Source: an optimization exercise on an open RTL-to-GDS flow (aim: small area, a short achievable clock period and few clock cycles). Production flows keep margins and buffers that such runs may drop.
Only simulation tests tie the RTL to the original design; equivalence was not proved.
The series may have gaps, and a smaller design here may also do less where the tests do not look.

==> flow/design.v <==
typedef enum logic [1:0] {
	S_IDLE,
	S_ENABLE_UART_RX,
	S_WAIT_UART_RX,
	S_M1_enable
} top_state_type;
typedef enum logic [4:0] {
	S_M1_IDLE,
	LEAD_IN_0,
	LEAD_IN_1,
	LEAD_IN_2,
	LEAD_IN_3,
	LEAD_IN_4,
	LEAD_IN_5,
	COMM_CASE_1_0,
	COMM_CASE_1_1,
	COMM_CASE_1_2,
	COMM_CASE_1_3,
	COMM_CASE_1_4,
	COMM_CASE_1_5,
	COMM_CASE_2_0,
	COMM_CASE_2_1,
	COMM_CASE_2_2,
	COMM_CASE_2_3,
	COMM_CASE_2_4,
	COMM_CASE_2_5,
	LEAD_OUT_0,
	LEAD_OUT_1,
	LEAD_OUT_2,
	LEAD_OUT_3,
	LEAD_OUT_4,
	LEAD_OUT_5
} M1_state_type;
typedef enum logic [1:0] {
	S_RXC_IDLE,
	S_RXC_SYNC,
	S_RXC_ASSEMBLE_DATA,
	S_RXC_STOP_BIT
} RX_Controller_state_type;
typedef enum logic [2:0] {
	S_US_IDLE,
	S_US_STRIP_FILE_HEADER_1,
	S_US_STRIP_FILE_HEADER_2,
	S_US_START_FIRST_BYTE_RECEIVE,
	S_US_WRITE_FIRST_BYTE,
	S_US_START_SECOND_BYTE_RECEIVE,
	S_US_WRITE_SECOND_BYTE
} UART_SRAM_state_type;
typedef enum logic [3:0] {
	S_VS_WAIT_NEW_PIXEL_ROW,
	S_VS_NEW_PIXEL_ROW_DELAY_1,
	S_VS_NEW_PIXEL_ROW_DELAY_2,
	S_VS_NEW_PIXEL_ROW_DELAY_3,
	S_VS_NEW_PIXEL_ROW_DELAY_4,
	S_VS_NEW_PIXEL_ROW_DELAY_5,
	S_VS_FETCH_PIXEL_DATA_0,
	S_VS_FETCH_PIXEL_DATA_1,
	S_VS_FETCH_PIXEL_DATA_2,
	S_VS_FETCH_PIXEL_DATA_3
} VGA_SRAM_state_type;
`timescale 1ns/100ps
`default_nettype none
module milestone1 (
		input logic clock,                    
		input logic Resetn,
		input logic Enable,
		output	logic [17:0] SRAM_address,
		output 	logic [15:0] SRAM_write_data,
		output	logic SRAM_we_n,
		input		logic [15:0] SRAM_read_data,
		output   logic M1_end
);
logic SRAM_ready;
M1_state_type state;
logic [17:0] U_address; 
logic [17:0] V_address;
logic [17:0] Y_address;
logic [17:0] RGB_address;
logic [63:0] U_values;  
logic [63:0] V_values; 
logic [31:0] Y_values;  
logic [63:0] temp_U;  
logic [63:0] temp_V;  
logic [31:0] temp_prime;  
logic [7:0] Uprime_values;  
logic [7:0] Vprime_values;  
logic [31:0] RGB_values;  
logic [7:0] redo, rede, greeno, greene, blueo, bluee;  
logic [31:0] red_calc, green_calc, blue_calc;  
logic [31:0] Uprime_odd;  
logic [31:0] Vprime_odd;  
logic FC_check;  
logic [7:0] some_counter;  
logic [7:0] pic_end;  
logic [31:0] mult_op1, mult_op2, mult_op3, mult_op4, mult_op5, mult_op6, Mult_result1, Mult_result2, Mult_result3;  
logic [63:0] Mult_result1_long, Mult_result2_long, Mult_result3_long;  
always_ff @(posedge clock or negedge Resetn) begin
	if (~Resetn) begin
		state <= S_M1_IDLE;
		SRAM_address <= 18'h00000;
		SRAM_write_data <= 16'h0000;
		SRAM_we_n <= 1'b1;
		U_address <= 18'd38400; 
		V_address <= 18'd57600;
		Y_address <= 18'h00000;
		RGB_address <= 18'd146944;
		U_values <= 64'b000000;
		V_values <= 64'b000000;
		Y_values <= 32'b00000;
		Uprime_values <= 16'b0000;
		Vprime_values <= 16'b0000;
		Uprime_odd <= 32'b00000;
		Vprime_odd <= 32'b00000;
		RGB_values <= 48'b000000;
		M1_end <= 1'b0;
		some_counter <= 8'b000;
		pic_end <= 8'b000;
		temp_U <= 64'b000000;
		temp_V <= 64'b000000;
		FC_check <= 1'b0;
		end 
		else begin
			case(state)
			S_M1_IDLE: begin
				if (Enable == 1 && pic_end != 240) begin
					U_values <= 64'b000000;
					V_values <= 64'b000000;
					Y_values <= 32'b00000;
					SRAM_we_n <= 1'b1;
					Uprime_values <= 16'b0000;
					Vprime_values <= 16'b0000;
					Uprime_odd <= 32'b00000;
					Vprime_odd <= 32'b00000;
					RGB_values <= 48'b000000;
					some_counter <= 8'h000;
					temp_U <= 64'b000000;
					temp_V <= 64'b000000;
					SRAM_we_n <= 1;
					SRAM_address <= U_address;  
					U_address <= U_address + 1'h1;  
					FC_check <= 1'b0;
					state <= LEAD_IN_0;		
				end
				else  if (pic_end >= 240) begin
					SRAM_we_n <= 1;
					M1_end <= 1'b1;	
				end
			end	
			LEAD_IN_0: begin  
				SRAM_address <= V_address;
				V_address <= V_address + 1'h1;			
				state <= LEAD_IN_1;
			end
			LEAD_IN_1: begin  
				SRAM_address <= Y_address;
				Y_address <= Y_address + 1'h1;		
				state <= LEAD_IN_2;
			end
			LEAD_IN_2: begin  
				SRAM_address <= U_address;
				U_address <= U_address + 1'h1;		
				U_values[63:48] <= SRAM_read_data;  
				state <= LEAD_IN_3;
			end
			LEAD_IN_3: begin  
				SRAM_address <= V_address;
				V_address <= V_address + 1'h1;
				V_values[63:48] <= SRAM_read_data;  
				state <= LEAD_IN_4;
			end
			LEAD_IN_4: begin
				Y_values[31:16] <= SRAM_read_data;  
				state <= LEAD_IN_5;
			end
			LEAD_IN_5:begin  
				U_values[47:32] <= SRAM_read_data;
				state <= COMM_CASE_1_0;			
			end
			COMM_CASE_1_0: begin
				if (FC_check == 0) begin 
					Uprime_values[7:0] <= U_values[63:56];
					Vprime_values[7:0] <= V_values[63:56];
					V_values[47:32] <= SRAM_read_data;
				end else begin
					Uprime_values[7:0] <= U_values[47:40];
					Vprime_values[7:0] <= V_values[47:40];
				end
				Uprime_odd[31:0] <= {{8{temp_prime[31]}},temp_prime[31:8]}; 
				SRAM_we_n <= 1;
				if (some_counter >= 'd156)
					SRAM_address <= U_address;
				else begin
					SRAM_address <= U_address;
					U_address <= U_address + 1'h1;
				end
				state <= COMM_CASE_1_1;
			end
			COMM_CASE_1_1: begin
				Vprime_odd[31:0] <= {{8{temp_prime[31]}},temp_prime[31:8]};
				if (FC_check == 1) begin
					temp_U[63:8] <= U_values[55:0];
					temp_V[63:8] <= V_values[55:0];
				end						
				if (some_counter >= 'd156)
					SRAM_address <= V_address;
				else begin
					SRAM_address <= V_address;
					V_address <= V_address + 1'h1;
				end
				state <= COMM_CASE_1_2;
			end
			COMM_CASE_1_2: begin
				if (FC_check == 1) begin
					U_values[63:0] <= temp_U[63:0];
					V_values[63:0] <= temp_V[63:0];
				end
				RGB_values[31:24] <= rede;  
				RGB_values[23:16] <= bluee;  
				if (some_counter >= 159)
					SRAM_address <= Y_address;
				else begin
					SRAM_address <= Y_address;	
					Y_address <= Y_address + 1'h1;
				end
				state <= COMM_CASE_1_3;				
			end
			COMM_CASE_1_3: begin				
				if (FC_check == 0)
					U_values[31:16] <= SRAM_read_data;
				else
					U_values[23:8] <= SRAM_read_data;
				SRAM_address <= RGB_address;
				RGB_address <= RGB_address + 1'h1;	
				SRAM_we_n <= 0;
				SRAM_write_data <= {{RGB_values[31:24]}, {greene[7:0]}};  
				state <= COMM_CASE_1_4;
			end
			COMM_CASE_1_4: begin
				if (FC_check == 0)
					V_values[31:16] <= SRAM_read_data;
				else
					V_values[23:8] <= SRAM_read_data;
				RGB_values[15:8] <= redo;  
				RGB_values[7:0] <= blueo;  
				SRAM_address <= RGB_address;
				RGB_address <= RGB_address + 1'h1;
				SRAM_write_data <= {{RGB_values[23:16]}, {redo[7:0]}};
				some_counter <= some_counter + 1;
				state <= COMM_CASE_1_5;	
			end
			COMM_CASE_1_5: begin
				Y_values[15:0] <= SRAM_read_data;
				SRAM_write_data <= {{greeno[7:0]}, {RGB_values[7:0]}};
				SRAM_address <= RGB_address;
				RGB_address <= RGB_address + 1'h1;
				if(some_counter == 159)  
					state <= LEAD_OUT_0;	
				else
					state <= COMM_CASE_2_0;
			end
			COMM_CASE_2_0: begin
				if (FC_check == 0) begin
					Uprime_values[7:0] <= U_values[55:48];
					Vprime_values[7:0] <= V_values[55:48];
				end else begin
					Uprime_values[7:0] <= U_values[47:40];
					Vprime_values[7:0] <= V_values[47:40];
				end
				Uprime_odd[31:0] <= {{8{temp_prime[31]}},temp_prime[31:8]};
				SRAM_we_n <= 1;
				SRAM_address <= Y_address;
				Y_address <= Y_address + 1'h1;
				state <= COMM_CASE_2_1;
			end
			COMM_CASE_2_1: begin
				Vprime_odd[31:0] <= {{8{temp_prime[31]}},temp_prime[31:8]}; 
				state <= COMM_CASE_2_2;
			end
			COMM_CASE_2_2: begin
				if (FC_check == 1) begin
					temp_U[63:8] <= U_values[55:0];
					temp_V[63:8] <= V_values[55:0];
				end	
				RGB_values[31:24] <= rede;  
				RGB_values[23:16] <= bluee;  
				state <= COMM_CASE_2_3;
			end
			COMM_CASE_2_3: begin
				if (FC_check == 1) begin
					U_values[63:0] <= temp_U[63:0];
					V_values[63:0] <= temp_V[63:0];
				end	
				Y_values[31:16] <= SRAM_read_data;
				SRAM_address <= RGB_address;
				SRAM_we_n <= 0;
				SRAM_write_data <= {{RGB_values[31:24]}, {greene[7:0]}};  
				RGB_address <= RGB_address + 1'h1;	
				state <= COMM_CASE_2_4;
			end
			COMM_CASE_2_4: begin
				RGB_values[15:8] <= redo;  
				RGB_values[7:0] <= blueo;  
				some_counter <= some_counter + 1;
				SRAM_address <= RGB_address;
				RGB_address <= RGB_address + 1'h1;	
				SRAM_write_data <= {{RGB_values[23:16]}, {redo[7:0]}};
				FC_check <= 1;
				state <= COMM_CASE_2_5;
			end
			COMM_CASE_2_5: begin
				SRAM_address <= RGB_address;
				RGB_address <= RGB_address + 1'h1;	
				SRAM_write_data <= {{greeno[7:0]}, {RGB_values[7:0]}};
				if(some_counter == 159) begin
					state <= LEAD_OUT_0;	
				end
				else
					state <= COMM_CASE_1_0;
			end
			LEAD_OUT_0: begin
				SRAM_we_n <= 1;
				Uprime_values[7:0] <= U_values[47:40];
				Vprime_values[7:0] <= V_values[47:40];		
				Uprime_odd[31:0] <= {{8{temp_prime[31]}},temp_prime[31:8]};
				state <= LEAD_OUT_1;
			end
			LEAD_OUT_1: begin
				Vprime_odd[31:0] <= {{8{temp_prime[31]}},temp_prime[31:8]};
				state <= LEAD_OUT_2;
			end
			LEAD_OUT_2: begin
				RGB_values[31:24] <= rede;  
				RGB_values[23:16] <= bluee;  
				state <= LEAD_OUT_3;
			end
			LEAD_OUT_3: begin
				SRAM_address <= RGB_address;
				SRAM_write_data <= {{RGB_values[31:24]}, {greene[7:0]}};  
				SRAM_we_n <= 0;
				RGB_address <= RGB_address + 1;
				state <= LEAD_OUT_4;
			end
			LEAD_OUT_4: begin
				RGB_values[15:8] <= redo;  
				RGB_values[7:0] <= blueo;  
				FC_check <= 0;
				SRAM_address <= RGB_address;
				SRAM_write_data <= {{RGB_values[23:16]}, {redo[7:0]}};	
				RGB_address <= RGB_address + 1;
				state <= LEAD_OUT_5;
			end
			LEAD_OUT_5: begin
				SRAM_address <= RGB_address;
				SRAM_write_data <= {{greeno[7:0]}, {RGB_values[7:0]}};
				RGB_address <= RGB_address + 1'h1;
				pic_end <= pic_end + 1;
				state <= S_M1_IDLE;
			end
			default: state <= S_M1_IDLE;
			endcase			
end
end
always_comb begin
	mult_op1 = 0;
	mult_op2 = 0;
	mult_op3 = 0;
	mult_op4 = 0;
	mult_op5 = 0;
	mult_op6 = 0;
	case(state)
	COMM_CASE_1_0: begin
	if (FC_check == 0) begin
		mult_op1 = 32'd21;
		mult_op2 = U_values[63:56] + U_values[39:32];
		mult_op3 = -32'd52; 
		mult_op4 = U_values[63:56] + U_values[47:40];
		mult_op5 = 32'd159;
		mult_op6 = U_values[63:56] + U_values[55:48];
	end
	else if (some_counter == 158) begin
		mult_op1 = 32'd21;
		mult_op2 = U_values[63:56] + U_values[39:32];
		mult_op3 = -32'd52; 
		mult_op4 = U_values[55:48] + U_values[39:32];
		mult_op5 = 32'd159;
		mult_op6 = U_values[47:40] + U_values[39:32];
	end
	else begin
		mult_op1 = 32'd21;
		mult_op2 = U_values[63:56] + U_values[23:16];
		mult_op3 = -32'd52; 
		mult_op4 = U_values[55:48] + U_values[31:24];
		mult_op5 = 32'd159;
		mult_op6 = U_values[47:40] + U_values[39:32];
	end
	end
	COMM_CASE_1_1: begin
	if (FC_check == 0) begin
		mult_op1 = 32'd21;
		mult_op2 = V_values[63:56] + V_values[39:32];
		mult_op3 = -32'd52; 
		mult_op4 = V_values[63:56] + V_values[47:40];
		mult_op5 = 32'd159;
		mult_op6 = V_values[63:56] + V_values[55:48];
	end 
	else if (some_counter == 158) begin
		mult_op1 = 32'd21;
		mult_op2 = V_values[63:56] + V_values[39:32];
		mult_op3 = -32'd52; 
		mult_op4 = V_values[55:48] + V_values[39:32];
		mult_op5 = 32'd159;
		mult_op6 = V_values[47:40] + V_values[39:32];
	end
	else begin	
		mult_op1 = 32'd21;
		mult_op2 = V_values[63:56] + V_values[23:16];
		mult_op3 = -32'd52; 
		mult_op4 = V_values[55:48] + V_values[31:24];
		mult_op5 = 32'd159;
		mult_op6 = V_values[47:40] + V_values[39:32];
	end
	end
	COMM_CASE_1_2: begin
		mult_op1 = Y_values[31:24] + (-32'd16);
		mult_op2 = 32'd76284;
		mult_op3 = Vprime_values[7:0] + (-32'd128);
		mult_op4 = 32'd104595;
		mult_op5 = Uprime_values[7:0] + (-32'd128);
		mult_op6 = 32'd132251;
	end
	COMM_CASE_1_3: begin
		mult_op1 = Y_values[31:24] + (-32'd16);
		mult_op2 = 32'd76284;
		mult_op3 = Vprime_values[7:0] + (-32'd128);
		mult_op4 = -32'd53281;
		mult_op5 = Uprime_values[7:0] + (-32'd128);
		mult_op6 = -32'd25624;
	end
	COMM_CASE_1_4: begin
		mult_op1 = Y_values[23:16] + (-32'd16);
		mult_op2 = 32'd76284;
		mult_op3 = Vprime_odd[31:0] + (-32'd128);
		mult_op4 = 32'd104595;
		mult_op5 = Uprime_odd[31:0] + (-32'd128);
		mult_op6 = 32'd132251;
	end
	COMM_CASE_1_5: begin
		mult_op1 = Y_values[23:16] + (-32'd16);
		mult_op2 = 32'd76284;
		mult_op3 = Vprime_odd[31:0] + (-32'd128);
		mult_op4 = -32'd53281;
		mult_op5 = Uprime_odd[31:0] + (-32'd128);
		mult_op6 = -32'd25624;
	end
	COMM_CASE_2_0: begin
	if (FC_check == 0) begin
		mult_op1 = 32'd21;
		mult_op2 = U_values[63:56] + U_values[31:24];
		mult_op3 = -32'd52; 
		mult_op4 = U_values[63:56] + U_values[39:32];
		mult_op5 = 32'd159;
		mult_op6 = U_values[55:48] + U_values[47:40];
	end 
	else if (some_counter == 157) begin
		mult_op1 = 32'd21;
		mult_op2 = U_values[63:56] + U_values[31:24];
		mult_op3 = -32'd52; 
		mult_op4 = U_values[55:48] + U_values[31:24];
		mult_op5 = 32'd159;
		mult_op6 = U_values[47:40] + U_values[39:32];
	end else begin	
		mult_op1 = 32'd21;
		mult_op2 = U_values[63:56] + U_values[23:16];
		mult_op3 = -32'd52; 
		mult_op4 = U_values[55:48] + U_values[31:24];
		mult_op5 = 32'd159;
		mult_op6 = U_values[47:40] + U_values[39:32];
	end
	end
	COMM_CASE_2_1: begin
	if (FC_check == 0) begin
		mult_op1 = 32'd21;
		mult_op2 = V_values[63:56] + V_values[31:24];
		mult_op3 = -32'd52; 
		mult_op4 = V_values[63:56] + V_values[39:32];
		mult_op5 = 32'd159;
		mult_op6 = V_values[55:48] + V_values[47:40];
	end else if (some_counter == 157) begin
		mult_op1 = 32'd21;
		mult_op2 = V_values[63:56] + V_values[31:24];
		mult_op3 = -32'd52; 
		mult_op4 = V_values[55:48] + V_values[31:24];
		mult_op5 = 32'd159;
		mult_op6 = V_values[47:40] + V_values[39:32];
	end else begin	
		mult_op1 = 32'd21;
		mult_op2 = V_values[63:56] + V_values[23:16];
		mult_op3 = -32'd52; 
		mult_op4 = V_values[55:48] + V_values[31:24];
		mult_op5 = 32'd159;
		mult_op6 = V_values[47:40] + V_values[39:32];
	end
	end
	COMM_CASE_2_2: begin
		mult_op1 = Y_values[15:8] + (-32'd16);
		mult_op2 = 32'd76284;
		mult_op3 = Vprime_values[7:0] + (-32'd128);
		mult_op4 = 32'd104595;
		mult_op5 = Uprime_values[7:0] + (-32'd128);
		mult_op6 = 32'd132251;
	end
	COMM_CASE_2_3: begin
		mult_op1 = Y_values[15:8] + (-32'd16);
		mult_op2 = 32'd76284;
		mult_op3 = Vprime_values[7:0] + (-32'd128);
		mult_op4 = -32'd53281;
		mult_op5 = Uprime_values[7:0] + (-32'd128);
		mult_op6 = -32'd25624;
	end
	COMM_CASE_2_4: begin
		mult_op1 = Y_values[7:0] + (-32'd16);
		mult_op2 = 32'd76284;
		mult_op3 = Vprime_odd[31:0] + (-32'd128);
		mult_op4 = 32'd104595;
		mult_op5 = Uprime_odd[31:0] + (-32'd128);
		mult_op6 = 32'd132251;
	end
	COMM_CASE_2_5: begin
		mult_op1 = Y_values[7:0] + (-32'd16);
		mult_op2 = 32'd76284;
		mult_op3 = Vprime_odd[31:0] + (-32'd128);
		mult_op4 = -32'd53281;
		mult_op5 = Uprime_odd[31:0] + (-32'd128);
		mult_op6 = -32'd25624;
	end
	LEAD_OUT_0: begin
		mult_op1 = 32'd21;
		mult_op2 = U_values[63:56] + U_values[47:40];
		mult_op3 = -32'd52; 
		mult_op4 = U_values[55:48] + U_values[47:40];
		mult_op5 = 32'd159;
		mult_op6 = U_values[47:40] + U_values[47:40];
	end
	LEAD_OUT_1: begin
		mult_op1 = 32'd21;
		mult_op2 = V_values[63:56] + V_values[47:40];
		mult_op3 = -32'd52; 
		mult_op4 = V_values[55:48] + V_values[47:40];
		mult_op5 = 32'd159;
		mult_op6 = V_values[47:40] + V_values[47:40];
	end
	LEAD_OUT_2: begin
		mult_op1 = Y_values[15:8] + (-32'd16);
		mult_op2 = 32'd76284;
		mult_op3 = Vprime_values[7:0] + (-32'd128);
		mult_op4 = 32'd104595;
		mult_op5 = Uprime_values[7:0] + (-32'd128);
		mult_op6 = 32'd132251;
	end
	LEAD_OUT_3: begin
		mult_op1 = Y_values[15:8] + (-32'd16);
		mult_op2 = 32'd76284;
		mult_op3 = Vprime_values[7:0] + (-32'd128);
		mult_op4 = -32'd53281;
		mult_op5 = Uprime_values[7:0] + (-32'd128);
		mult_op6 = -32'd25624;
	end
	LEAD_OUT_4: begin
		mult_op1 = Y_values[7:0] + (-32'd16);
		mult_op2 = 32'd76284;
		mult_op3 = Vprime_odd[31:0] + (-32'd128);
		mult_op4 = 32'd104595;
		mult_op5 = Uprime_odd[31:0] + (-32'd128);
		mult_op6 = 32'd132251;
	end
	LEAD_OUT_5: begin
		mult_op1 = Y_values[7:0] + (-32'd16);
		mult_op2 = 32'd76284;
		mult_op3 = Vprime_odd[31:0] + (-32'd128);
		mult_op4 = -32'd53281;
		mult_op5 = Uprime_odd[31:0] + (-32'd128);
		mult_op6 = -32'd25624;
	end
	endcase
end
assign Mult_result1_long = mult_op1* mult_op2;
assign Mult_result2_long = mult_op3* mult_op4;
assign Mult_result3_long = mult_op5* mult_op6;
assign Mult_result1 = Mult_result1_long[31:0];
assign Mult_result2 = Mult_result2_long[31:0];
assign Mult_result3 = Mult_result3_long[31:0];
assign temp_prime[31:0] = Mult_result1 + Mult_result2 + Mult_result3 + 32'd128;
always_comb begin
	red_calc = Mult_result1 + Mult_result2;
	green_calc = Mult_result1 + Mult_result2 + Mult_result3;
	blue_calc = Mult_result1 + Mult_result3;
	if(red_calc[31] == 1) begin
		redo = 8'd0;
		rede = 8'd0;
	end else 
	if(red_calc[30:24] > 0) begin
			redo = 8'd255;
			rede = 8'd255;
	end else begin
		redo = red_calc[23:16];
		rede = red_calc[23:16];
	end
	if(green_calc[31] == 1) begin
		greeno = 8'd0;
		greene = 8'd0;
	end else 
	if(green_calc[30:24] > 0) begin
			greeno = 8'd255;
			greene = 8'd255;
	end else begin
		greeno = green_calc[23:16];
		greene = green_calc[23:16];
	end
	if(blue_calc[31] == 1) begin
		blueo = 8'd0;
		bluee = 8'd0;
	end else 
	if(blue_calc[30:24] > 0) begin
			blueo = 8'd255;
			bluee = 8'd255;
	end else begin
		blueo = blue_calc[23:16];
		bluee = blue_calc[23:16];
	end
end
endmodule
==> flow/run.sh <==
#!/bin/bash
# synth_recipe.tcl (not shown) runs the flow's synth.tcl, then flattens the netlist and writes it again
# the make line also repeats each setting of config.mk as NAME=value (left out here)
make -C /OpenROAD-flow-scripts/flow DESIGN_CONFIG=/design/flow/config.mk WORK_HOME=/design/flow/orfs CLKGATE_MAP_FILE= SYNTH_SCRIPT=/design/flow/synth_recipe.tcl finish
==> flow/config.mk <==
export PLATFORM = sky130hd
export DESIGN_NAME = milestone1
export DESIGN_NICKNAME = milestone1
export VERILOG_FILES = /design/flow/design.v
export SDC_FILE = /design/flow/constraint.sdc
export NUM_CORES = 4
export LEC_CHECK = 0
export CAP_MARGIN = 20
export CORE_MARGIN = 2
export CORE_UTILIZATION = 40
export SLEW_MARGIN = 20
==> flow/constraint.sdc <==
create_clock -name core_clock -period 20.0 [get_ports {clock}]
set_input_delay 4.0000 -clock core_clock [delete_from_list [all_inputs] [get_ports {clock}]]
set_output_delay 4.0000 -clock core_clock [all_outputs]
set_load 0.01 [all_outputs]
Figure 1. The whole layout, all layers (run 1).
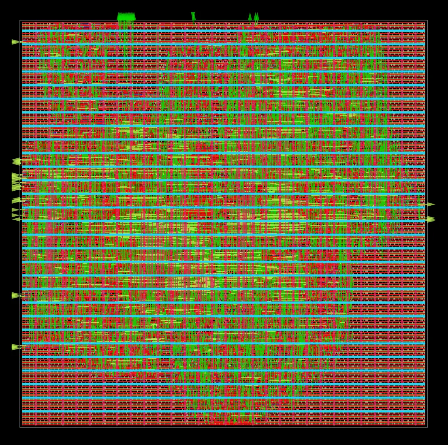
Util after Layout: 43.2%
Post-Route WL: 221 mm
die extent in x: 408 um

Figure 2. Routed metal per tile (run 1).
The die is cut into 20 by 20 equal tiles; dark purple is low, yellow is high, scaled to the fullest tile. Values are wire area over tile area, all layers added.
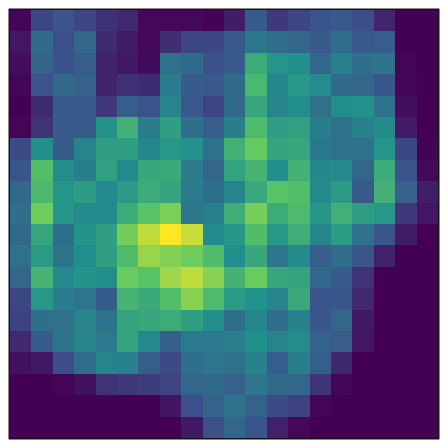
The mean over all tiles is 0.22. The fullest tile reaches 0.65. The emptiest ninth of the die: lower right. 25% of the tiles are over half the peak. 18% of the tiles are nearly empty.

Figure 3. Pin placement (run 1).
Pins as bars across the die edge, other pins in gray.
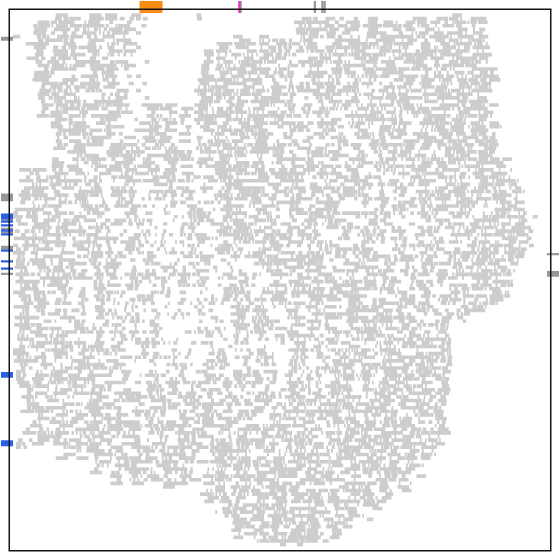
SRAM_address: drawn in orange, pins 18, direction output, edge top. SRAM_read_data: drawn in blue, pins 16, direction input, edge left. Enable: drawn in magenta, pins 1, direction input, edge top.

Figure 4. Metal 2 (run 1).
The bar under the picture is 100 um long.
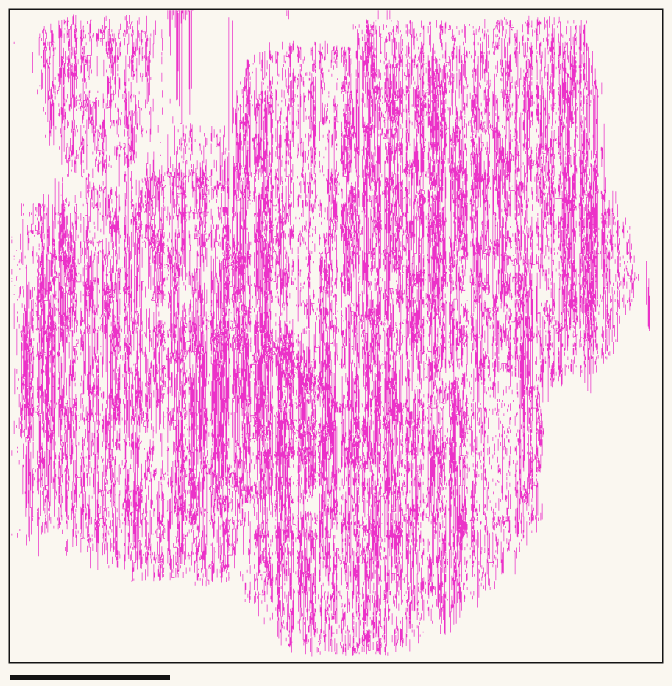
The layer holds 45% of the routed length. The layer carries 99.3 mm of wire. The longest straight run is 113 um. The wires run mostly vertical. 7,245 nets have wire on it.

==> results.py, run 1 <==
metrics = {
    "place": {
        "place_inst": 9344,
        "place_congestion": 1.00,
        "portBuffers": 54,
        "place_ws_ns": 1.80,
        "place_area_sq_um": 68400,
        "place_hpwl_mm": 182,
    },
    "final_layout": {
        "diodes": 0,
        "layout_common_cells": "inv_1, fa_1, nand2_1",
        "drive_above_1_share_pct": 4.37,
        "final_common_cell": "inv_1",
        "post_layout_nonfiller_instances": 9433,
        "nNetsFinal": 8762,
        "largest_registers": "U_values (56), V_values (56)",
        "areaGrowthSynthToFinish_pct": 7.59,
        "final_area_sq_um": 70100,
    },
    "route": {
        "drtIter0Drc": 5121,
        "drc": 0,
        "via_per_inst": 5.53,
        "met1Wirelength_mm": 97.6,
        "routed-wl-met3_mm": 14.3,
        "top_layer": "met4",
        "dr_wl_met2_mm": 99.3,
        "ant_nets": 0,
        "vias": 52126,
        "avgRoutedWirePerCell_um": 23.4,
        "drt_pre_antenna_iters": 7,
    },
    "setup_path": {
        "worst_path_max_delay_cell": "dfrtp_1",
        "cpPeakStageDelay_ns": 1.06,
        "endpoint_kind": "flip-flop",
        "cp-start-kind": "flip-flop",
        "worstSetupPathType": "reg -> reg",
        "crit_fanout": 38,
        "critPathRequiredTime_ns": 20.48,
        "worstPathArrival_ns": 18.96,
        "cp_common_cell": "fa_1",
    },
    "global_route": {
        "grt_use_total_pct": 26.5,
        "use_met1_pct": 37.4,
        "grt_use_met2_pct": 41.6,
        "grt_pass1_wl_mm": 335,
        "grt_max_degree": 151,
        "busiest_layer": "met2",
        "groute.layer.met3.usage_pct": 3.14,
        "overflow": 0,
        "grt_pass1_vias": 52613,
        "antenna_found_initial": 4,
    },
    "synth": {
        "syn_area_sq_um": 65200,
        "synth-main-ff-cell": "dfrtp_1",
        "yosysSeqAreaShare_pct": 17.6,
        "synth.distinct_cells": 115,
        "synthArstFlopShare_pct": 100,
        "synthCells": 7235,
        "yosysWarnings": 1,
        "ys_ff_latch": 458,
        "synth_edf_count": 0,
        "syn_avg_cell_area_sq_um": 9.01,
    },
    "timing": {
        "rsz0062_at_grt": "false",
        "min_period_ns": 18.47,
        "tightest_slew_ns": 1.26,
        "timing.hold.ws_ns": 0.475,
        "tns_ns": 0,
        "fin_crit_sh_pct": 92.4,
        "relSlewSlack_pct": 15.9,
        "setup_violations": 0,
        "hold_viol": 0,
        "fin_worst_skew_ns": 0.0507,
        "max_freq_ghz": 0.0541,
        "layout_setup_ws_ns": 1.53,
        "finalMaxSlewViolations": 0,
    },
    "die": {
        "die_area_sq_um": 166000,
        "start_util_pct": 40.2,
        "core-area_sq_um": 162000,
        "io_pins": 55,
        "rows": 148,
    },
    "clock_network": {
        "ctsResizeCount": 0,
        "cts-buffers-inserted": 49,
        "clock_latency_ns": 0.64,
        "ctsHoldBuffers": 0,
        "cts_sinks": 458,
        "cts.clk_slew.worst_paths_ns": 0.07,
        "cts_tree": "built",
        "cts_htree_levels": 2,
        "root_buffer": "clkbuf_16",
        "cts_max_path_buffers": 3,
        "post_cts_buffers": 0,
    },
    "job": {
        "drv_cap": 0,
    },
    "status": {
        "outcome": "finished clean",
    },
    "hold_path": {
        "worstHoldPathType": "reg -> reg",
    },
}
Testbench counts for the RTL of run 1, summed over its fixed seeds: cycles 928,328.
-- run 1: worst max-delay path: cells and delay by family (launching register included) --
kind	cells	cell delay, ns
adders and majority gates	18	7.76
and+or+nand+nor	18	4.04
AOI/OAI and AO/OA	17	3.68
DFF	1	1.06
xor gates and xnor gates	3	0.98
buffers and inverters	12	0.81
-- run 1: area by class of cell --
cell class,count,area (sq um)
clock buffer,73,1430
multi-input combinational,5283,48200
sequential,458,11500
inverter,1281,4810
timing repair buffer,147,1260
fill,16131,92100
tap,2175,2720
clock inverter,16,244
-- run 1: Yosys cell counts (all sizes together) (18+ instances only) --
library cell / number / share of area [%]
a22oi: 120 / 1.4
inv: 1281 / 7.4
nand2: 769 / 4.4
a221o: 18 / 0.28
xor2: 123 / 1.7
nor2: 502 / 2.9
or2: 42 / 0.40
ha: 582 / 11
o211ai: 23 / 0.27
mux2i: 28 / 0.43
a222oi: 35 / 0.54
a21o: 90 / 1.0
o21ai: 329 / 2.5
dfrtp: 443 / 17
fa: 941 / 29
o21a: 31 / 0.36
buf: 53 / 0.45
and2: 28 / 0.27
nand3: 90 / 0.70
o22ai: 27 / 0.26
nand2b: 71 / 0.69
a221oi: 35 / 0.47
nor3: 111 / 0.90
o21bai: 48 / 0.55
a211oi: 41 / 0.47
nand4: 32 / 0.31
a21oi: 379 / 2.9
nor2b: 58 / 0.56
a31oi: 47 / 0.47
or3: 35 / 0.34
clkbuf: 212 / 1.2
a22o: 73 / 0.98
xnor2: 274 / 3.7
and3: 38 / 0.36
-- run 1: cell families (layout without fill, tap and decap cells) --
logic type / count (synthesis) / after routing / share of synthesized area [%]
xor gates and xnor gates: 400 / 400 / 5.47
buffers and inverters: 1546 / 1517 / 9.05
AOI/OAI and AO/OA: 1418 / 1418 / 14.4
other: 2 / 54 / 0.0115
and+or+nand+nor: 1850 / 1850 / 12.8
muxes: 38 / 38 / 0.603
adders and majority gates: 1523 / 1523 / 40.1
DFF: 458 / 458 / 17.6
-- run 1: worst paths after layout --
check / from / endpoint / slack (ns) / cells after the start
worst max-delay path: state[4] / SRAM_write_data[3] / 1.53 / 68
worst min-delay path: Y_address[17] / Y_address[17] / 0.48 / 1
worst max register to register: state[4] / SRAM_write_data[3] / 1.53 / 68
worst min register to register: Y_address[17] / Y_address[17] / 0.48 / 1
max in group asynchronous: Resetn / Vprime_odd[13] / 14.28 / 3
min in group asynchronous: Resetn / Y_address[14] / 3.39 / 1
==> run 2: a larger rewrite; changed files in full <==
==> flow/design.v <==
`timescale 1ns/100ps
`default_nettype none
module milestone1 (
		input logic clock,
		input logic Resetn,
		input logic Enable,
		output	logic [17:0] SRAM_address,
		output 	logic [15:0] SRAM_write_data,
		output	logic SRAM_we_n,
		input		logic [15:0] SRAM_read_data,
		output   logic M1_end
);
localparam [1:0] S_IDLE = 2'd0, S_BLK = 2'd1, S_FRM = 2'd2, S_DONE = 2'd3;
logic [1:0] state;
logic [2:0] pos;         
logic [7:0] col;         
logic [15:0] m;          
logic fin;               
logic have_prev;         
logic [17:0] rgb_addr;
logic [7:0] up0, up1, up2, up3, up4, up5, ust;
logic [7:0] vp0, vp1, vp2, vp3, vp4, vp5, vst;
logic [15:0] yreg;
logic [9:0] uo, vo;      
logic [7:0] b0reg;
wire [7:0] in_hi = SRAM_read_data[15:8];
wire [7:0] in_lo = SRAM_read_data[7:0];
wire f_v = (pos == 3'd3);    
wire [7:0] fa = f_v ? vp0 : up0;
wire [7:0] fb = f_v ? vp1 : up1;
wire [7:0] fc = f_v ? vp2 : up2;
wire [7:0] fd = f_v ? vp3 : up3;
wire [7:0] fe = f_v ? vp4 : up4;
wire [7:0] ff = f_v ? vp5 : up5;
wire [8:0] s1 = fa + ff;
wire [8:0] s2 = fb + fe;
wire [8:0] s3 = fc + fd;
wire [17:0] fsum = (18'd0 + s1) + (18'd0 + {s1, 2'd0}) + (18'd0 + {s1, 4'd0}) + (18'd0 + {{~s2}, 2'd0}) + (18'd0 + {s2, 4'd0}) + (18'd0 + {{~s2}, 6'd0}) + (18'd0 + {~s3}) + (18'd0 + {s3, 5'd0}) + (18'd0 + {s3, 7'd0}) + 18'd227013;
wire [9:0] fout = fsum[17:8];
wire even = (pos == 3'd3);
wire [7:0] py = even ? yreg[15:8] : yreg[7:0];
wire [9:0] pu = even ? {2'b00, up3} : uo;
wire [9:0] pv = even ? {2'b00, vp2} : vo;
wire [26:0] rs = (27'd0 + {{~py}, 2'd0}) + (27'd0 + {py, 9'd0}) + (27'd0 + {py, 11'd0}) + (27'd0 + {py, 13'd0}) + (27'd0 + {py, 16'd0}) + (27'd0 + {~{~pv[9],pv[8:0]}}) + (27'd0 + {{~pv[9],pv[8:0]}, 2'd0}) + (27'd0 + {{~pv[9],pv[8:0]}, 4'd0}) + (27'd0 + {{~pv[9],pv[8:0]}, 7'd0}) + (27'd0 + {{~{~pv[9],pv[8:0]}}, 11'd0}) + (27'd0 + {{~pv[9],pv[8:0]}, 13'd0}) + (27'd0 + {{~{~pv[9],pv[8:0]}}, 15'd0}) + (27'd0 + {{~pv[9],pv[8:0]}, 17'd0}) + 27'd30437573;
wire [26:0] gs = (27'd0 + {{~py}, 2'd0}) + (27'd0 + {py, 9'd0}) + (27'd0 + {py, 11'd0}) + (27'd0 + {py, 13'd0}) + (27'd0 + {py, 16'd0}) + (27'd0 + {{~pu[9],pu[8:0]}, 3'd0}) + (27'd0 + {{~{~pu[9],pu[8:0]}}, 5'd0}) + (27'd0 + {{~{~pu[9],pu[8:0]}}, 10'd0}) + (27'd0 + {{~pu[9],pu[8:0]}, 13'd0}) + (27'd0 + {{~{~pu[9],pu[8:0]}}, 15'd0}) + (27'd0 + {~{~pv[9],pv[8:0]}}) + (27'd0 + {{~{~pv[9],pv[8:0]}}, 5'd0}) + (27'd0 + {{~{~pv[9],pv[8:0]}}, 12'd0}) + (27'd0 + {{~pv[9],pv[8:0]}, 14'd0}) + (27'd0 + {{~{~pv[9],pv[8:0]}}, 16'd0}) + 27'd77626117;
wire [26:0] bs = (27'd0 + {{~py}, 2'd0}) + (27'd0 + {py, 9'd0}) + (27'd0 + {py, 11'd0}) + (27'd0 + {py, 13'd0}) + (27'd0 + {py, 16'd0}) + (27'd0 + {~{~pu[9],pu[8:0]}}) + (27'd0 + {{~{~pu[9],pu[8:0]}}, 2'd0}) + (27'd0 + {{~pu[9],pu[8:0]}, 5'd0}) + (27'd0 + {{~pu[9],pu[8:0]}, 7'd0}) + (27'd0 + {{~pu[9],pu[8:0]}, 10'd0}) + (27'd0 + {{~pu[9],pu[8:0]}, 17'd0}) + 27'd48350409;
function automatic [7:0] clip(input logic [26:0] s);
	if (s[26]) clip = 8'd0;
	else if (|s[25:24]) clip = 8'd255;
	else clip = s[23:16];
endfunction
wire [7:0] rc = clip(rs);
wire [7:0] gc = clip(gs);
wire [7:0] bc = clip(bs);
always_ff @(posedge clock) begin
	if (state == S_FRM && pos == 3'd2) yreg <= SRAM_read_data;
	if (state == S_FRM && pos == 3'd3) begin
		vo <= fout;
		b0reg <= bc;
	end
	if (state == S_FRM && pos == 3'd4) uo <= fout;
	case (pos)
		3'd1: SRAM_write_data <= {b0reg, rc};
		3'd2: SRAM_write_data <= {gc, bc};
		default: SRAM_write_data <= {rc, gc};
	endcase
end
logic u_sh;
logic [7:0] u_new;
always_comb begin
	u_sh = 1'b0;
	u_new = up5;
	if (state == S_BLK) begin
		case (pos)
			3'd2: begin u_sh = 1'b1; u_new = in_hi; end
			3'd3, 3'd4, 3'd5: u_sh = 1'b1;
			3'd6: begin u_sh = 1'b1; u_new = ust; end
			default: ;
		endcase
	end else if (state == S_FRM) begin
		if (pos == 3'd0 && col == 8'd0) begin u_sh = 1'b1; u_new = in_hi; end
		if (pos == 3'd3) begin
			u_sh = 1'b1;
			if (col <= 8'd156) u_new = col[0] ? in_hi : ust;
		end
	end
end
wire u_ld = (state == S_BLK && pos == 3'd2) || (state == S_FRM && (pos == 3'd0 && col == 8'd0 || pos == 3'd3 && col[0]));
logic v_sh;
logic [7:0] v_new;
always_comb begin
	v_sh = 1'b0;
	v_new = vp5;
	if (state == S_BLK) begin
		case (pos)
			3'd3: begin v_sh = 1'b1; v_new = in_hi; end
			3'd4, 3'd5: v_sh = 1'b1;
			3'd6: begin v_sh = 1'b1; v_new = vst; end
			default: ;
		endcase
	end else if (state == S_FRM) begin
		if (col == 8'd0 && pos == 3'd1) begin v_sh = 1'b1; v_new = in_hi; end
		if (col == 8'd0 && pos == 3'd2) begin v_sh = 1'b1; v_new = vst; end
		if (pos == 3'd3) begin
			v_sh = 1'b1;
			if (col <= 8'd155) v_new = col[0] ? vst : in_hi;
		end
	end
end
wire v_ld = (state == S_BLK && pos == 3'd3) || (state == S_FRM && (pos == 3'd1 && col == 8'd0 || pos == 3'd3 && !col[0]));
always_ff @(posedge clock) begin
	if (u_sh) begin
		up0 <= up1; up1 <= up2; up2 <= up3; up3 <= up4; up4 <= up5; up5 <= u_new;
	end
	if (u_ld) ust <= in_lo;
	if (v_sh) begin
		vp0 <= vp1; vp1 <= vp2; vp2 <= vp3; vp3 <= vp4; vp4 <= vp5; vp5 <= v_new;
	end
	if (v_ld) vst <= in_lo;
end
wire [14:0] mh = m[15:1];
logic [17:0] c_addr;
logic c_v;
logic [1:0] c_off;
always_comb begin
	c_addr = (c_v ? 18'd57600 : 18'd38400) + {3'd0, mh} + {16'd0, c_off};
end
logic [1:0] n_state;
logic [2:0] n_pos;
logic n_rd, n_wr;
always_comb begin
	n_state = state;
	n_pos = pos + 3'd1;
	c_v = 1'b0;
	c_off = 2'd2;
	n_rd = 1'b0;
	n_wr = 1'b0;
	case (state)
		S_IDLE: begin
			n_pos = 3'd0;
			if (Enable) begin
				n_state = S_BLK;
				n_rd = 1'b1; c_v = 1'b0; c_off = 2'd0;    
			end
		end
		S_BLK: begin
			case (pos)
				3'd0: begin n_rd = 1'b1; c_v = 1'b1; c_off = 2'd0; end  
				3'd4: begin n_rd = 1'b1; c_v = 1'b0; c_off = 2'd1; end  
				3'd5: begin n_rd = 1'b1; c_v = 1'b1; c_off = 2'd1; end  
				3'd6: begin n_state = S_FRM; n_pos = 3'd0; n_rd = 1'b1; end  
				default: ;
			endcase
		end
		S_FRM: begin
			case (pos)
				3'd0: begin
					c_v = ~col[0];
					n_rd = ~fin & (col[0] ? (col <= 8'd155) : (col <= 8'd154));
				end
				3'd1: n_wr = have_prev;
				3'd2: n_wr = have_prev;
				3'd3: begin
					n_wr = ~fin;
					if (fin) n_state = S_DONE;
				end
				3'd4: begin
					n_pos = 3'd0;
					if (col == 8'd159) begin
						if (m != 16'd38399) begin n_state = S_BLK; n_rd = 1'b1; c_v = 1'b0; c_off = 2'd1; end
					end else n_rd = 1'b1;    
				end
				default: ;
			endcase
		end
		default: n_pos = 3'd0;
	endcase
end
wire [15:0] m_inc = m + 16'd1;
always_ff @(posedge clock or negedge Resetn) begin
	if (~Resetn) begin
		state <= S_IDLE;
		pos <= 3'd0;
		SRAM_we_n <= 1'b1;
		M1_end <= 1'b0;
	end else begin
		state <= n_state;
		pos <= n_pos;
		SRAM_we_n <= ~n_wr;
		if (state == S_FRM && pos == 3'd3 && fin) M1_end <= 1'b1;
	end
end
always_ff @(posedge clock) begin
	if (state == S_IDLE) begin
		m <= 16'd0;
		col <= 8'd0;
		fin <= 1'b0;
		have_prev <= 1'b0;
		rgb_addr <= 18'd146944;
	end else begin
		if (state == S_FRM && pos == 3'd4) begin
			have_prev <= 1'b1;
			if (col == 8'd159) begin
				col <= 8'd0;
				if (m == 16'd38399) fin <= 1'b1;
			end else col <= col + 8'd1;
			m <= m_inc;
		end
		if (n_wr) rgb_addr <= rgb_addr + 18'd1;
	end
	if (n_wr) SRAM_address <= rgb_addr;
	else if (state == S_FRM && pos == 3'd4 && n_state == S_FRM) SRAM_address <= {2'b00, m_inc};
	else if (state == S_BLK && pos == 3'd6) SRAM_address <= {2'b00, m};
	else if (state == S_IDLE) SRAM_address <= 18'd38400;
	else SRAM_address <= c_addr;
end
endmodule
Figure 5. Routed metal per tile (run 2).
The die is cut into 24 by 24 equal tiles; dark purple is low, yellow is high, scaled to the fullest tile. Values are wire area over tile area, all layers added.
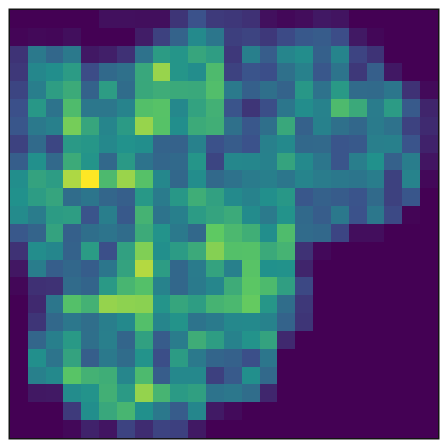
The fullest tile reaches 0.52. The emptiest ninth of the die: lower right. The mean over all tiles is 0.16. The densest ninth of the die: center.

Figure 6. Cells by drive strength (run 2).
The bar under the picture is 50 um long.
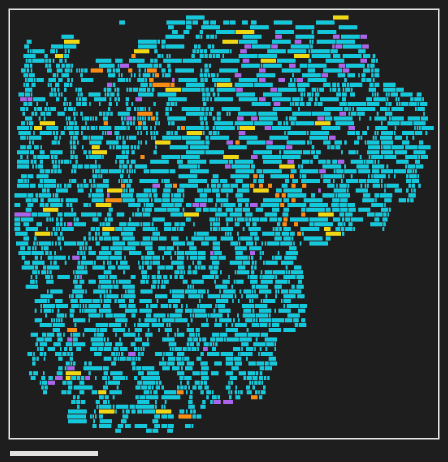
_6 and larger: drawn in yellow, cells 35, share 1.5%, most used clkbuf_16. _0 and _1 cells: drawn in cyan, cells 2,119, share 94%, most used inv_1. _3 and _4 cells: drawn in orange, cells 38, share 1.7%, most used buf_4. _2 cells: drawn in purple, cells 70, share 3.1%, most used mux2_2.

Figure 7. The whole layout, all layers (run 2).
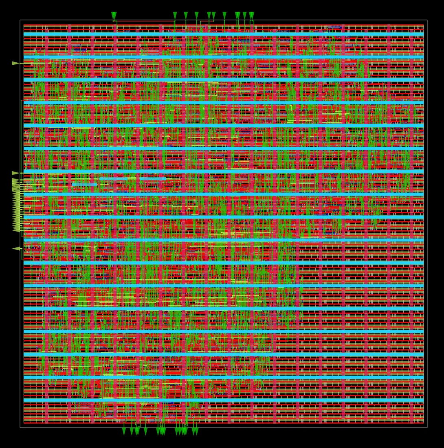
Post-Route WL: 59.3 mm
Util after Layout: 44.6%
Die Area: 58,700 sq um
fin area: 25,100 sq um
fin cells: 3,018

==> run 2 against run 1 <==
Against the previous run: utilization increased by 1.3 points; largest cell class unchanged; still clean on timing, DRC and antenna; critical path depth decreased by 39; non-clock buffer count decreased by 66; fmax increased by 85%.
==> results.py, run 2 <==
metrics = {
    "synth": {
        "synthCells": 2186,
        "synth_edf_count": 156,
        "synth.distinct_cells": 88,
        "ys_ff_latch": 241,
        "synth_common_cells": "inv_1, ha_1, fa_1",
        "syn_avg_cell_area_sq_um": 10.4,
        "yosys.cell_count.top_type": "inv_1",
        "yosysSeqAreaShare_pct": 28.3,
        "yosysWarnings": 1,
        "synth-main-ff-cell": "edfxtp_1",
        "syn_area_sq_um": 22700,
        "synthArstFlopShare_pct": 2.90,
        "yosysTopAreaCell": "edfxtp_1",
        "synth_area_leaders": "edfxtp_1, fa_1, ha_1",
        "synth_top_area_share_pct": 20.6,
    },
    "clock_network": {
        "post_cts_buffers": 0,
        "cts_tree": "built",
        "ctsResizeCount": 0,
        "root_buffer": "clkbuf_16",
        "cts_max_path_buffers": 3,
        "cts_sinks": 241,
        "ctsHoldBuffers": 0,
        "cts-buffers-inserted": 27,
        "cts.clk_slew.worst_paths_ns": 0.06,
        "cts_htree_levels": 1,
        "clock_latency_ns": 0.57,
    },
    "final_layout": {
        "nNetsFinal": 2778,
        "areaGrowthSynthToFinish_pct": 10.4,
        "diodes": 0,
        "final_common_cell": "inv_1",
        "largest_registers": "SRAM_address (18), rgb_addr (18)",
        "layout_common_cells": "inv_1, ha_1, fa_1",
        "fill_cells": 5260,
        "drive_above_1_share_pct": 6.32,
    },
    "hold_path": {
        "worstHoldPathType": "reg -> reg",
    },
    "route": {
        "vias": 16010,
        "drtIter0Drc": 958,
        "via_per_inst": 5.30,
        "drt_pre_antenna_iters": 6,
        "ant_nets": 0,
        "drc": 0,
        "avgRoutedWirePerCell_um": 19.7,
    },
    "setup_path": {
        "critPathRequiredTime_ns": 20.51,
        "endpoint_kind": "flip-flop",
        "cp_common_cell": "fa_1",
        "cpPeakStageDelay_ns": 0.70,
        "cp-start-kind": "flip-flop",
        "critPathBufInv": 3,
        "worstPathArrival_ns": 10.48,
        "r2r_setup_slack_ns": 10.03,
        "worst_path_max_delay_cell": "dfrtp_1",
        "worstSetupPathType": "reg -> reg",
        "crit_fanout": 33,
        "cpLargestDelayFamily": "adder cells",
    },
    "global_route": {
        "grt_max_degree": 58,
        "grt_use_total_pct": 20.1,
        "overflow": 0,
        "antenna_found_initial": 3,
        "grt_pass1_vias": 16585,
        "grt_pass1_wl_mm": 93.0,
    },
    "die": {
        "core-area_sq_um": 56300,
        "start_util_pct": 40.4,
        "die_height_um": 242,
        "rows": 87,
        "die_w_um": 242,
        "io_pins": 55,
    },
    "job": {
        "drv_cap": 0,
    },
    "timing": {
        "fin_worst_skew_ns": 0.0154,
        "setup_violations": 0,
        "min_period_ns": 9.97,
        "tns_ns": 0,
        "relSlewSlack_pct": 29.9,
        "tightest_slew_ns": 1.05,
        "hold_viol": 0,
        "fin_crit_sh_pct": 49.9,
        "finalMaxSlewViolations": 0,
        "rsz0062_at_grt": "false",
        "max_freq_ghz": 0.100,
    },
    "place": {
        "portBuffers": 54,
        "place_hpwl_mm": 47.0,
        "place_congestion": 0.885,
        "place_area_sq_um": 24200,
    },
    "status": {
        "outcome": "finished clean",
    },
}
Testbench counts for the RTL of run 2, summed over its fixed seeds: cycles 774,744.
==> run 2: cell types whose count changed after synthesis, sizes merged, moves of 276 or more <==
| cell | change |
|---|---|
| nor2 | -366 |
| dfrtp | -437 |
| nand2 | -660 |
| inv | -959 |
| a21oi | -277 |
| ha | -276 |
| fa | -730 |
==> run 2: logic make-up after synthesis <==
kind of cell               count (synthesis)  synth area share, %
and+or+nand+nor                          438                 9.39
muxes                                     64                 3.06
xor gates and xnor gates                 135                 5.20
adders and majority gates                517                 35.4
DFF                                      241                 28.3
AOI/OAI and AO/OA                        414                 12.3
buffers and inverters                    377                 6.34
==> run 2: worst paths after layout <==
check,depth (start not counted),startpoint,end
max in group asynchronous,1,Resetn,SRAM_we_n
worst max-delay path,29,pos[2],SRAM_write_data[14]
worst max register to register,29,pos[2],SRAM_write_data[14]
min in group asynchronous,1,Resetn,pos[1]
worst min-delay path,0,vp4[2],vp3[2]
worst min register to register,0,vp4[2],vp3[2]
==> run 2: per-layer routing <==
metal	share of wire (%)	GRT usage, %	vias up	routed length (um)
li1	-	-	7673	-
met1	45	27.1	7952	26900
met2	47	33.8	294	28200
met3	4.2	3.05	85	2490
met4	2.8	5.39	6	1670
met5	0.069	0	-	41
==> run 2: area by class of cell <==
| class | instances | area [sq um] | share of cell area [%] |
|---|---|---|---|
| flip-flops and latches | 241 | 6420 | 25.6 |
| repair buffers | 81 | 743 | 2.96 |
| inverters | 323 | 1210 | 4.83 |
| well taps | 756 | 946 | 3.77 |
| clock inverters | 12 | 113 | 0.449 |
| clock buffers | 37 | 753 | 3.00 |
| multi-input cells | 1568 | 14900 | 59.4 |
==> run 2: per-stage QoR <==
stage               util [%]  hold WS [ns]  cells  worst slack (ns)
global placement        43.0         0.427   2969             10.32
finish                  44.6         0.441   3018             10.03
global route            44.6         0.451   3018              9.30
detailed placement      43.0         0.429   2969             10.09
CTS                     44.6         0.442   3018             10.03
floorplan                  -         0.420   2186             11.15
==> run 3: too many edits to list; what changed since run 2 <==
flow/design.v: 217 -> 1669 lines; modules unchanged: 0
  milestone1: edited, 215 -> 1667 lines
Figure 8. The whole layout, all layers (run 3).
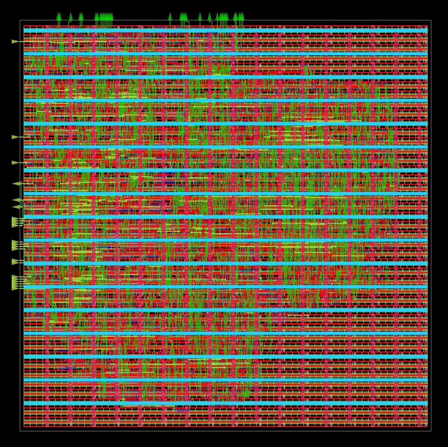
Die Area: 57,600 sq um
row count: 86
fin area: 24,500 sq um
I/O Pins: 55
die extent in x: 240 um

Figure 9. Routed metal per tile (run 3).
The die is cut into 24 by 24 equal tiles; dark purple is low, yellow is high, scaled to the fullest tile. Values are wire area over tile area, all layers added.
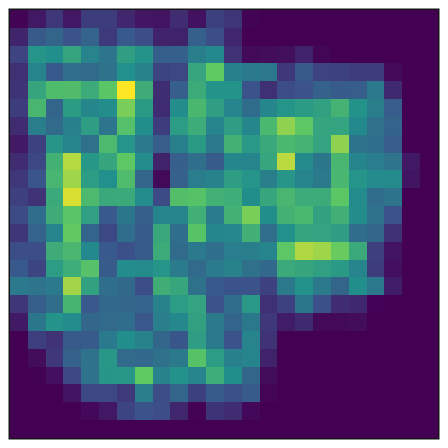
23% of the tiles are over half the peak. The emptiest ninth of the die: lower right. 25% of the tiles are nearly empty. The mean over all tiles is 0.15.

Figure 10. Pin placement (run 3).
Pins as bars across the die edge, other pins in gray.
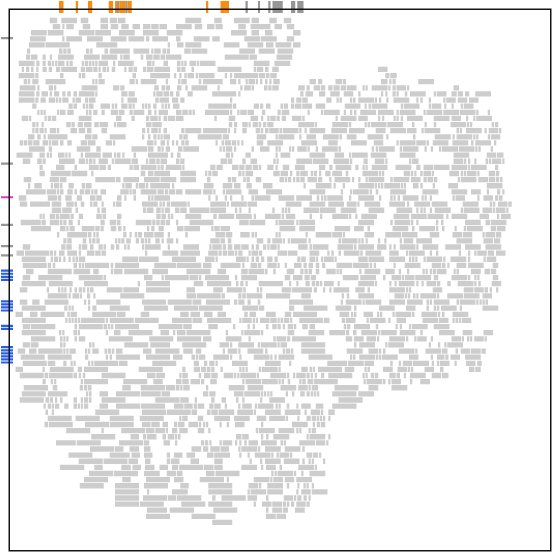
SRAM_read_data: drawn in blue, pins 16, direction input, edge left. SRAM_address: drawn in orange, pins 18, direction output, edge top. Enable: drawn in magenta, pins 1, direction input, edge left.
All pins by edge: 33 top, 22 left.

==> run 3 against run 2 <==
Against the previous run: global-route usage fell by 0.22 points; count of clock-buffer cells in the layout fell by 8; utilization fell by 0.063 points; critical endpoint is now pv[8].
==> results.py, run 3 <==
metrics = {
    "status": {
        "outcome": "finished clean",
    },
    "setup_path": {
        "worstSetupPathType": "reg -> reg",
        "cp-start-kind": "flip-flop",
        "r2r_setup_slack_ns": 12.59,
        "critPathCapture": "pv[8]",
        "path_depth": 27,
        "crit_fanout": 48,
        "critPathBufInv": 5,
        "crit_start": "fsel",
        "worstPathArrival_ns": 7.85,
        "critPathRequiredTime_ns": 20.45,
        "cpLargestDelayFamily": "adder cells",
        "rr_worst_depth": 27,
        "worst_path_max_delay_cell": "fa_1",
        "r2r-start": "fsel",
        "cpPeakStageDelay_ns": 0.53,
        "r2r_end": "pv[8]",
        "endpoint_kind": "flip-flop",
    },
    "die": {
        "core-area_sq_um": 55100,
        "start_util_pct": 40.4,
        "taps": 748,
    },
    "synth": {
        "yosysSeqAreaShare_pct": 28.4,
        "synth_top_family_by_area": "adder cells",
        "synth_top_area_share_pct": 23.2,
        "synthArstFlopShare_pct": 2.89,
        "yosysWarnings": 1,
        "syn_area_sq_um": 22300,
        "synthCells": 2263,
        "synth_common_cells": "inv_1, fa_1, ha_1",
        "synth_compound_area_share_pct": 10.3,
        "synth_edf_count": 144,
        "ys_ff_latch": 242,
        "muxShareOfSynthArea_pct": 2.79,
        "yosys.cell_count.top_type": "inv_1",
        "synth-xor-area-share_pct": 3.58,
        "synth-main-ff-cell": "edfxtp_1",
        "synth.distinct_cells": 77,
        "synth_area_leaders": "fa_1, edfxtp_1, ha_1",
        "syn_avg_cell_area_sq_um": 9.84,
        "synth_fa_ha_area_share_pct": 35.6,
        "yosysTopAreaCell": "fa_1",
        "synth-simple-area-share_pct": 10.0,
    },
    "final_layout": {
        "largestClassByArea": "multi-input combinational cells",
        "drive_above_1_share_pct": 4.99,
        "nClkBuffers": 29,
        "fill_cells": 5330,
        "buffers_excl_clock": 68,
        "multiInputGateArea_sq_um": 13900,
        "areaGrowthSynthToFinish_pct": 10.2,
        "post_layout_nonfiller_instances": 3073,
        "final_common_cell": "inv_1",
        "buffer_area_share_pct": 2.71,
        "nMultiInputCombCells": 1474,
        "multi_input_area_share_pct": 56.6,
        "regArea_sq_um": 6320,
        "sequential_cell_total": 242,
        "n_all_inverters": 496,
        "largest_registers": "SRAM_address (18), rgb_addr (18)",
        "diodes": 0,
        "clockNetworkAreaShare_pct": 3.54,
        "nNetsFinal": 2804,
        "sh_seq_area_pct": 25.8,
        "layout_common_cells": "inv_1, fa_1, ha_1",
    },
    "timing": {
        "rsz0062_at_grt": "false",
        "max_freq_ghz": 0.135,
        "fin_crit_sh_pct": 37.0,
        "hold_viol": 0,
        "tightest_slew_ns": 1.00,
        "setup_violations": 0,
        "fin_worst_skew_ns": 0.0182,
        "finalMaxSlewViolations": 0,
        "relSlewSlack_pct": 33.2,
        "tns_ns": 0,
        "min_period_ns": 7.41,
    },
    "route": {
        "vias": 15722,
        "drtIter0Drc": 854,
        "via_per_inst": 5.12,
        "ant_nets": 0,
        "drc": 0,
        "routed_wl_mm": 55.5,
        "avgRoutedWirePerCell_um": 18.1,
        "drt_pre_antenna_iters": 5,
    },
    "place": {
        "portBuffers": 54,
        "place_congestion": 0.893,
        "place_inst": 3027,
        "place_hpwl_mm": 43.8,
    },
    "clock_network": {
        "clock_latency_ns": 0.55,
        "root_buffer": "clkbuf_16",
        "ctsResizeCount": 0,
        "cts.clk_slew.worst_paths_ns": 0.06,
        "cts_sinks": 242,
        "cts-buffers-inserted": 25,
        "post_cts_buffers": 0,
        "ctsHoldBuffers": 0,
        "cts_max_path_buffers": 3,
        "cts_tree": "built",
        "cts_htree_levels": 1,
    },
    "job": {
        "drv_cap": 0,
    },
    "global_route": {
        "grt_use_total_pct": 19.9,
        "grt_pass1_wl_mm": 89.5,
        "grt_pass1_vias": 16306,
        "grt_max_degree": 49,
        "overflow": 0,
        "antenna_found_initial": 1,
    },
    "hold_path": {
        "worstHoldPathType": "reg -> reg",
    },
}
Testbench counts for the RTL of run 3, summed over its fixed seeds: cycles 774,744.
[run 3: changes by cell type in the layout (fill, tap and decap cells not counted), moves of 33 or more]
cell     previous run  this run
ha_1              304       220
inv_1             321       493
o21ai_0            75        42
fa_1              211       258
nand2_1           109       188
o21ai_1             8        42
[run 3: kinds of logic (layout without fill, tap and decap cells)]
| family | count (synthesis) | after routing |
|---|---|---|
| buf+inv | 547 | 609 |
| mux | 56 | 56 |
| fa+ha+maj | 478 | 478 |
| xor+xnor | 91 | 91 |
| flops | 242 | 242 |
| simple gates | 488 | 488 |
| compound gates | 361 | 361 |
[run 3: worst min-delay path by stage]
stage                       from      to  slack, ns  depth (start not counted)
after floorplan           ylo[0]   py[0]       0.42                          2
after global placement    up1[3]  up0[3]       0.42                          0
after detailed placement  vp1[5]  vp0[5]       0.43                          0
after CTS                 up1[7]  up0[7]       0.43                          0
after global routing      up1[7]  up0[7]       0.45                          0
final                     up1[7]  up0[7]       0.43                          0
[run 3: routing by layer]
| metal | GRT usage, % | part of all wire (%) | vias to the layer above |
|---|---|---|---|
| li1 | - | - | 7458 |
| met1 | 27.6 | 46 | 7791 |
| met2 | 33.4 | 47 | 392 |
| met3 | 1.95 | 4.7 | 81 |
| met4 | 5.36 | 2.5 | 0 |
| met5 | 0 | 0 | - |
[run 3: metrics by stage]
| step | hold WS [ns] | instance area [sq um] | worst slack (ns) | util, % |
|---|---|---|---|---|
| 2_1_floorplan | 0.415 | 22300 | 13.06 | - |
| 3_3_place_gp | 0.424 | 23600 | 12.74 | 42.9 |
| 3_5_place_dp | 0.431 | 23600 | 12.59 | 42.9 |
| 4_1_cts | 0.432 | 24500 | 12.58 | 44.5 |
| 5_1_grt | 0.449 | 24500 | 11.85 | 44.5 |
| 6_report | 0.435 | 24500 | 12.59 | 44.5 |
[run 3: worst register-to-register path, delay by kind of cell, from the launching register on]
| kind | cells | cell delay [ns] |
|---|---|---|
| simple gates | 3 | 0.42 |
| xor+xnor | 1 | 0.14 |
| mux | 1 | 0.46 |
| buf+inv | 5 | 0.77 |
| fa+ha+maj | 7 | 2.91 |
| compound gates | 10 | 2.29 |
| flops | 1 | 0.31 |
--- run 4: outline of the changes from run 3 ---
flow/design.v: 1669 -> 1572 lines; modules unchanged: 0
  milestone1: edited, 1667 -> 1570 lines
Figure 11. Pin placement (run 4).
Pins as bars across the die edge, other pins in gray.
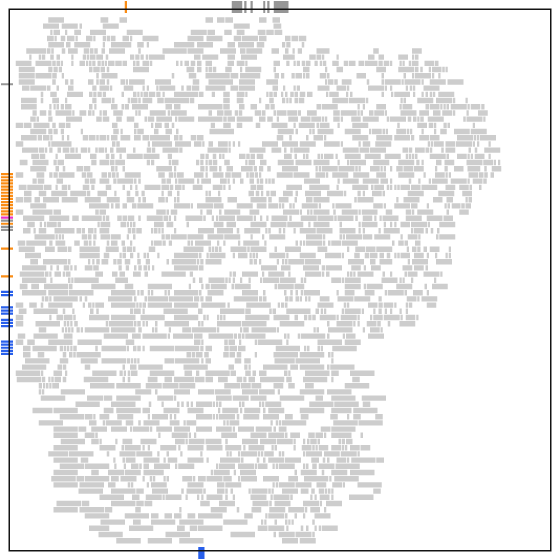
SRAM_read_data: drawn in blue, pins 16, direction input, edge 13 left, 3 bottom. Enable: drawn in magenta, pins 1, direction input, edge left. SRAM_address: drawn in orange, pins 18, direction output, edge 17 left, 1 top.
All pins by edge: 35 left, 17 top, 3 bottom.

Figure 12. Metal 2 (run 4).
The bar under the picture is 50 um long.
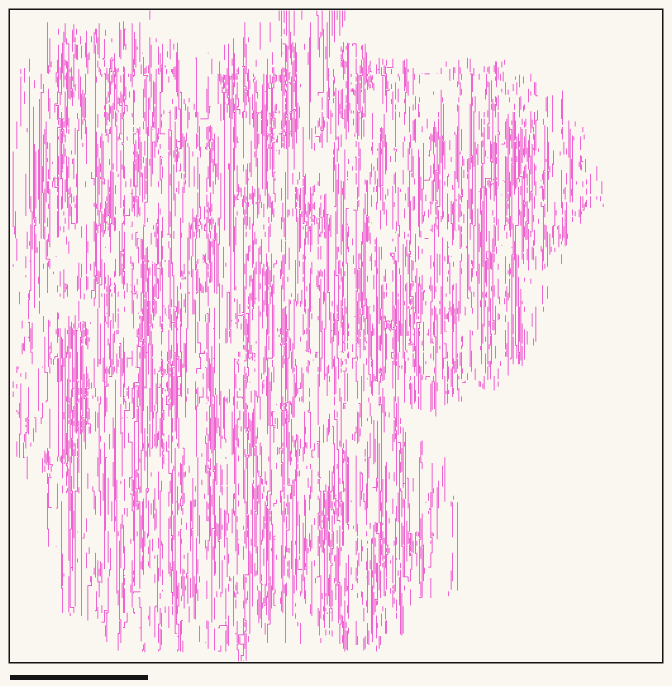
2,190 nets have wire on it. The longest straight run is 83.0 um. The layer carries 26.2 mm of wire.

==> run 4 against run 3 <==
Against the previous run: wire length down 1.2%; first-iteration DRC count up 19%; cell count shrank 6.1%.
==> results.py, run 4 <==
metrics = {
    "status": {
        "outcome": "finished clean",
    },
    "route": {
        "top_layer": "met4",
        "routed_wl_mm": 54.9,
        "drt_pre_antenna_iters": 5,
        "avgRoutedWirePerCell_um": 19.0,
        "ant_nets": 0,
        "drc": 0,
        "met1Wirelength_mm": 24.4,
        "vias": 14915,
        "routed-wl-met3_mm": 2.73,
        "dr_wl_met2_mm": 26.2,
        "via_per_inst": 5.17,
        "drtIter0Drc": 1017,
    },
    "synth": {
        "syn_area_sq_um": 21700,
        "synth_area_leaders": "fa_1, edfxtp_1, ha_1",
        "synth_edf_count": 152,
        "syn_avg_cell_area_sq_um": 10.2,
        "synth_top_area_share_pct": 25.6,
        "synthCells": 2131,
        "synth.distinct_cells": 82,
        "yosysWarnings": 1,
        "synth_common_cells": "inv_1, fa_1, nand2_1",
        "yosysTopAreaCell": "fa_1",
        "ys_ff_latch": 253,
        "yosysSeqAreaShare_pct": 30.5,
        "synth-main-ff-cell": "edfxtp_1",
        "synthArstFlopShare_pct": 2.77,
        "yosys.cell_count.top_type": "inv_1",
    },
    "place": {
        "place_ws_ns": 13.44,
        "portBuffers": 54,
        "place_congestion": 0.901,
        "place_hpwl_mm": 43.5,
    },
    "die": {
        "core-area_sq_um": 53700,
        "io_pins": 55,
        "start_util_pct": 40.4,
        "die_w_um": 237,
    },
    "timing": {
        "max_freq_ghz": 0.153,
        "setup_violations": 0,
        "relSlewSlack_pct": 26.1,
        "tns_ns": 0,
        "timing.hold.ws_ns": 0.440,
        "finalMaxSlewViolations": 0,
        "min_period_ns": 6.54,
        "rsz0062_at_grt": "false",
        "hold_viol": 0,
        "layout_setup_ws_ns": 13.46,
        "fin_worst_skew_ns": 0.0238,
        "fin_crit_sh_pct": 32.7,
        "tightest_slew_ns": 1.10,
    },
    "clock_network": {
        "cts-buffers-inserted": 27,
        "root_buffer": "clkbuf_16",
        "ctsHoldBuffers": 0,
        "post_cts_buffers": 0,
        "cts_sinks": 253,
        "cts.clk_slew.worst_paths_ns": 0.07,
        "cts_max_path_buffers": 3,
        "cts_tree": "built",
        "clock_latency_ns": 0.56,
        "cts_htree_levels": 1,
        "ctsResizeCount": 0,
    },
    "final_layout": {
        "drive_above_1_share_pct": 4.66,
        "diodes": 0,
        "largest_registers": "SRAM_address (18), rgb_addr (18)",
        "areaGrowthSynthToFinish_pct": 10.5,
        "nNetsFinal": 2633,
        "final_common_cell": "inv_1",
        "layout_common_cells": "inv_1, fa_1, nand2_1",
    },
    "global_route": {
        "grt_pass1_wl_mm": 88.4,
        "grt_max_degree": 63,
        "antenna_found_initial": 0,
        "grt_use_total_pct": 20.2,
        "grt_pass1_vias": 15875,
        "overflow": 0,
    },
    "setup_path": {
        "crit_fanout": 48,
        "r2r_setup_slack_ns": 13.46,
        "cp-start-kind": "flip-flop",
        "worstPathArrival_ns": 6.85,
        "worstSetupPathType": "reg -> reg",
        "critPathRequiredTime_ns": 20.31,
        "endpoint_kind": "flip-flop",
    },
    "hold_path": {
        "worstHoldPathType": "reg -> reg",
    },
    "job": {
        "drv_cap": 0,
    },
}
Testbench counts for the RTL of run 4, summed over its fixed seeds: cycles 774,744.
Figure 13. The whole layout, all layers (run 4).
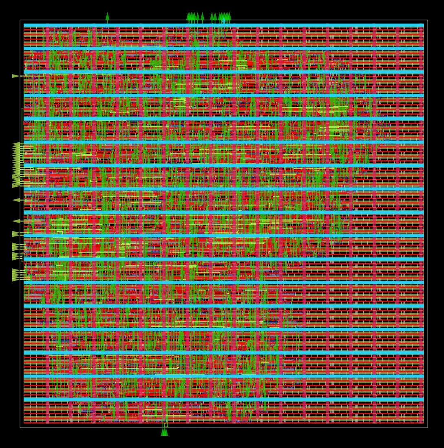
Die H: 237 um
row count: 85
fin cells: 2,885
Die Area: 56,100 sq um

## run 4: cells by family after synthesis
group / count (synthesis) / synth area share (%)
AOI/OAI and AO/OA: 308 / 9.64
xor gates and xnor gates: 61 / 2.46
adders and majority gates: 448 / 35.4
buffers and inverters: 537 / 9.36
DFF: 253 / 30.5
muxes: 58 / 2.70
and+or+nand+nor: 466 / 9.89
## run 4: stage by stage
step                      area [sq um]  std cells  util, %
after floorplan                  21700       2131        -
after global placement           23000       2835     42.8
after detailed placement         23000       2835     42.8
after CTS                        24000       2885     44.6
after global routing             24000       2885     44.7
final                            24000       2885     44.7
## run 4: area by class of cell
cell class | instances | area (sq um)
inverters | 481 | 1810
flip-flops and latches | 253 | 6630
clock buffers | 33 | 708
clock inverters | 17 | 255
multi-input cells | 1341 | 13100
fillers | 5014 | 29700
repair buffers | 64 | 616
well taps | 696 | 871
## run 4: final timing paths
check | start | endpoint | depth (start not counted)
worst max-delay path | fsel | pu[6] | 20
worst max register to register | fsel | pu[6] | 20
worst min register to register | vp4[5] | vp3[5] | 0
max in group asynchronous | Resetn | SRAM_we_n | 1
min in group asynchronous | Resetn | M1_end | 1
worst min-delay path | vp4[5] | vp3[5] | 0
## run 4: critical path: stages (launching register included)
cell      delay (ns)
dfxtp_2         0.31
buf_4           0.65
mux2i_1         0.35
inv_1           0.13
fa_1            0.49
inv_1           0.06
fa_1            0.54
inv_1           0.07
fa_1            0.44
fa_1            0.55
inv_1           0.06
fa_1            0.50
fa_1            0.49
ha_1            0.34
a21o_1          0.17
a21o_1          0.17
a22oi_1         0.25
nand3b_1        0.16
a21oi_1         0.20
xnor2_1         0.10
mux2_2          0.27
## run 4: per-layer routing
layer / GRT usage [%] / vias to the layer above
li1: - / 7000
met1: 27.4 / 7452
met2: 33.8 / 376
met3: 2.69 / 87
met4: 5.81 / 0
met5: 0 / -
==> run 4 -> run 5 <==
--- a/flow/design.v
+++ b/flow/design.v
@@ -15,20 +15,23 @@
 logic [2:0] pos;         
 logic [7:0] col;         
 logic [15:0] m;          
-logic fin;               
-logic have_prev;         
 logic [17:0] rgb_addr;
 logic [7:0] up0, up1, up2, up3, up4, up5, ust;
 logic [7:0] vp0, vp1, vp2, vp3, vp4, vp5, vst;
 logic [7:0] ylo;         
 logic [7:0] py;
 logic [9:0] pu, pv, px;
-logic lsel;
-logic [7:0] b0reg;
+logic lsel;              
 logic fsel;              
+logic [7:0] b0reg;
+logic [10:0] l_ha, l_hb, g_ha, g_hb;
+logic l_lc, g_lc;
+logic [9:0] f_ha, f_hb;
+logic f_lc;
 wire [7:0] in_hi = SRAM_read_data[15:8];
 wire [7:0] in_lo = SRAM_read_data[7:0];
 wire frm = (state == S_FRM);
+wire tail = (col == 8'd160);
 wire [7:0] fa = fsel ? vp0 : up0;
 wire [7:0] fb = fsel ? vp1 : up1;
 wire [7:0] fc = fsel ? vp2 : up2;
@@ -569,8 +572,11 @@
 assign ft_266 = (ft_202 & ft_204) | (ft_202 & ft_234) | (ft_204 & ft_234);
 wire [17:0] ft_a = {1'b1, 1'b1, ft_264, ft_262, ft_260, ft_258, ft_256, ft_254, ft_252, ft_250, ft_248, ft_246, ft_244, ft_242, ft_240, ft_238, ft_236, ft_205};
 wire [17:0] ft_b = {1'b0, ft_266, ft_265, ft_263, ft_261, ft_259, ft_257, ft_255, ft_253, ft_251, ft_249, ft_247, ft_245, ft_243, ft_241, ft_239, ft_237, ft_235};
-wire [17:0] fsum = ft_a + ft_b;
-wire [9:0] fout = fsum[17:8];
+wire [8:0] ft_lo = {1'b0, ft_a[7:0]} + {1'b0, ft_b[7:0]};
+wire ft_lc = ft_lo[8];
+wire [9:0] ft_ha = ft_a[17:8];
+wire [9:0] ft_hb = ft_b[17:8];
+wire [9:0] fout = f_ha + f_hb + {9'd0, f_lc};
 wire lt_1;
 wire lt_2;
 assign lt_1 = py[4] ^ py[2] ^ py[0];
@@ -953,7 +959,10 @@
 assign lt_190 = (px[8] & ~lsel) | (px[8] & lt_142) | (~lsel & lt_142);
 wire [26:0] lt_a = {~px[9], lt_188, lt_186, lt_184, lt_182, lt_180, lt_178, lt_176, lt_174, lt_172, lt_170, lt_168, lt_166, lt_164, lt_162, lt_160, lt_158, lt_156, lt_154, lt_152, lt_150, lt_148, lt_146, lt_144, lt_97, ~px[1], ~px[0]};
 wire [26:0] lt_b = {lt_190, lt_189, lt_187, lt_185, lt_183, lt_181, lt_179, lt_177, lt_175, lt_173, lt_171, lt_169, lt_167, lt_165, lt_163, lt_161, lt_159, lt_157, lt_155, lt_153, lt_151, lt_149, lt_147, lt_145, lt_143, 1'b0, 1'b1};
-wire [26:0] ls = lt_a + lt_b;
+wire [16:0] lt_lo = {1'b0, lt_a[15:0]} + {1'b0, lt_b[15:0]};
+wire lt_lc = lt_lo[16];
+wire [10:0] lt_ha = lt_a[26:16];
+wire [10:0] lt_hb = lt_b[26:16];
 wire gt_1;
 wire gt_2;
 assign gt_1 = py[5] ^ py[3];
@@ -1408,77 +1417,73 @@
 assign gt_226 = pv[9] & gt_178;
 wire [26:0] gt_a = {1'b1, gt_224, gt_222, gt_220, gt_218, gt_216, gt_214, gt_212, gt_210, gt_208, gt_206, gt_204, gt_202, gt_200, gt_198, gt_196, gt_194, gt_192, gt_190, gt_188, gt_186, gt_184, gt_182, gt_180, 1'b1, ~pv[1], ~pv[0]};
 wire [26:0] gt_b = {gt_226, gt_225, gt_223, gt_221, gt_219, gt_217, gt_215, gt_213, gt_211, gt_209, gt_207, gt_205, gt_203, gt_201, gt_199, gt_197, gt_195, gt_193, gt_191, gt_189, gt_187, gt_185, gt_183, gt_181, gt_179, 1'b0, 1'b1};
-wire [26:0] gs = gt_a + gt_b;
-function automatic [7:0] clip(input logic [26:0] s);
-	if (s[26]) clip = 8'd0;
-	else if (|s[25:24]) clip = 8'd255;
-	else clip = s[23:16];
+wire [16:0] gt_lo = {1'b0, gt_a[15:0]} + {1'b0, gt_b[15:0]};
+wire gt_lc = gt_lo[16];
+wire [10:0] gt_ha = gt_a[26:16];
+wire [10:0] gt_hb = gt_b[26:16];
+function automatic [7:0] clip(input logic [10:0] s);
+	if (s[10]) clip = 8'd0;
+	else if (|s[9:8]) clip = 8'd255;
+	else clip = s[7:0];
 endfunction
-wire [7:0] lc = clip(ls);
-wire [7:0] gc = clip(gs);
+wire [7:0] lc = clip(l_ha + l_hb + {10'd0, l_lc});
+wire [7:0] gc = clip(g_ha + g_hb + {10'd0, g_lc});
 always_ff @(posedge clock) begin
-	py <= (pos == 3'd2) ? in_hi : (pos == 3'd3) ? py : ylo;
+	l_ha <= lt_ha; l_hb <= lt_hb; l_lc <= lt_lc;
+	g_ha <= gt_ha; g_hb <= gt_hb; g_lc <= gt_lc;
+	f_ha <= ft_ha; f_hb <= ft_hb; f_lc <= ft_lc;
+	if (pos == 3'd2) py <= in_hi;
+	else if (pos == 3'd0 || pos == 3'd1) py <= ylo;
 	if (frm && pos == 3'd2) ylo <= in_lo;
-	if (frm && pos == 3'd2) pu <= {2'b00, up3};
-	else if (frm && pos == 3'd4) pu <= fout;
-	if (frm && pos == 3'd2) pv <= {2'b00, vp2};
-	else if (frm && pos == 3'd3) pv <= fout;
-	px <= (pos == 3'd2) ? {2'b00, vp2} : (pos == 3'd0) ? pv : pu;
-	lsel <= (pos == 3'd2) || (pos == 3'd0);
-	if (frm && pos == 3'd4) b0reg <= lc;
-	SRAM_write_data[15:8] <= (pos == 3'd1) ? b0reg : (pos == 3'd2) ? gc : lc;
-	SRAM_write_data[7:0] <= (pos == 3'd3) ? gc : lc;
-end
-logic u_sh;
-logic [7:0] u_new;
-always_comb begin
-	u_sh = 1'b0;
-	u_new = up5;
-	if (state == S_BLK) begin
-		case (pos)
-			3'd2: begin u_sh = 1'b1; u_new = in_hi; end
-			3'd3, 3'd4, 3'd5: u_sh = 1'b1;
-			3'd6: begin u_sh = 1'b1; u_new = ust; end
-			default: ;
-		endcase
-	end else if (frm) begin
-		if (pos == 3'd0 && col == 8'd0) begin u_sh = 1'b1; u_new = in_hi; end
-		if (pos == 3'd3) begin
-			u_sh = 1'b1;
-			if (col <= 8'd156) u_new = col[0] ? in_hi : ust;
-		end
+	px <= (pos == 3'd3) ? {2'b00, vp2} : (pos == 3'd4) ? {2'b00, up3} : fout;
+	lsel <= (pos == 3'd3) || (pos == 3'd0);
+	if (pos == 3'd3) begin
+		pu <= {2'b00, up3};
+		pv <= {2'b00, vp2};
 	end
+	if (pos == 3'd0) pv <= fout;    
+	if (pos == 3'd1) pu <= fout;    
+	fsel <= (pos == 3'd3);
+	if (pos == 3'd1) b0reg <= lc;
+	SRAM_write_data[15:8] <= (pos == 3'd0) ? lc : (pos == 3'd2) ? b0reg : gc;
+	SRAM_write_data[7:0] <= (pos == 3'd0) ? gc : lc;
 end
-wire u_ld = (state == S_BLK && pos == 3'd2) || (frm && (pos == 3'd0 && col == 8'd0 || pos == 3'd3 && col[0]));
-logic v_sh;
-logic [7:0] v_new;
+logic u_sh, u_hi, u_st, u_ld, v_sh, v_hi, v_st, v_ld;
+logic nu_sh, nu_hi, nu_st, nv_sh, nv_hi, nv_st, nv_ld;
 always_comb begin
-	v_sh = 1'b0;
-	v_new = vp5;
+	nu_sh = 1'b0; nu_hi = 1'b0; nu_st = 1'b0;
+	nv_sh = 1'b0; nv_hi = 1'b0; nv_st = 1'b0; nv_ld = 1'b0;
 	if (state == S_BLK) begin
 		case (pos)
-			3'd3: begin v_sh = 1'b1; v_new = in_hi; end
-			3'd4, 3'd5: v_sh = 1'b1;
-			3'd6: begin v_sh = 1'b1; v_new = vst; end
+			3'd1: begin nu_sh = 1'b1; nu_hi = 1'b1; end
+			3'd2: begin nu_sh = 1'b1; nv_sh = 1'b1; nv_hi = 1'b1; nv_ld = 1'b1; end
+			3'd3, 3'd4: begin nu_sh = 1'b1; nv_sh = 1'b1; end
+			3'd5: begin nu_sh = 1'b1; nu_st = 1'b1; nv_sh = 1'b1; nv_st = 1'b1; end
+			3'd6: begin nu_sh = 1'b1; nu_hi = 1'b1; end
 			default: ;
 		endcase
 	end else if (frm) begin
-		if (col == 8'd0 && pos == 3'd1) begin v_sh = 1'b1; v_new = in_hi; end
-		if (col == 8'd0 && pos == 3'd2) begin v_sh = 1'b1; v_new = vst; end
+		if (col == 8'd0 && pos == 3'd0) begin nv_sh = 1'b1; nv_hi = 1'b1; nv_ld = 1'b1; end
+		if (col == 8'd0 && pos == 3'd1) begin nv_sh = 1'b1; nv_st = 1'b1; end
 		if (pos == 3'd3) begin
-			v_sh = 1'b1;
-			if (col <= 8'd155) v_new = col[0] ? vst : in_hi;
+			nu_sh = 1'b1;
+			nv_sh = 1'b1;
+			if (col <= 8'd156) begin nu_hi = col[0]; nu_st = ~col[0]; end
+			if (col <= 8'd155) begin nv_hi = ~col[0]; nv_st = col[0]; nv_ld = ~col[0]; end
 		end
 	end
 end
-wire v_ld = (state == S_BLK && pos == 3'd3) || (frm && (pos == 3'd1 && col == 8'd0 || pos == 3'd3 && !col[0]));
 always_ff @(posedge clock) begin
+	u_sh <= nu_sh; u_hi <= nu_hi; u_st <= nu_st; u_ld <= nu_hi;
+	v_sh <= nv_sh; v_hi <= nv_hi; v_st <= nv_st; v_ld <= nv_ld;
 	if (u_sh) begin
-		up0 <= up1; up1 <= up2; up2 <= up3; up3 <= up4; up4 <= up5; up5 <= u_new;
+		up0 <= up1; up1 <= up2; up2 <= up3; up3 <= up4; up4 <= up5;
+		up5 <= u_hi ? in_hi : u_st ? ust : up5;
 	end
 	if (u_ld) ust <= in_lo;
 	if (v_sh) begin
-		vp0 <= vp1; vp1 <= vp2; vp2 <= vp3; vp3 <= vp4; vp4 <= vp5; vp5 <= v_new;
+		vp0 <= vp1; vp1 <= vp2; vp2 <= vp3; vp3 <= vp4; vp4 <= vp5;
+		vp5 <= v_hi ? in_hi : v_st ? vst : vp5;
 	end
 	if (v_ld) vst <= in_lo;
 end
@@ -1486,8 +1491,7 @@
 logic c_v;
 logic [1:0] c_off;
 wire [17:0] c_addr = (c_v ? 18'd57600 : 18'd38400) + {3'd0, mh} + {16'd0, c_off};
-wire row_end = (col == 8'd159);
-wire last = row_end && (m == 16'd38400);
+wire last = tail && (m == 16'd38400);
 logic [1:0] n_state;
 logic [2:0] n_pos;
 logic n_wr;
@@ -1516,17 +1520,15 @@
 		end
 		S_FRM: begin
 			case (pos)
-				3'd0: begin c_v = ~col[0]; c_off = 2'd2; end
-				3'd1: begin n_wr = have_prev; a_wr = 1'b1; end
-				3'd2: begin n_wr = have_prev; a_wr = 1'b1; end
-				3'd3: begin
-					n_wr = ~fin; a_wr = 1'b1;
-					if (fin) n_state = S_DONE;
-				end
+				3'd0: begin n_wr = (col != 8'd0); a_wr = 1'b1; end
+				3'd1: begin c_v = ~col[0]; c_off = 2'd2; end
+				3'd2: begin n_wr = (col != 8'd0); a_wr = 1'b1; end
+				3'd3: begin n_wr = (col != 8'd0); a_wr = 1'b1; end
 				3'd4: begin
 					n_pos = 3'd0;
-					if (row_end && !last) n_state = S_BLK;    
-					else a_y = 1'b1;                          
+					if (last) n_state = S_DONE;
+					else if (tail) n_state = S_BLK;    
+					else a_y = 1'b1;                   
 				end
 				default: ;
 			endcase
@@ -1544,24 +1546,17 @@
 		state <= n_state;
 		pos <= n_pos;
 		SRAM_we_n <= ~n_wr;
-		if (frm && pos == 3'd3 && fin) M1_end <= 1'b1;
+		if (frm && pos == 3'd4 && last) M1_end <= 1'b1;
 	end
 end
 always_ff @(posedge clock) begin
-	fsel <= (n_pos == 3'd3);
 	if (state == S_IDLE) begin
 		m <= 16'd0;
 		col <= 8'd0;
-		fin <= 1'b0;
-		have_prev <= 1'b0;
 		rgb_addr <= 18'd146944;
 	end else begin
-		if (frm && pos == 3'd0) m <= m + 16'd1;
-		if (frm && pos == 3'd4) begin
-			have_prev <= 1'b1;
-			col <= row_end ? 8'd0 : col + 8'd1;
-			if (last) fin <= 1'b1;
-		end
+		if (frm && pos == 3'd1 && !tail) m <= m + 16'd1;
+		if (frm && pos == 3'd4) col <= tail ? 8'd0 : col + 8'd1;
 		if (n_wr) rgb_addr <= rgb_addr + 18'd1;
 	end
 	if (state == S_IDLE) SRAM_address <= 18'd38400;
==> run 5 against run 4 <==
Against the previous run: fmax grew 17%; critical path depth is 19 lower; via count decreased by 6.1%; clock skew is 0.0032 ns higher; die area rose by 3.3%; design area is 4.1% higher; largest cell class unchanged; still clean.
==> results.py, run 5 <==
metrics = {
    "status": {
        "outcome": "finished clean",
    },
    "place": {
        "place_congestion": 0.939,
        "portBuffers": 54,
        "place_hpwl_mm": 40.1,
    },
    "clock_network": {
        "cts_tree": "built",
        "ctsHoldBuffers": 0,
        "cts_max_path_buffers": 3,
        "cts_htree_levels": 2,
        "ctsResizeCount": 0,
        "post_cts_buffers": 0,
        "root_buffer": "clkbuf_16",
        "cts.clk_slew.worst_paths_ns": 0.06,
        "cts-buffers-inserted": 37,
        "clock_latency_ns": 0.56,
        "cts_sinks": 320,
    },
    "setup_path": {
        "cp_cell_sequence": "clkdlybuf4s50_1",
        "cpLargestDelayFamily": "buffers and inverters",
        "r2r-start": "fsel",
        "worst_path_max_delay_cell": "clkdlybuf4s50_1",
        "endpoint_kind": "output pin",
        "cpPeakStageDelay_ns": 0.53,
        "crit_start": "SRAM_we_n",
        "r2r_setup_slack_ns": 14.90,
        "crit_fanout": 1,
        "r2r_end": "f_lc",
        "cp-start-kind": "flip-flop",
        "critPathRequiredTime_ns": 16.00,
        "worstPathArrival_ns": 1.59,
        "critPathBufInv": 1,
        "rr_worst_depth": 14,
        "worstSetupPathType": "reg -> out",
    },
    "final_layout": {
        "drive_above_1_share_pct": 6.52,
        "areaGrowthSynthToFinish_pct": 11.2,
        "nNetsFinal": 2526,
        "layout_common_cells": "inv_1, fa_1, ha_1",
        "final_common_cell": "inv_1",
        "largest_registers": "SRAM_address (18), rgb_addr (18)",
        "diodes": 0,
    },
    "global_route": {
        "overflow": 0,
        "antenna_found_initial": 0,
        "grt_use_total_pct": 18.1,
        "grt_max_degree": 58,
        "grt_pass1_vias": 14872,
        "grt_pass1_wl_mm": 81.1,
    },
    "synth": {
        "synth-main-ff-cell": "dfxtp_1",
        "yosysTopAreaCell": "fa_1",
        "synth_common_cells": "inv_1, fa_1, ha_1",
        "synthArstFlopShare_pct": 2.19,
        "ys_ff_latch": 320,
        "syn_area_sq_um": 22400,
        "synth_top_area_share_pct": 25.3,
        "yosysWarnings": 1,
        "yosys.cell_count.top_type": "inv_1",
        "synth_edf_count": 156,
        "synthCells": 2003,
        "yosysSeqAreaShare_pct": 35.7,
        "synth.distinct_cells": 85,
        "synth_area_leaders": "fa_1, edfxtp_1, dfxtp_1",
        "syn_avg_cell_area_sq_um": 11.2,
    },
    "route": {
        "drt_pre_antenna_iters": 5,
        "ant_nets": 0,
        "drc": 0,
        "via_per_inst": 4.94,
        "vias": 13998,
        "avgRoutedWirePerCell_um": 17.7,
        "drtIter0Drc": 839,
    },
    "timing": {
        "tns_ns": 0,
        "min_period_ns": 5.59,
        "fin_crit_sh_pct": 27.9,
        "rsz0062_at_grt": "false",
        "finalMaxSlewViolations": 0,
        "setup_violations": 0,
        "max_freq_ghz": 0.179,
        "tightest_slew_ns": 1.08,
        "fin_worst_skew_ns": 0.0271,
        "relSlewSlack_pct": 28.2,
        "hold_viol": 0,
    },
    "hold_path": {
        "holdPathEnd": "up0[7]",
        "worstHoldPathType": "reg -> reg",
        "worstHoldStart": "up1[7]",
        "holdPathStages": 0,
    },
    "die": {
        "core-area_sq_um": 55300,
        "die_height_um": 241,
        "start_util_pct": 40.6,
        "die_w_um": 241,
        "io_pins": 55,
    },
    "job": {
        "drv_cap": 0,
    },
}
Testbench counts for the RTL of run 5, summed over its fixed seeds: cycles 779,528.
## run 5: cell types whose count changed in the layout (fill, tap and decap cells not counted), sizes merged, moves of 8 or more
cell    delta
inv       -35
a211oi    +10
nand2     -96
o221a      -8
dfxtp     +63
a21oi     -34
o221ai     -9
o22ai     +13
clkbuf    +14
o21ai      +8
a221o      -9
mux2      +28
## run 5: kinds of logic (layout without fill, tap and decap cells)
family	after synthesis	after routing	synth area share, %
compound gates	244	244	7.07
xor+xnor	64	64	2.53
fa+ha+maj	451	451	34.7
buf+inv	490	572	8.50
flops	320	320	35.7
mux	83	83	3.89
simple gates	351	351	7.66
## run 5: per-stage QoR
stage / area, sq um / hold slack [ns] / setup slack [ns] / instances / util (%)
CTS: 24900 / 0.442 / 14.37 / 2832 / 45.1
floorplan: 22400 / 0.420 / 15.14 / 2003 / -
global route: 25000 / 0.460 / 14.36 / 2833 / 45.1
global placement: 23700 / 0.431 / 14.79 / 2764 / 42.9
detailed placement: 23700 / 0.431 / 14.79 / 2764 / 42.9
finish: 25000 / 0.436 / 14.41 / 2833 / 45.1
## run 5: worst max-delay path by stage
stage | to | slack (ns) | cells after the start
final | SRAM_we_n | 14.41 | 1
after global routing | SRAM_we_n | 14.36 | 1
after CTS | SRAM_we_n | 14.37 | 1
after detailed placement | state[1] | 14.79 | 5
after global placement | state[0] | 14.79 | 5
after floorplan | f_lc | 15.14 | 15
## run 5: cell type report
class / count / area, sq um
repair buffers: 61 / 606
inverters: 443 / 1660
multi-input cells: 1193 / 12500
fillers: 5115 / 30400
flip-flops and latches: 320 / 8010
well taps: 748 / 936
clock inverters: 21 / 190
clock buffers: 47 / 1010
## run 5: routing by layer
metal	routed length, um	global-route usage [%]	vias up
met3	2050	2.54	59
li1	-	-	6559
met4	836	4.10	0
met1	23100	25.1	7121
met5	0	0	-
met2	24200	30.3	259
Figure 14. Metal 2 (run 5).
The bar under the picture is 50 um long.
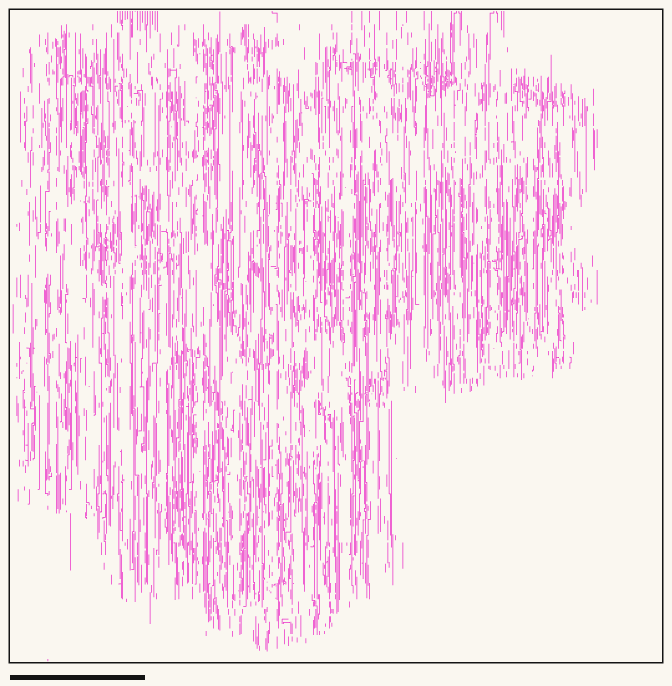
The layer holds 48% of the routed length. The layer carries 24.2 mm of wire. 2,180 nets have wire on it. The wires run mostly vertical. The longest straight run is 61.5 um.

Figure 15. The whole layout, all layers (run 5).
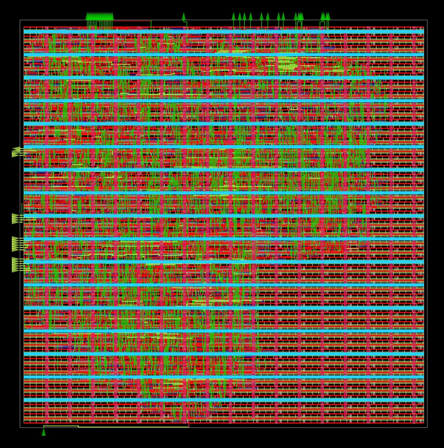
row count: 86
Die Area: 58,000 sq um
Post-Route WL: 50.1 mm
fin area: 25,000 sq um
fin cells: 2,833

Figure 16. Cells by drive strength (run 5).
The bar under the picture is 50 um long.
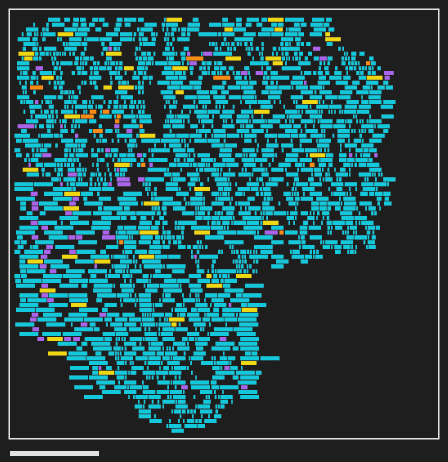
_6 and larger: drawn in yellow, cells 50, share 2.4%, most used clkbuf_16. _2 cells: drawn in purple, cells 71, share 3.4%, most used mux2_2. _3 and _4 cells: drawn in orange, cells 15, share 0.72%, most used buf_4. _0 and _1 cells: drawn in cyan, cells 1,949, share 93%, most used inv_1.

Figure 17. Routed metal per tile (run 5).
The die is cut into 24 by 24 equal tiles; dark purple is low, yellow is high, scaled to the fullest tile. Values are wire area over tile area, all layers added.
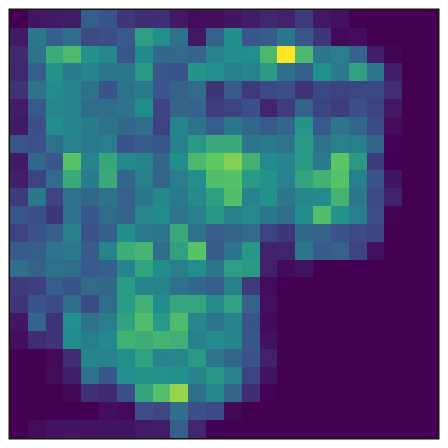

==> run 5 -> run 6 <==
==> flow/flow/run.sh (new file) <==
#!/bin/bash
# Standard layout, with the port buffers made from buf_4 cells instead of the
# default delay-buffer cells, and timing repair aiming at a 15 ns setup margin.
export BUFFER_PORTS_ARGS="-buffer_cell sky130_fd_sc_hd__buf_4"
export SETUP_SLACK_MARGIN=15
bash standard.sh > standard.log 2>&1
==> flow/standard.sh (new file) <==
#!/bin/bash
# synth_recipe.tcl (not shown) runs the flow's synth.tcl, then flattens the netlist and writes it again
# the make line also repeats each setting of config.mk as NAME=value (left out here)
make -C /OpenROAD-flow-scripts/flow DESIGN_CONFIG=/design/flow/config.mk WORK_HOME=/design/flow/orfs CLKGATE_MAP_FILE= SYNTH_SCRIPT=/design/flow/synth_recipe.tcl "${@:-finish}"
removed: flow/run.sh
Figure 18. Routed metal per tile (run 6).
The die is cut into 24 by 24 equal tiles; dark purple is low, yellow is high, scaled to the fullest tile. Values are wire area over tile area, all layers added.
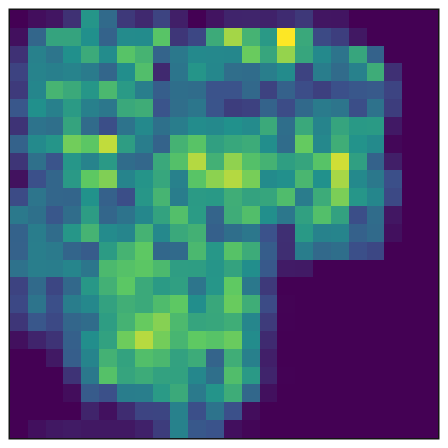
The densest ninth of the die: center. 29% of the tiles are over half the peak. The mean over all tiles is 0.14. The emptiest ninth of the die: lower right. 25% of the tiles are nearly empty. The fullest tile reaches 0.43.

Figure 19. Pin placement (run 6).
Pins as bars across the die edge, other pins in gray.
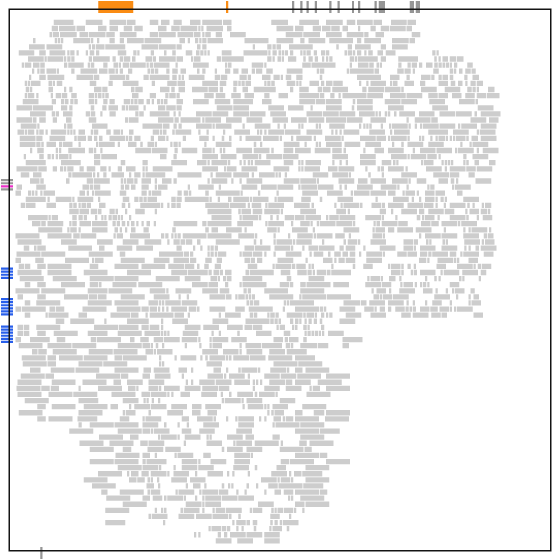
SRAM_address: drawn in orange, pins 18, direction output, edge top. Enable: drawn in magenta, pins 1, direction input, edge left. SRAM_read_data: drawn in blue, pins 16, direction input, edge left.
All pins by edge: 34 top, 20 left, 1 bottom.

==> run 6 against run 5 <==
Against the previous run: largest cell class unchanged; non-clock buffer count stayed put; clock skew increased by 0.0037 ns; still clean; critical endpoint unchanged; flip-flop and latch count did not move.
==> results.py, run 6 <==
metrics = {
    "status": {
        "outcome": "finished clean",
    },
    "timing": {
        "rsz0062_at_grt": "true",
        "fin_crit_sh_pct": 25.9,
        "tightest_slew_ns": 1.10,
        "setup_violations": 0,
        "layout_setup_ws_ns": 14.82,
        "timing.hold.ws_ns": 0.445,
        "tns_ns": 0,
        "relSlewSlack_pct": 26.4,
        "hold_viol": 0,
        "fin_worst_skew_ns": 0.0308,
        "max_freq_ghz": 0.193,
        "finalMaxSlewViolations": 0,
        "min_period_ns": 5.18,
    },
    "synth": {
        "synth-simple-area-share_pct": 7.66,
        "syn_avg_cell_area_sq_um": 11.2,
        "synth_edf_count": 156,
        "yosysSeqAreaShare_pct": 35.7,
        "yosysWarnings": 1,
        "synth_top_area_share_pct": 25.3,
        "synth_area_leaders": "fa_1, edfxtp_1, dfxtp_1",
        "synth_top_family_by_area": "adder cells",
        "muxShareOfSynthArea_pct": 3.89,
        "synth-main-ff-cell": "dfxtp_1",
        "synth_compound_area_share_pct": 7.07,
        "ys_ff_latch": 320,
        "synth.distinct_cells": 85,
        "synth-xor-area-share_pct": 2.53,
        "yosysTopAreaCell": "fa_1",
        "yosys.cell_count.top_type": "inv_1",
        "synth_fa_ha_area_share_pct": 34.7,
        "synthArstFlopShare_pct": 2.19,
        "syn_area_sq_um": 22400,
        "synthCells": 2003,
        "synth_common_cells": "inv_1, fa_1, ha_1",
    },
    "setup_path": {
        "cpLargestDelayFamily": "flip-flops",
        "cp-start-kind": "flip-flop",
        "worstPathArrival_ns": 1.18,
        "cpPeakStageDelay_ns": 0.52,
        "cp_cell_sequence": "buf_6",
        "worst_path_max_delay_cell": "dfstp_2",
        "worstSetupPathType": "reg -> out",
        "critPathBufInv": 1,
        "critPathRequiredTime_ns": 16.00,
        "crit_fanout": 1,
        "endpoint_kind": "output pin",
    },
    "final_layout": {
        "nNetsFinal": 2527,
        "diodes": 0,
        "final_common_cell": "inv_1",
        "post_layout_nonfiller_instances": 2835,
        "layout_common_cells": "inv_1, fa_1, ha_1",
        "areaGrowthSynthToFinish_pct": 11.5,
        "largest_registers": "SRAM_address (18), rgb_addr (18)",
        "drive_above_1_share_pct": 10.5,
        "fill_cells": 5161,
    },
    "global_route": {
        "antenna_found_initial": 0,
        "grt_use_total_pct": 18.8,
        "grt_max_degree": 58,
        "grt_pass1_vias": 15006,
        "grt_pass1_wl_mm": 83.4,
        "overflow": 0,
    },
    "clock_network": {
        "cts_max_path_buffers": 3,
        "cts_sinks": 320,
        "root_buffer": "clkbuf_16",
        "post_cts_buffers": 0,
        "cts.clk_slew.worst_paths_ns": 0.06,
        "cts_htree_levels": 2,
        "clock_latency_ns": 0.56,
        "cts_tree": "built",
        "cts-buffers-inserted": 38,
    },
    "route": {
        "avgRoutedWirePerCell_um": 18.4,
        "routed_wl_mm": 52.2,
        "drtIter0Drc": 714,
        "drc": 0,
        "via_per_inst": 4.95,
        "ant_nets": 0,
        "vias": 14041,
        "drt_pre_antenna_iters": 6,
    },
    "die": {
        "die_area_sq_um": 58000,
        "die_height_um": 241,
        "core-area_sq_um": 55300,
        "start_util_pct": 40.6,
        "io_pins": 55,
        "die_w_um": 241,
        "rows": 86,
    },
    "place": {
        "portBuffers": 54,
        "place_ws_ns": 14.92,
        "place_inst": 2764,
        "place_congestion": 0.930,
        "place_hpwl_mm": 41.7,
    },
    "job": {
        "drv_cap": 0,
    },
    "hold_path": {
        "worstHoldPathType": "reg -> reg",
    },
}
Figure 20. Metal 2 (run 6).
The bar under the picture is 50 um long.
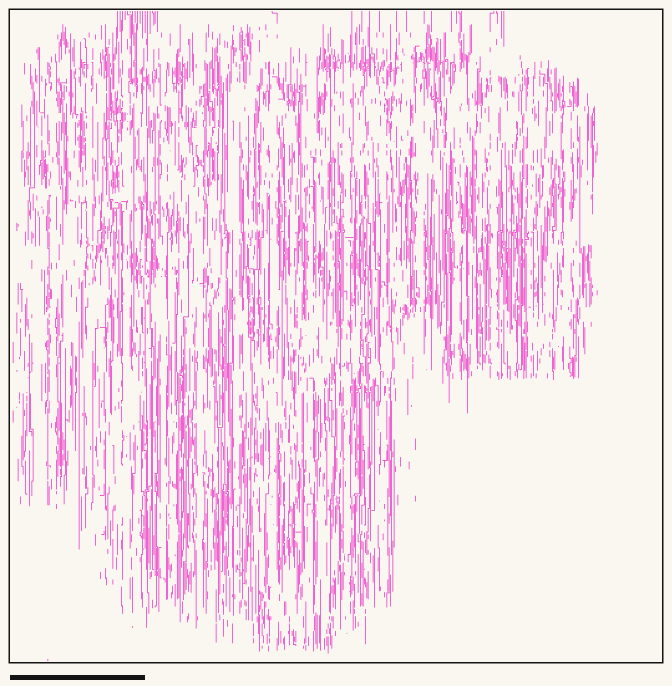
The longest straight run is 84.0 um. The layer holds 49% of the routed length. The wires run mostly vertical. The layer carries 25.4 mm of wire.

==> run 6: worst paths after layout <==
path,slack (ns),endpoint,cells after the start,start
min reg2reg,0.44,up0[5],0,up1[5]
max,14.82,SRAM_we_n,1,SRAM_we_n
max reg2reg,15.23,f_lc,14,fsel
max in group asynchronous,16.54,SRAM_we_n,1,Resetn
min,0.44,up0[5],0,up1[5]
min in group asynchronous,3.25,state[0],1,Resetn
==> run 6: per-layer routing <==
layer | vias to the layer above | GRT usage, % | part of all wire (%)
li1 | 6555 | - | -
met1 | 7157 | 25.9 | 46
met2 | 277 | 31.8 | 49
met3 | 52 | 2.70 | 4.1
met4 | 0 | 4.06 | 1.6
met5 | - | 0 | 0
==> run 6: stage by stage <==
step,cell area (sq um),util [%]
after CTS,24900,45.0
after detailed placement,23600,42.6
after global routing,25000,45.2
after floorplan,22400,-
after global placement,23600,42.6
final,25000,45.2
==> run 6: layout make-up <==
cell class	instances	area, sq um	area share, %
clock buffers	51	1080	4.33
clock inverters	19	133	0.531
inverters	443	1660	6.65
multi-input cells	1193	12500	50.2
flip-flops and latches	320	8040	32.2
well taps	748	936	3.74
repair buffers	61	604	2.42
==> run 6: kinds of logic after synthesis <==
kind of cell / after synthesis
AO/OA/AOI/OAI: 244
AND/OR/NAND/NOR: 351
adder cells (fa/ha/maj): 451
flip-flops: 320
multiplexers: 83
XOR/XNOR: 64
buffers and inverters: 490
==> run 6: timing repair <==
item | CTS | global route
hold buffers | 0 | 0
gates resized for setup | 33 | 30
endpoints found under the setup margin | 21 | 33
==> run 6 -> run 7 <==
--- a/flow/design.v
+++ b/flow/design.v
@@ -16,6 +16,7 @@
 logic [7:0] col;         
 logic [15:0] m;          
 logic [17:0] rgb_addr;
+logic first;             
 logic [7:0] up0, up1, up2, up3, up4, up5, ust;
 logic [7:0] vp0, vp1, vp2, vp3, vp4, vp5, vst;
 logic [7:0] ylo;         
@@ -32,6 +33,7 @@
 wire [7:0] in_lo = SRAM_read_data[7:0];
 wire frm = (state == S_FRM);
 wire tail = (col == 8'd160);
+wire blk = (state == S_BLK);
 wire [7:0] fa = fsel ? vp0 : up0;
 wire [7:0] fb = fsel ? vp1 : up1;
 wire [7:0] fc = fsel ? vp2 : up2;
@@ -1453,13 +1455,15 @@
 always_comb begin
 	nu_sh = 1'b0; nu_hi = 1'b0; nu_st = 1'b0;
 	nv_sh = 1'b0; nv_hi = 1'b0; nv_st = 1'b0; nv_ld = 1'b0;
-	if (state == S_BLK) begin
+	if (blk) begin
+		if (pos == 3'd0) begin nu_sh = 1'b1; nu_st = 1'b1; nv_sh = 1'b1; end           
+		else begin nu_sh = 1'b1; nu_hi = 1'b1; nv_sh = 1'b1; nv_st = 1'b1; end         
+	end else if (frm && tail) begin
 		case (pos)
 			3'd1: begin nu_sh = 1'b1; nu_hi = 1'b1; end
-			3'd2: begin nu_sh = 1'b1; nv_sh = 1'b1; nv_hi = 1'b1; nv_ld = 1'b1; end
-			3'd3, 3'd4: begin nu_sh = 1'b1; nv_sh = 1'b1; end
-			3'd5: begin nu_sh = 1'b1; nu_st = 1'b1; nv_sh = 1'b1; nv_st = 1'b1; end
-			3'd6: begin nu_sh = 1'b1; nu_hi = 1'b1; end
+			3'd2: nu_sh = 1'b1;
+			3'd3: begin nu_sh = 1'b1; nv_sh = 1'b1; nv_hi = 1'b1; nv_ld = 1'b1; end
+			3'd4: begin nu_sh = 1'b1; nv_sh = 1'b1; end                                 
 			default: ;
 		endcase
 	end else if (frm) begin
@@ -1496,6 +1500,7 @@
 logic [2:0] n_pos;
 logic n_wr;
 logic a_wr, a_y;
+wire wr_ok = tail ? ~first : (col != 8'd0);
 always_comb begin
 	n_state = state;
 	n_pos = pos + 3'd1;
@@ -1507,28 +1512,26 @@
 	case (state)
 		S_IDLE: begin
 			n_pos = 3'd0;
-			if (Enable) n_state = S_BLK;
+			if (Enable) n_state = S_FRM;    
 		end
 		S_BLK: begin
-			case (pos)
-				3'd0: c_v = 1'b1;
-				3'd4: c_off = 2'd1;
-				3'd5: begin c_v = 1'b1; c_off = 2'd1; end
-				3'd6: begin n_state = S_FRM; n_pos = 3'd0; a_y = 1'b1; end
-				default: ;
-			endcase
+			if (pos == 3'd0) begin c_v = 1'b1; c_off = 2'd1; end    
+			else begin n_state = S_FRM; n_pos = 3'd0; a_y = 1'b1; end
 		end
 		S_FRM: begin
 			case (pos)
-				3'd0: begin n_wr = (col != 8'd0); a_wr = 1'b1; end
-				3'd1: begin c_v = ~col[0]; c_off = 2'd2; end
-				3'd2: begin n_wr = (col != 8'd0); a_wr = 1'b1; end
-				3'd3: begin n_wr = (col != 8'd0); a_wr = 1'b1; end
+				3'd0: begin n_wr = wr_ok; a_wr = 1'b1; end
+				3'd1: begin
+					c_v = tail | ~col[0];
+					c_off = tail ? 2'd0 : 2'd2;
+				end
+				3'd2: begin n_wr = wr_ok; a_wr = 1'b1; end
+				3'd3: begin n_wr = wr_ok; a_wr = 1'b1; end
 				3'd4: begin
 					n_pos = 3'd0;
 					if (last) n_state = S_DONE;
-					else if (tail) n_state = S_BLK;    
-					else a_y = 1'b1;                   
+					else if (tail) begin n_state = S_BLK; c_off = 2'd1; end    
+					else if (col != 8'd159) a_y = 1'b1;                         
 				end
 				default: ;
 			endcase
@@ -1552,11 +1555,15 @@
 always_ff @(posedge clock) begin
 	if (state == S_IDLE) begin
 		m <= 16'd0;
-		col <= 8'd0;
+		col <= 8'd160;
+		first <= 1'b1;
 		rgb_addr <= 18'd146944;
 	end else begin
 		if (frm && pos == 3'd1 && !tail) m <= m + 16'd1;
-		if (frm && pos == 3'd4) col <= tail ? 8'd0 : col + 8'd1;
+		if (frm && pos == 3'd4) begin
+			col <= tail ? 8'd0 : col + 8'd1;
+			if (tail) first <= 1'b0;
+		end
 		if (n_wr) rgb_addr <= rgb_addr + 18'd1;
 	end
 	if (state == S_IDLE) SRAM_address <= 18'd38400;
Figure 21. Pin placement (run 7).
Pins as bars across the die edge, other pins in gray.
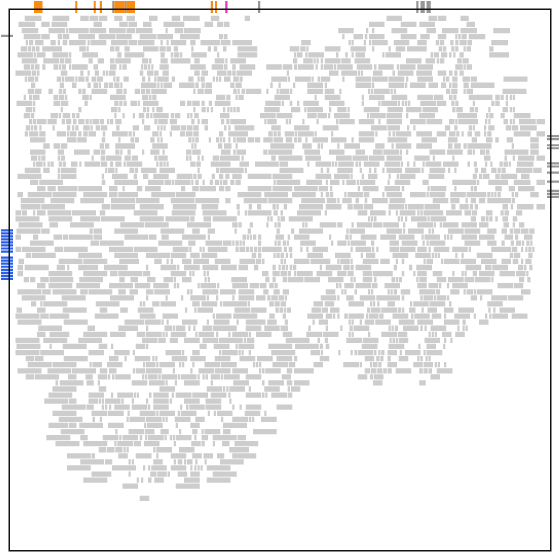
Enable: drawn in magenta, pins 1, direction input, edge top. SRAM_address: drawn in orange, pins 18, direction output, edge top. SRAM_read_data: drawn in blue, pins 16, direction input, edge left.

Figure 22. The whole layout, all layers (run 7).
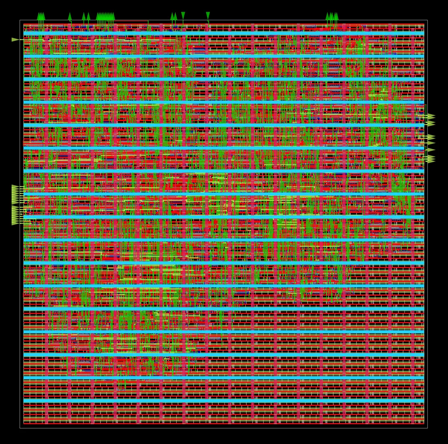
Die H: 242 um
die extent in x: 242 um

==> run 7 against run 6 <==
Against the previous run: synthesized area rose by 0.81%; clock skew fell by 0.012 ns; via count rose by 3.3%; largest cell class unchanged; first-iteration DRC count rose by 25%; wire length rose by 2.4%; non-clock buffer count rose by 8.
==> results.py, run 7 <==
metrics = {
    "status": {
        "outcome": "finished clean",
    },
    "setup_path": {
        "critPathBufInv": 1,
        "cpPeakStageDelay_ns": 0.53,
        "endpoint_kind": "output pin",
        "worstPathArrival_ns": 1.17,
        "cpLargestDelayFamily": "flip-flops",
        "worstSetupPathType": "reg -> out",
        "critPathRequiredTime_ns": 16.00,
        "cp_cell_sequence": "buf_6",
        "crit_fanout": 1,
        "cp-start-kind": "flip-flop",
        "worst_path_max_delay_cell": "dfstp_2",
    },
    "timing": {
        "min_period_ns": 5.17,
        "rsz0062_at_grt": "true",
        "finalMaxSlewViolations": 0,
        "fin_crit_sh_pct": 25.9,
        "max_freq_ghz": 0.193,
        "tightest_slew_ns": 0.952,
        "relSlewSlack_pct": 36.5,
        "layout_setup_ws_ns": 14.83,
        "timing.hold.ws_ns": 0.443,
        "setup_violations": 0,
        "hold_viol": 0,
        "fin_worst_skew_ns": 0.0186,
    },
    "final_layout": {
        "diodes": 0,
        "regArea_sq_um": 8070,
        "final_common_cell": "inv_1",
        "largest_registers": "SRAM_address (18), rgb_addr (18)",
        "multiInputGateArea_sq_um": 12700,
        "nNetsFinal": 2579,
        "areaGrowthSynthToFinish_pct": 11.5,
        "layout_common_cells": "inv_1, fa_1, ha_1",
        "post_layout_nonfiller_instances": 2896,
        "drive_above_1_share_pct": 9.95,
    },
    "die": {
        "core-area_sq_um": 56200,
        "start_util_pct": 40.3,
        "die_area_sq_um": 58500,
        "io_pins": 55,
        "rows": 87,
    },
    "place": {
        "portBuffers": 54,
        "place_hpwl_mm": 42.5,
        "place_inst": 2830,
        "place_congestion": 0.969,
        "place_ws_ns": 15.02,
    },
    "synth": {
        "syn_area_sq_um": 22600,
        "synth_edf_count": 156,
        "ys_ff_latch": 321,
        "yosysTopAreaCell": "fa_1",
        "synthArstFlopShare_pct": 2.18,
        "synth.distinct_cells": 73,
        "yosys.cell_count.top_type": "inv_1",
        "synth_common_cells": "inv_1, fa_1, ha_1",
        "synth_top_area_share_pct": 25.1,
        "synthCells": 2062,
        "yosysSeqAreaShare_pct": 35.5,
        "synth-main-ff-cell": "dfxtp_1",
        "syn_avg_cell_area_sq_um": 11.0,
        "yosysWarnings": 1,
        "synth_area_leaders": "fa_1, edfxtp_1, dfxtp_1",
    },
    "clock_network": {
        "cts_tree": "built",
        "cts_htree_levels": 2,
        "cts_sinks": 321,
        "cts-buffers-inserted": 36,
        "cts.clk_slew.worst_paths_ns": 0.06,
        "root_buffer": "clkbuf_16",
        "clock_latency_ns": 0.56,
        "cts_max_path_buffers": 3,
    },
    "job": {
        "drv_cap": 0,
    },
    "global_route": {
        "grt_pass1_wl_mm": 85.8,
        "antenna_found_initial": 0,
        "grt_pass1_vias": 15575,
        "overflow": 0,
        "grt_max_degree": 52,
    },
    "route": {
        "vias": 14504,
        "routed_wl_mm": 53.5,
        "drc": 0,
        "drtIter0Drc": 892,
        "avgRoutedWirePerCell_um": 18.5,
        "ant_nets": 0,
        "drt_pre_antenna_iters": 5,
        "via_per_inst": 5.01,
    },
    "hold_path": {
        "worstHoldPathType": "reg -> reg",
    },
}
Testbench counts for the RTL of run 7, summed over its fixed seeds: cycles 774,748.
Figure 23. Routed metal per tile (run 7).
The die is cut into 24 by 24 equal tiles; dark purple is low, yellow is high, scaled to the fullest tile. Values are wire area over tile area, all layers added.
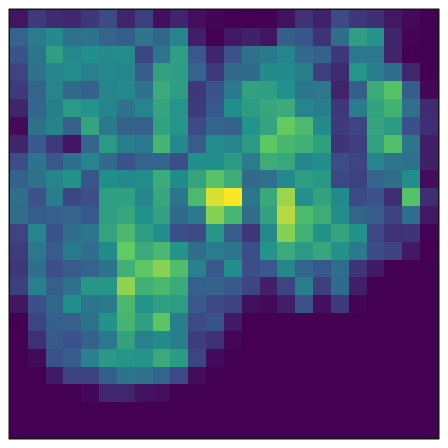
The fullest tile reaches 0.52. 19% of the tiles are over half the peak. The densest ninth of the die: center. The emptiest ninth of the die: lower right. 25% of the tiles are nearly empty. The mean over all tiles is 0.14.

-- run 7: cell count changes in the layout (fill, tap and decap cells not counted), moves of 6 or more --
| cell | delta |
|---|---|
| nand3_1 | +8 |
| nor3_1 | +13 |
| nor4_1 | +7 |
| nor2_1 | -6 |
| nand4_1 | +9 |
| a211oi_1 | -6 |
| o21ai_1 | -7 |
| a21oi_1 | +12 |
| a2111oi_0 | +6 |
| a221oi_1 | +6 |
| nand2b_1 | +8 |
-- run 7: layer usage --
metal  vias up  track usage [%]  share of wire [%]
li1       6802                -                  -
met4         0             6.01                2.9
met5         -                0                  0
met3        81             2.67                4.6
met2       307             31.0                 47
met1      7314             25.2                 45
-- run 7: path summary, 6_finish.rpt --
check,startpoint,endpoint,slack [ns],depth (start not counted)
max in group asynchronous,Resetn,SRAM_we_n,16.53,1
worst max-delay path,SRAM_we_n,SRAM_we_n,14.83,1
worst min register to register,up4[5],up3[5],0.44,0
worst min-delay path,up4[5],up3[5],0.44,0
worst max register to register,fsel,f_lc,15.19,13
min in group asynchronous,Resetn,state[1],3.25,1
-- run 7: layout make-up --
cell class | instances | area share [%]
multi-input cells | 1240 | 50.4
flip-flops and latches | 321 | 32.0
inverters | 444 | 6.61
clock buffers | 50 | 4.03
well taps | 756 | 3.75
repair buffers | 69 | 2.60
clock inverters | 16 | 0.625
-- run 7: cell families after synthesis --
family | after synthesis | share of synthesized area [%]
multiplexers | 84 | 3.91
flip-flops | 321 | 35.5
adder cells (fa/ha/maj) | 448 | 34.2
AO/OA/AOI/OAI | 251 | 7.08
AND/OR/NAND/NOR | 394 | 8.52
buffers and inverters | 501 | 8.36
XOR/XNOR | 63 | 2.44
-- run 7: what timing repair did --
action                     CTS  global route
hold buffers                 0             0
hold endpoints to repair     0             0
setup endpoints to repair   35            34
cloned                       0             0
resized for setup           52            18
-- run 7: metrics by stage --
stage / cell area [sq um] / util [%]
6_report: 25200 / 44.9
4_1_cts: 25200 / 44.9
3_3_place_gp: 23900 / 42.5
5_1_grt: 25200 / 44.9
2_1_floorplan: 22600 / -
3_5_place_dp: 23900 / 42.5
==> run 8: too many edits to list; what changed since run 7 <==
flow/design.v: 1574 -> 1329 lines; modules unchanged: 0
  milestone1: edited, 1572 -> 1327 lines
--- a/flow/config.mk
+++ b/flow/config.mk
@@ -9,3 +9,5 @@
 export CORE_MARGIN = 2
 export CORE_UTILIZATION = 40
+export CTS_BUF_LIST = sky130_fd_sc_hd__clkbuf_8
+export CTS_CLUSTER_SIZE = 30
 export SLEW_MARGIN = 20
==> run 8 against run 7 <==
Against the previous run: synthesized area is 5.8% lower; register-to-register slack worse by 0.02 ns; still clean.
==> results.py, run 8 <==
metrics = {
    "timing": {
        "setup_violations": 0,
        "fin_worst_skew_ns": 0.0448,
        "finalMaxSlewViolations": 0,
        "hold_viol": 0,
        "max_freq_ghz": 0.194,
        "fin_crit_sh_pct": 25.8,
        "relSlewSlack_pct": 25.2,
        "tightest_slew_ns": 1.12,
    },
    "synth": {
        "synthArstFlopShare_pct": 1.92,
        "synth-main-ff-cell": "edfxtp_1",
        "yosys.cell_count.top_type": "inv_1",
        "yosysTopAreaCell": "edfxtp_1",
        "syn_avg_cell_area_sq_um": 10.8,
        "synth_area_leaders": "edfxtp_1, fa_1, dfxtp_1",
        "synthCells": 1973,
        "yosysWarnings": 1,
        "synth_common_cells": "inv_1, fa_1, ha_1",
        "synth_top_area_share_pct": 22.0,
        "syn_area_sq_um": 21300,
        "synth_edf_count": 156,
        "ys_ff_latch": 312,
        "yosysSeqAreaShare_pct": 36.8,
    },
    "hold_path": {
        "worstHoldStart": "up4[6]",
        "worstHoldPathType": "reg -> reg",
        "holdPathEnd": "up3[6]",
    },
    "setup_path": {
        "worst_path_max_delay_cell": "dfrtp_1",
        "worstSetupPathType": "reg -> out",
        "worstPathArrival_ns": 1.16,
        "crit_fanout": 2,
        "cpLargestDelayFamily": "flip-flops",
        "rr_worst_depth": 16,
        "crit_start": "M1_end",
        "cpPeakStageDelay_ns": 0.39,
        "cp_cell_sequence": "buf_6",
        "path_depth": 1,
        "cp-start-kind": "flip-flop",
        "critPathRequiredTime_ns": 16.00,
    },
    "final_layout": {
        "final_common_cell": "inv_1",
        "layout_common_cells": "inv_1, fa_1, ha_1",
        "diodes": 0,
        "areaGrowthSynthToFinish_pct": 12.2,
        "drive_above_1_share_pct": 13.7,
        "largest_registers": "SRAM_address (18), rgb_addr (18)",
    },
    "global_route": {
        "grt_max_degree": 42,
        "grt_pass1_vias": 14746,
        "antenna_found_initial": 2,
        "overflow": 0,
    },
    "route": {
        "routed_wl_mm": 53.6,
        "ant_nets": 0,
        "drt_pre_antenna_iters": 7,
    },
    "place": {
        "place_area_sq_um": 22500,
        "place_hpwl_mm": 41.8,
        "place_congestion": 0.943,
        "portBuffers": 54,
    },
    "die": {
        "start_util_pct": 40.5,
        "core-area_sq_um": 52600,
        "die_area_sq_um": 55100,
        "io_pins": 55,
    },
    "status": {
        "outcome": "finished clean",
    },
    "clock_network": {
        "cts_max_path_buffers": 3,
        "cts_tree": "built",
        "cts_htree_levels": 2,
        "cts.clk_slew.worst_paths_ns": 0.06,
    },
    "job": {
        "drv_cap": 0,
    },
}
Testbench counts for the RTL of run 8, summed over its fixed seeds: cycles 774,748.
==> run 8: changes by cell type in the layout (fill, tap and decap cells not counted), sizes merged, moves of 17 or more <==
cell	previous run	this run
fa	284	220
inv	446	389
mux2i	50	10
nand2	96	132
mux2	34	62
a21o	11	31
xnor2	32	49
==> run 8: kinds of logic after synthesis <==
kind of cell    share of synthesized area [%]
buf+inv                                  7.64
flops                                    36.8
compound gates                           9.28
xor+xnor                                 3.58
simple gates                             8.91
fa+ha+maj                                30.1
mux                                      3.75
==> run 8: repair_timing <==
action,CTS,global route
buffers inserted,2,2
gates resized for setup,70,21
setup endpoints to repair,43,45
hold buffers,0,0
gates cloned,0,1
pin swaps,1,5
==> run 8: routing by layer <==
layer / global-route usage [%] / vias to the layer above / wire length, um
met5: 0 / - / 16
met4: 5.64 / 2 / 1280
met3: 2.80 / 91 / 2380
met2: 32.2 / 389 / 25600
met1: 26.6 / 7079 / 24300
li1: - / 6669 / -
==> run 8: final cells by class <==
class	count	area (sq um)	share of cell area, %
well taps	688	861	3.60
inverters	380	1430	5.97
clock inverters	36	292	1.22
multi-input cells	1233	11900	49.7
flip-flops and latches	312	7890	33.0
clock buffers	62	853	3.57
repair buffers	70	703	2.94
==> run 8: worst max path at each step <==
| stage | endpoint | slack [ns] |
|---|---|---|
| floorplan | f_lc | 15.02 |
| detailed placement | l_lc | 14.54 |
| global placement | l_lc | 14.60 |
| CTS | M1_end | 14.78 |
| finish | M1_end | 14.84 |
| global route | M1_end | 14.76 |
==> run 8: metrics by stage <==
| stage | hold WS [ns] | setup WS [ns] | instances |
|---|---|---|---|
| 6_report | 0.416 | 14.84 | 2781 |
| 5_1_grt | 0.436 | 14.76 | 2781 |
| 4_1_cts | 0.410 | 14.78 | 2778 |
| 3_5_place_dp | 0.432 | 14.54 | 2678 |
| 3_3_place_gp | 0.425 | 14.60 | 2678 |
| 2_1_floorplan | 0.420 | 15.02 | 1973 |
Figure 24. The whole layout, all layers (run 8).
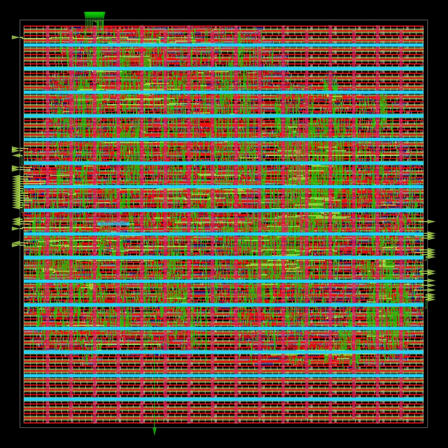
Util after Layout: 45.5%
fin area: 23,900 sq um
die extent in x: 235 um
Die H: 235 um
row count: 84

Figure 25. Routed metal per tile (run 8).
The die is cut into 23 by 23 equal tiles; dark purple is low, yellow is high, scaled to the fullest tile. Values are wire area over tile area, all layers added.
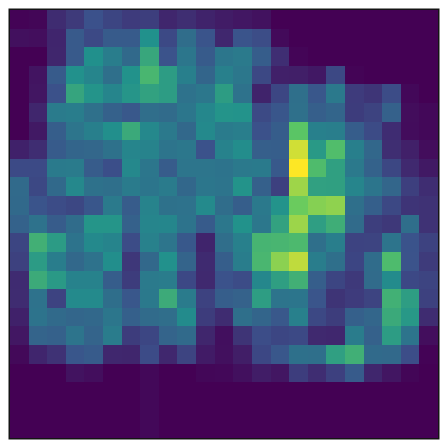
22% of the tiles are nearly empty. 12% of the tiles are over half the peak. The fullest tile reaches 0.60. The mean over all tiles is 0.15.

Figure 26. Cells by drive strength (run 8).
The bar under the picture is 50 um long.
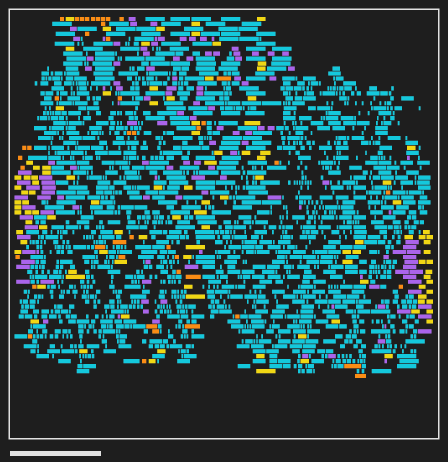
_6 and larger: drawn in yellow, cells 108, share 5.2%, most used clkbuf_8. _3 and _4 cells: drawn in orange, cells 44, share 2.1%, most used buf_4. _0 and _1 cells: drawn in cyan, cells 1,807, share 86%, most used inv_1. _2 cells: drawn in purple, cells 134, share 6.4%, most used mux2_2.

==> run 8 -> run 9 <==
--- a/flow/config.mk
+++ b/flow/config.mk
@@ -8,6 +8,4 @@
 export CAP_MARGIN = 20
 export CORE_MARGIN = 2
 export CORE_UTILIZATION = 40
-export CTS_BUF_LIST = sky130_fd_sc_hd__clkbuf_8
-export CTS_CLUSTER_SIZE = 30
 export SLEW_MARGIN = 20
Figure 27. The whole layout, all layers (run 9).
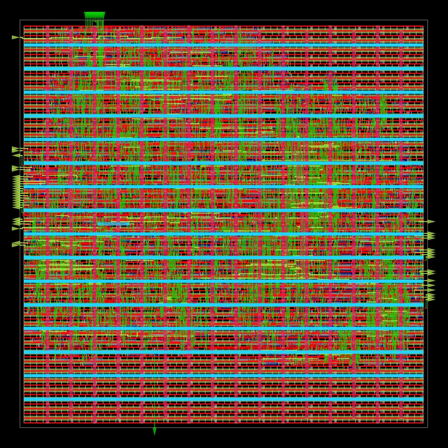
Post-Route WL: 53.3 mm
fin cells: 2,749
Util after Layout: 45.5%

Figure 28. Pin placement (run 9).
Pins as bars across the die edge, other pins in gray.
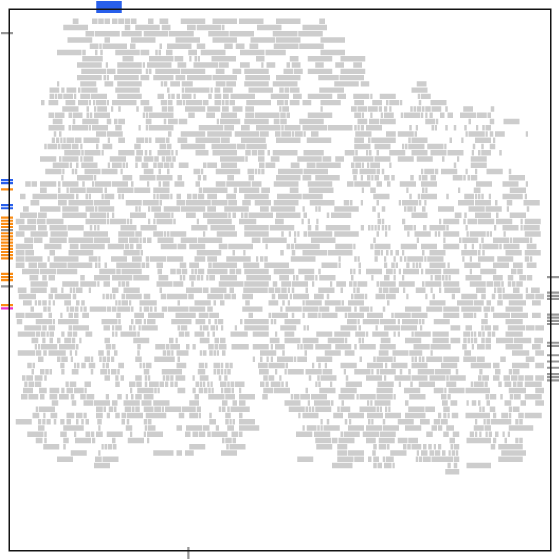
SRAM_address: drawn in orange, pins 18, direction output, edge left. SRAM_read_data: drawn in blue, pins 16, direction input, edge 12 top, 4 left. Enable: drawn in magenta, pins 1, direction input, edge left.

Figure 29. Routed metal per tile (run 9).
The die is cut into 23 by 23 equal tiles; dark purple is low, yellow is high, scaled to the fullest tile. Values are wire area over tile area, all layers added.
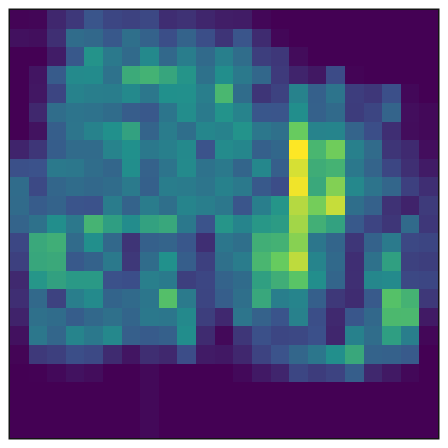
11% of the tiles are over half the peak. The fullest tile reaches 0.58. 22% of the tiles are nearly empty. The mean over all tiles is 0.15.

==> run 9 against run 8 <==
Against the previous run: still clean on timing, DRC and antenna; synthesized cell count unchanged; wire length down 0.57%; worst hold slack better by 0.020 ns; first-iteration DRC count down 6.1%; largest cell class unchanged.
==> results.py, run 9 <==
metrics = {
    "synth": {
        "synth_top_area_share_pct": 22.0,
        "yosysTopAreaCell": "edfxtp_1",
        "synth_area_leaders": "edfxtp_1, fa_1, dfxtp_1",
        "yosysWarnings": 1,
        "yosysSeqAreaShare_pct": 36.8,
        "syn_area_sq_um": 21300,
        "yosys.cell_count.top_type": "inv_1",
        "ys_ff_latch": 312,
        "synth_edf_count": 156,
        "synth_common_cells": "inv_1, fa_1, ha_1",
        "synth.distinct_cells": 87,
        "syn_avg_cell_area_sq_um": 10.8,
        "synth-main-ff-cell": "edfxtp_1",
        "synthArstFlopShare_pct": 1.92,
        "synthCells": 1973,
    },
    "setup_path": {
        "cpPeakStageDelay_ns": 0.39,
        "r2r-start": "fsel",
        "path_depth": 1,
        "endpoint_kind": "output pin",
        "r2r_end": "f_hb[2]",
        "worstPathArrival_ns": 1.08,
        "cp-start-kind": "flip-flop",
        "critPathRequiredTime_ns": 16.00,
        "cpLargestDelayFamily": "flip-flops",
        "critPathBufInv": 1,
        "crit_start": "M1_end",
        "r2r_setup_slack_ns": 15.17,
        "crit_fanout": 2,
        "cp_cell_sequence": "buf_6",
        "worst_path_max_delay_cell": "dfrtp_1",
        "rr_worst_depth": 18,
        "worstSetupPathType": "reg -> out",
    },
    "global_route": {
        "grt_max_degree": 42,
        "overflow": 0,
        "grt_pass1_wl_mm": 83.4,
        "grt_use_total_pct": 19.4,
        "antenna_found_initial": 2,
        "grt_pass1_vias": 14636,
    },
    "status": {
        "outcome": "finished clean",
    },
    "clock_network": {
        "root_buffer": "clkbuf_16",
        "cts_sinks": 312,
        "cts-buffers-inserted": 35,
        "cts_tree": "built",
        "clock_latency_ns": 0.57,
        "cts_htree_levels": 2,
        "ctsHoldBuffers": 0,
        "cts.clk_slew.worst_paths_ns": 0.07,
        "cts_max_path_buffers": 3,
    },
    "route": {
        "drtIter0Drc": 920,
        "dr_wl_met2_mm": 25.6,
        "ant_nets": 0,
        "top_layer": "met5",
        "routed-wl-met3_mm": 2.45,
        "drt_pre_antenna_iters": 5,
        "vias": 14086,
        "drc": 0,
        "met1Wirelength_mm": 23.9,
        "avgRoutedWirePerCell_um": 19.4,
        "via_per_inst": 5.12,
    },
    "hold_path": {
        "holdPathEnd": "vp3[6]",
        "worstHoldStart": "vp4[6]",
        "worstHoldPathType": "reg -> reg",
        "holdPathStages": 0,
    },
    "final_layout": {
        "largest_registers": "SRAM_address (18), rgb_addr (18)",
        "nNetsFinal": 2431,
        "diodes": 0,
        "fill_cells": 4854,
        "drive_above_1_share_pct": 12.8,
        "areaGrowthSynthToFinish_pct": 12.4,
        "final_common_cell": "inv_1",
        "layout_common_cells": "inv_1, fa_1, ha_1",
    },
    "timing": {
        "max_freq_ghz": 0.197,
        "hold_viol": 0,
        "tightest_slew_ns": 1.10,
        "timing.hold.ws_ns": 0.436,
        "tns_ns": 0,
        "rsz0062_at_grt": "true",
        "fin_worst_skew_ns": 0.0293,
        "setup_violations": 0,
        "fin_crit_sh_pct": 25.4,
        "relSlewSlack_pct": 26.7,
        "min_period_ns": 5.08,
        "finalMaxSlewViolations": 0,
    },
    "die": {
        "io_pins": 55,
        "die_w_um": 235,
        "core-area_sq_um": 52600,
        "die_area_sq_um": 55100,
        "rows": 84,
        "die_height_um": 235,
        "start_util_pct": 40.5,
    },
    "job": {
        "drv_cap": 0,
    },
    "place": {
        "place_congestion": 0.943,
        "place_hpwl_mm": 41.8,
        "portBuffers": 54,
    },
}
run 9: cell types whose count changed in the layout (fill, tap and decap cells not counted), moves of 2 or more:
cell and delta:
inv_1 -9, clkinv_2 -6, clkbuf_16 +36, clkbuf_8 -59, inv_6 +2, clkinv_1 -4, clkbuf_1 +6, dfxtp_2 +2
clkinvlp_4 +3, bufinv_16 -3
run 9: area by class of cell:
type                       instances  area (sq um)  area share, %
multi-input combinational       1233         11900           49.7
clock inverter                    20           183          0.763
clock buffer                      44           940           3.93
tap                              688           861           3.60
sequential                       312          7890           33.0
inverter                         380          1430           5.97
timing repair buffer              72           748           3.13
run 9: metal layers:
metal	GRT usage (%)	up-vias
li1	-	6618
met5	0	-
met4	5.12	2
met1	26.5	7025
met2	32.1	361
met3	3.16	80
run 9: logic make-up (layout without fill, tap and decap cells):
logic type	count (synthesis)	count (layout)	share of synthesized area, %
flops	312	312	36.8
compound gates	298	298	9.28
xor+xnor	87	87	3.58
buf+inv	428	516	7.64
mux	72	72	3.75
simple gates	396	396	8.91
fa+ha+maj	380	380	30.1
run 9: timing repair:
item	4_1_cts	5_1_grt
pin swaps	1	5
endpoints found under the setup margin	43	44
buffers inserted	2	2
resized for setup	71	22
cloned	0	2
run 9: how the worst max path moves through the flow:
| stage | end | slack, ns |
|---|---|---|
| after floorplan | f_lc | 15.02 |
| after global placement | l_lc | 14.60 |
| after detailed placement | l_lc | 14.54 |
| after CTS | M1_end | 14.88 |
| after global routing | M1_end | 14.86 |
| final | M1_end | 14.92 |
run 9: through the flow:
step           cells  cell area [sq um]  setup slack [ns]
2_1_floorplan   1973              21300             15.02
3_3_place_gp    2678              22500             14.60
3_5_place_dp    2678              22500             14.54
4_1_cts         2744              23800             14.88
5_1_grt         2749              23900             14.86
6_report        2749              23900             14.92

-- separate check: timing with driven ports --
How much do the figures lean on ideal ports? The routed layouts below were timed once more, with nothing changed but the port constraints. Step 1 sets driving cells, clkbuf_16 on the clock port and buf_2 on the other inputs (assumed; they add their load-dependent delay and slew). Step 2 adds t to the input delays and takes it off the output delays; t is the mean of the earliest and latest rising clock arrival at the registers after step 1. Input paths then give back, and output paths get back, about the clock's delay inside the block. Three values: ideal, step 1, step 2; two values: the first two.
run	shift t [ns]	slack for setup (ns)	hold WS [ns]	clock arrival spread, ns	worst register clock-pin slew, ns
run 1	0.684	1.529 / 1.529 / 1.529	0.475 / 0.475 / 0.475	0.051 / 0.050	0.07 / 0.07
run 2	0.617	10.027 / 10.027 / 10.027	0.441 / 0.441 / 0.441	0.016 / 0.015	0.07 / 0.07
run 3	0.595	12.591 / 12.591 / 12.591	0.435 / 0.435 / 0.435	0.018 / 0.018	0.07 / 0.07
run 4	0.599	13.458 / 13.458 / 13.458	0.440 / 0.440 / 0.440	0.026 / 0.027	0.07 / 0.07
run 5	0.601	14.411 / 14.354 / 14.786	0.436 / 0.436 / 0.436	0.027 / 0.027	0.07 / 0.07
run 6	0.603	14.821 / 14.766 / 15.154	0.445 / 0.445 / 0.445	0.033 / 0.033	0.07 / 0.07
run 7	0.611	14.826 / 14.769 / 15.036	0.443 / 0.443 / 0.443	0.018 / 0.018	0.06 / 0.06
run 8	0.689	14.837 / 14.783 / 15.099	0.416 / 0.416 / 0.416	0.047 / 0.046	0.07 / 0.07
run 9	0.611	14.920 / 14.861 / 15.098	0.436 / 0.436 / 0.436	0.030 / 0.030	0.07 / 0.07
After both steps every run listed still meets setup and hold.
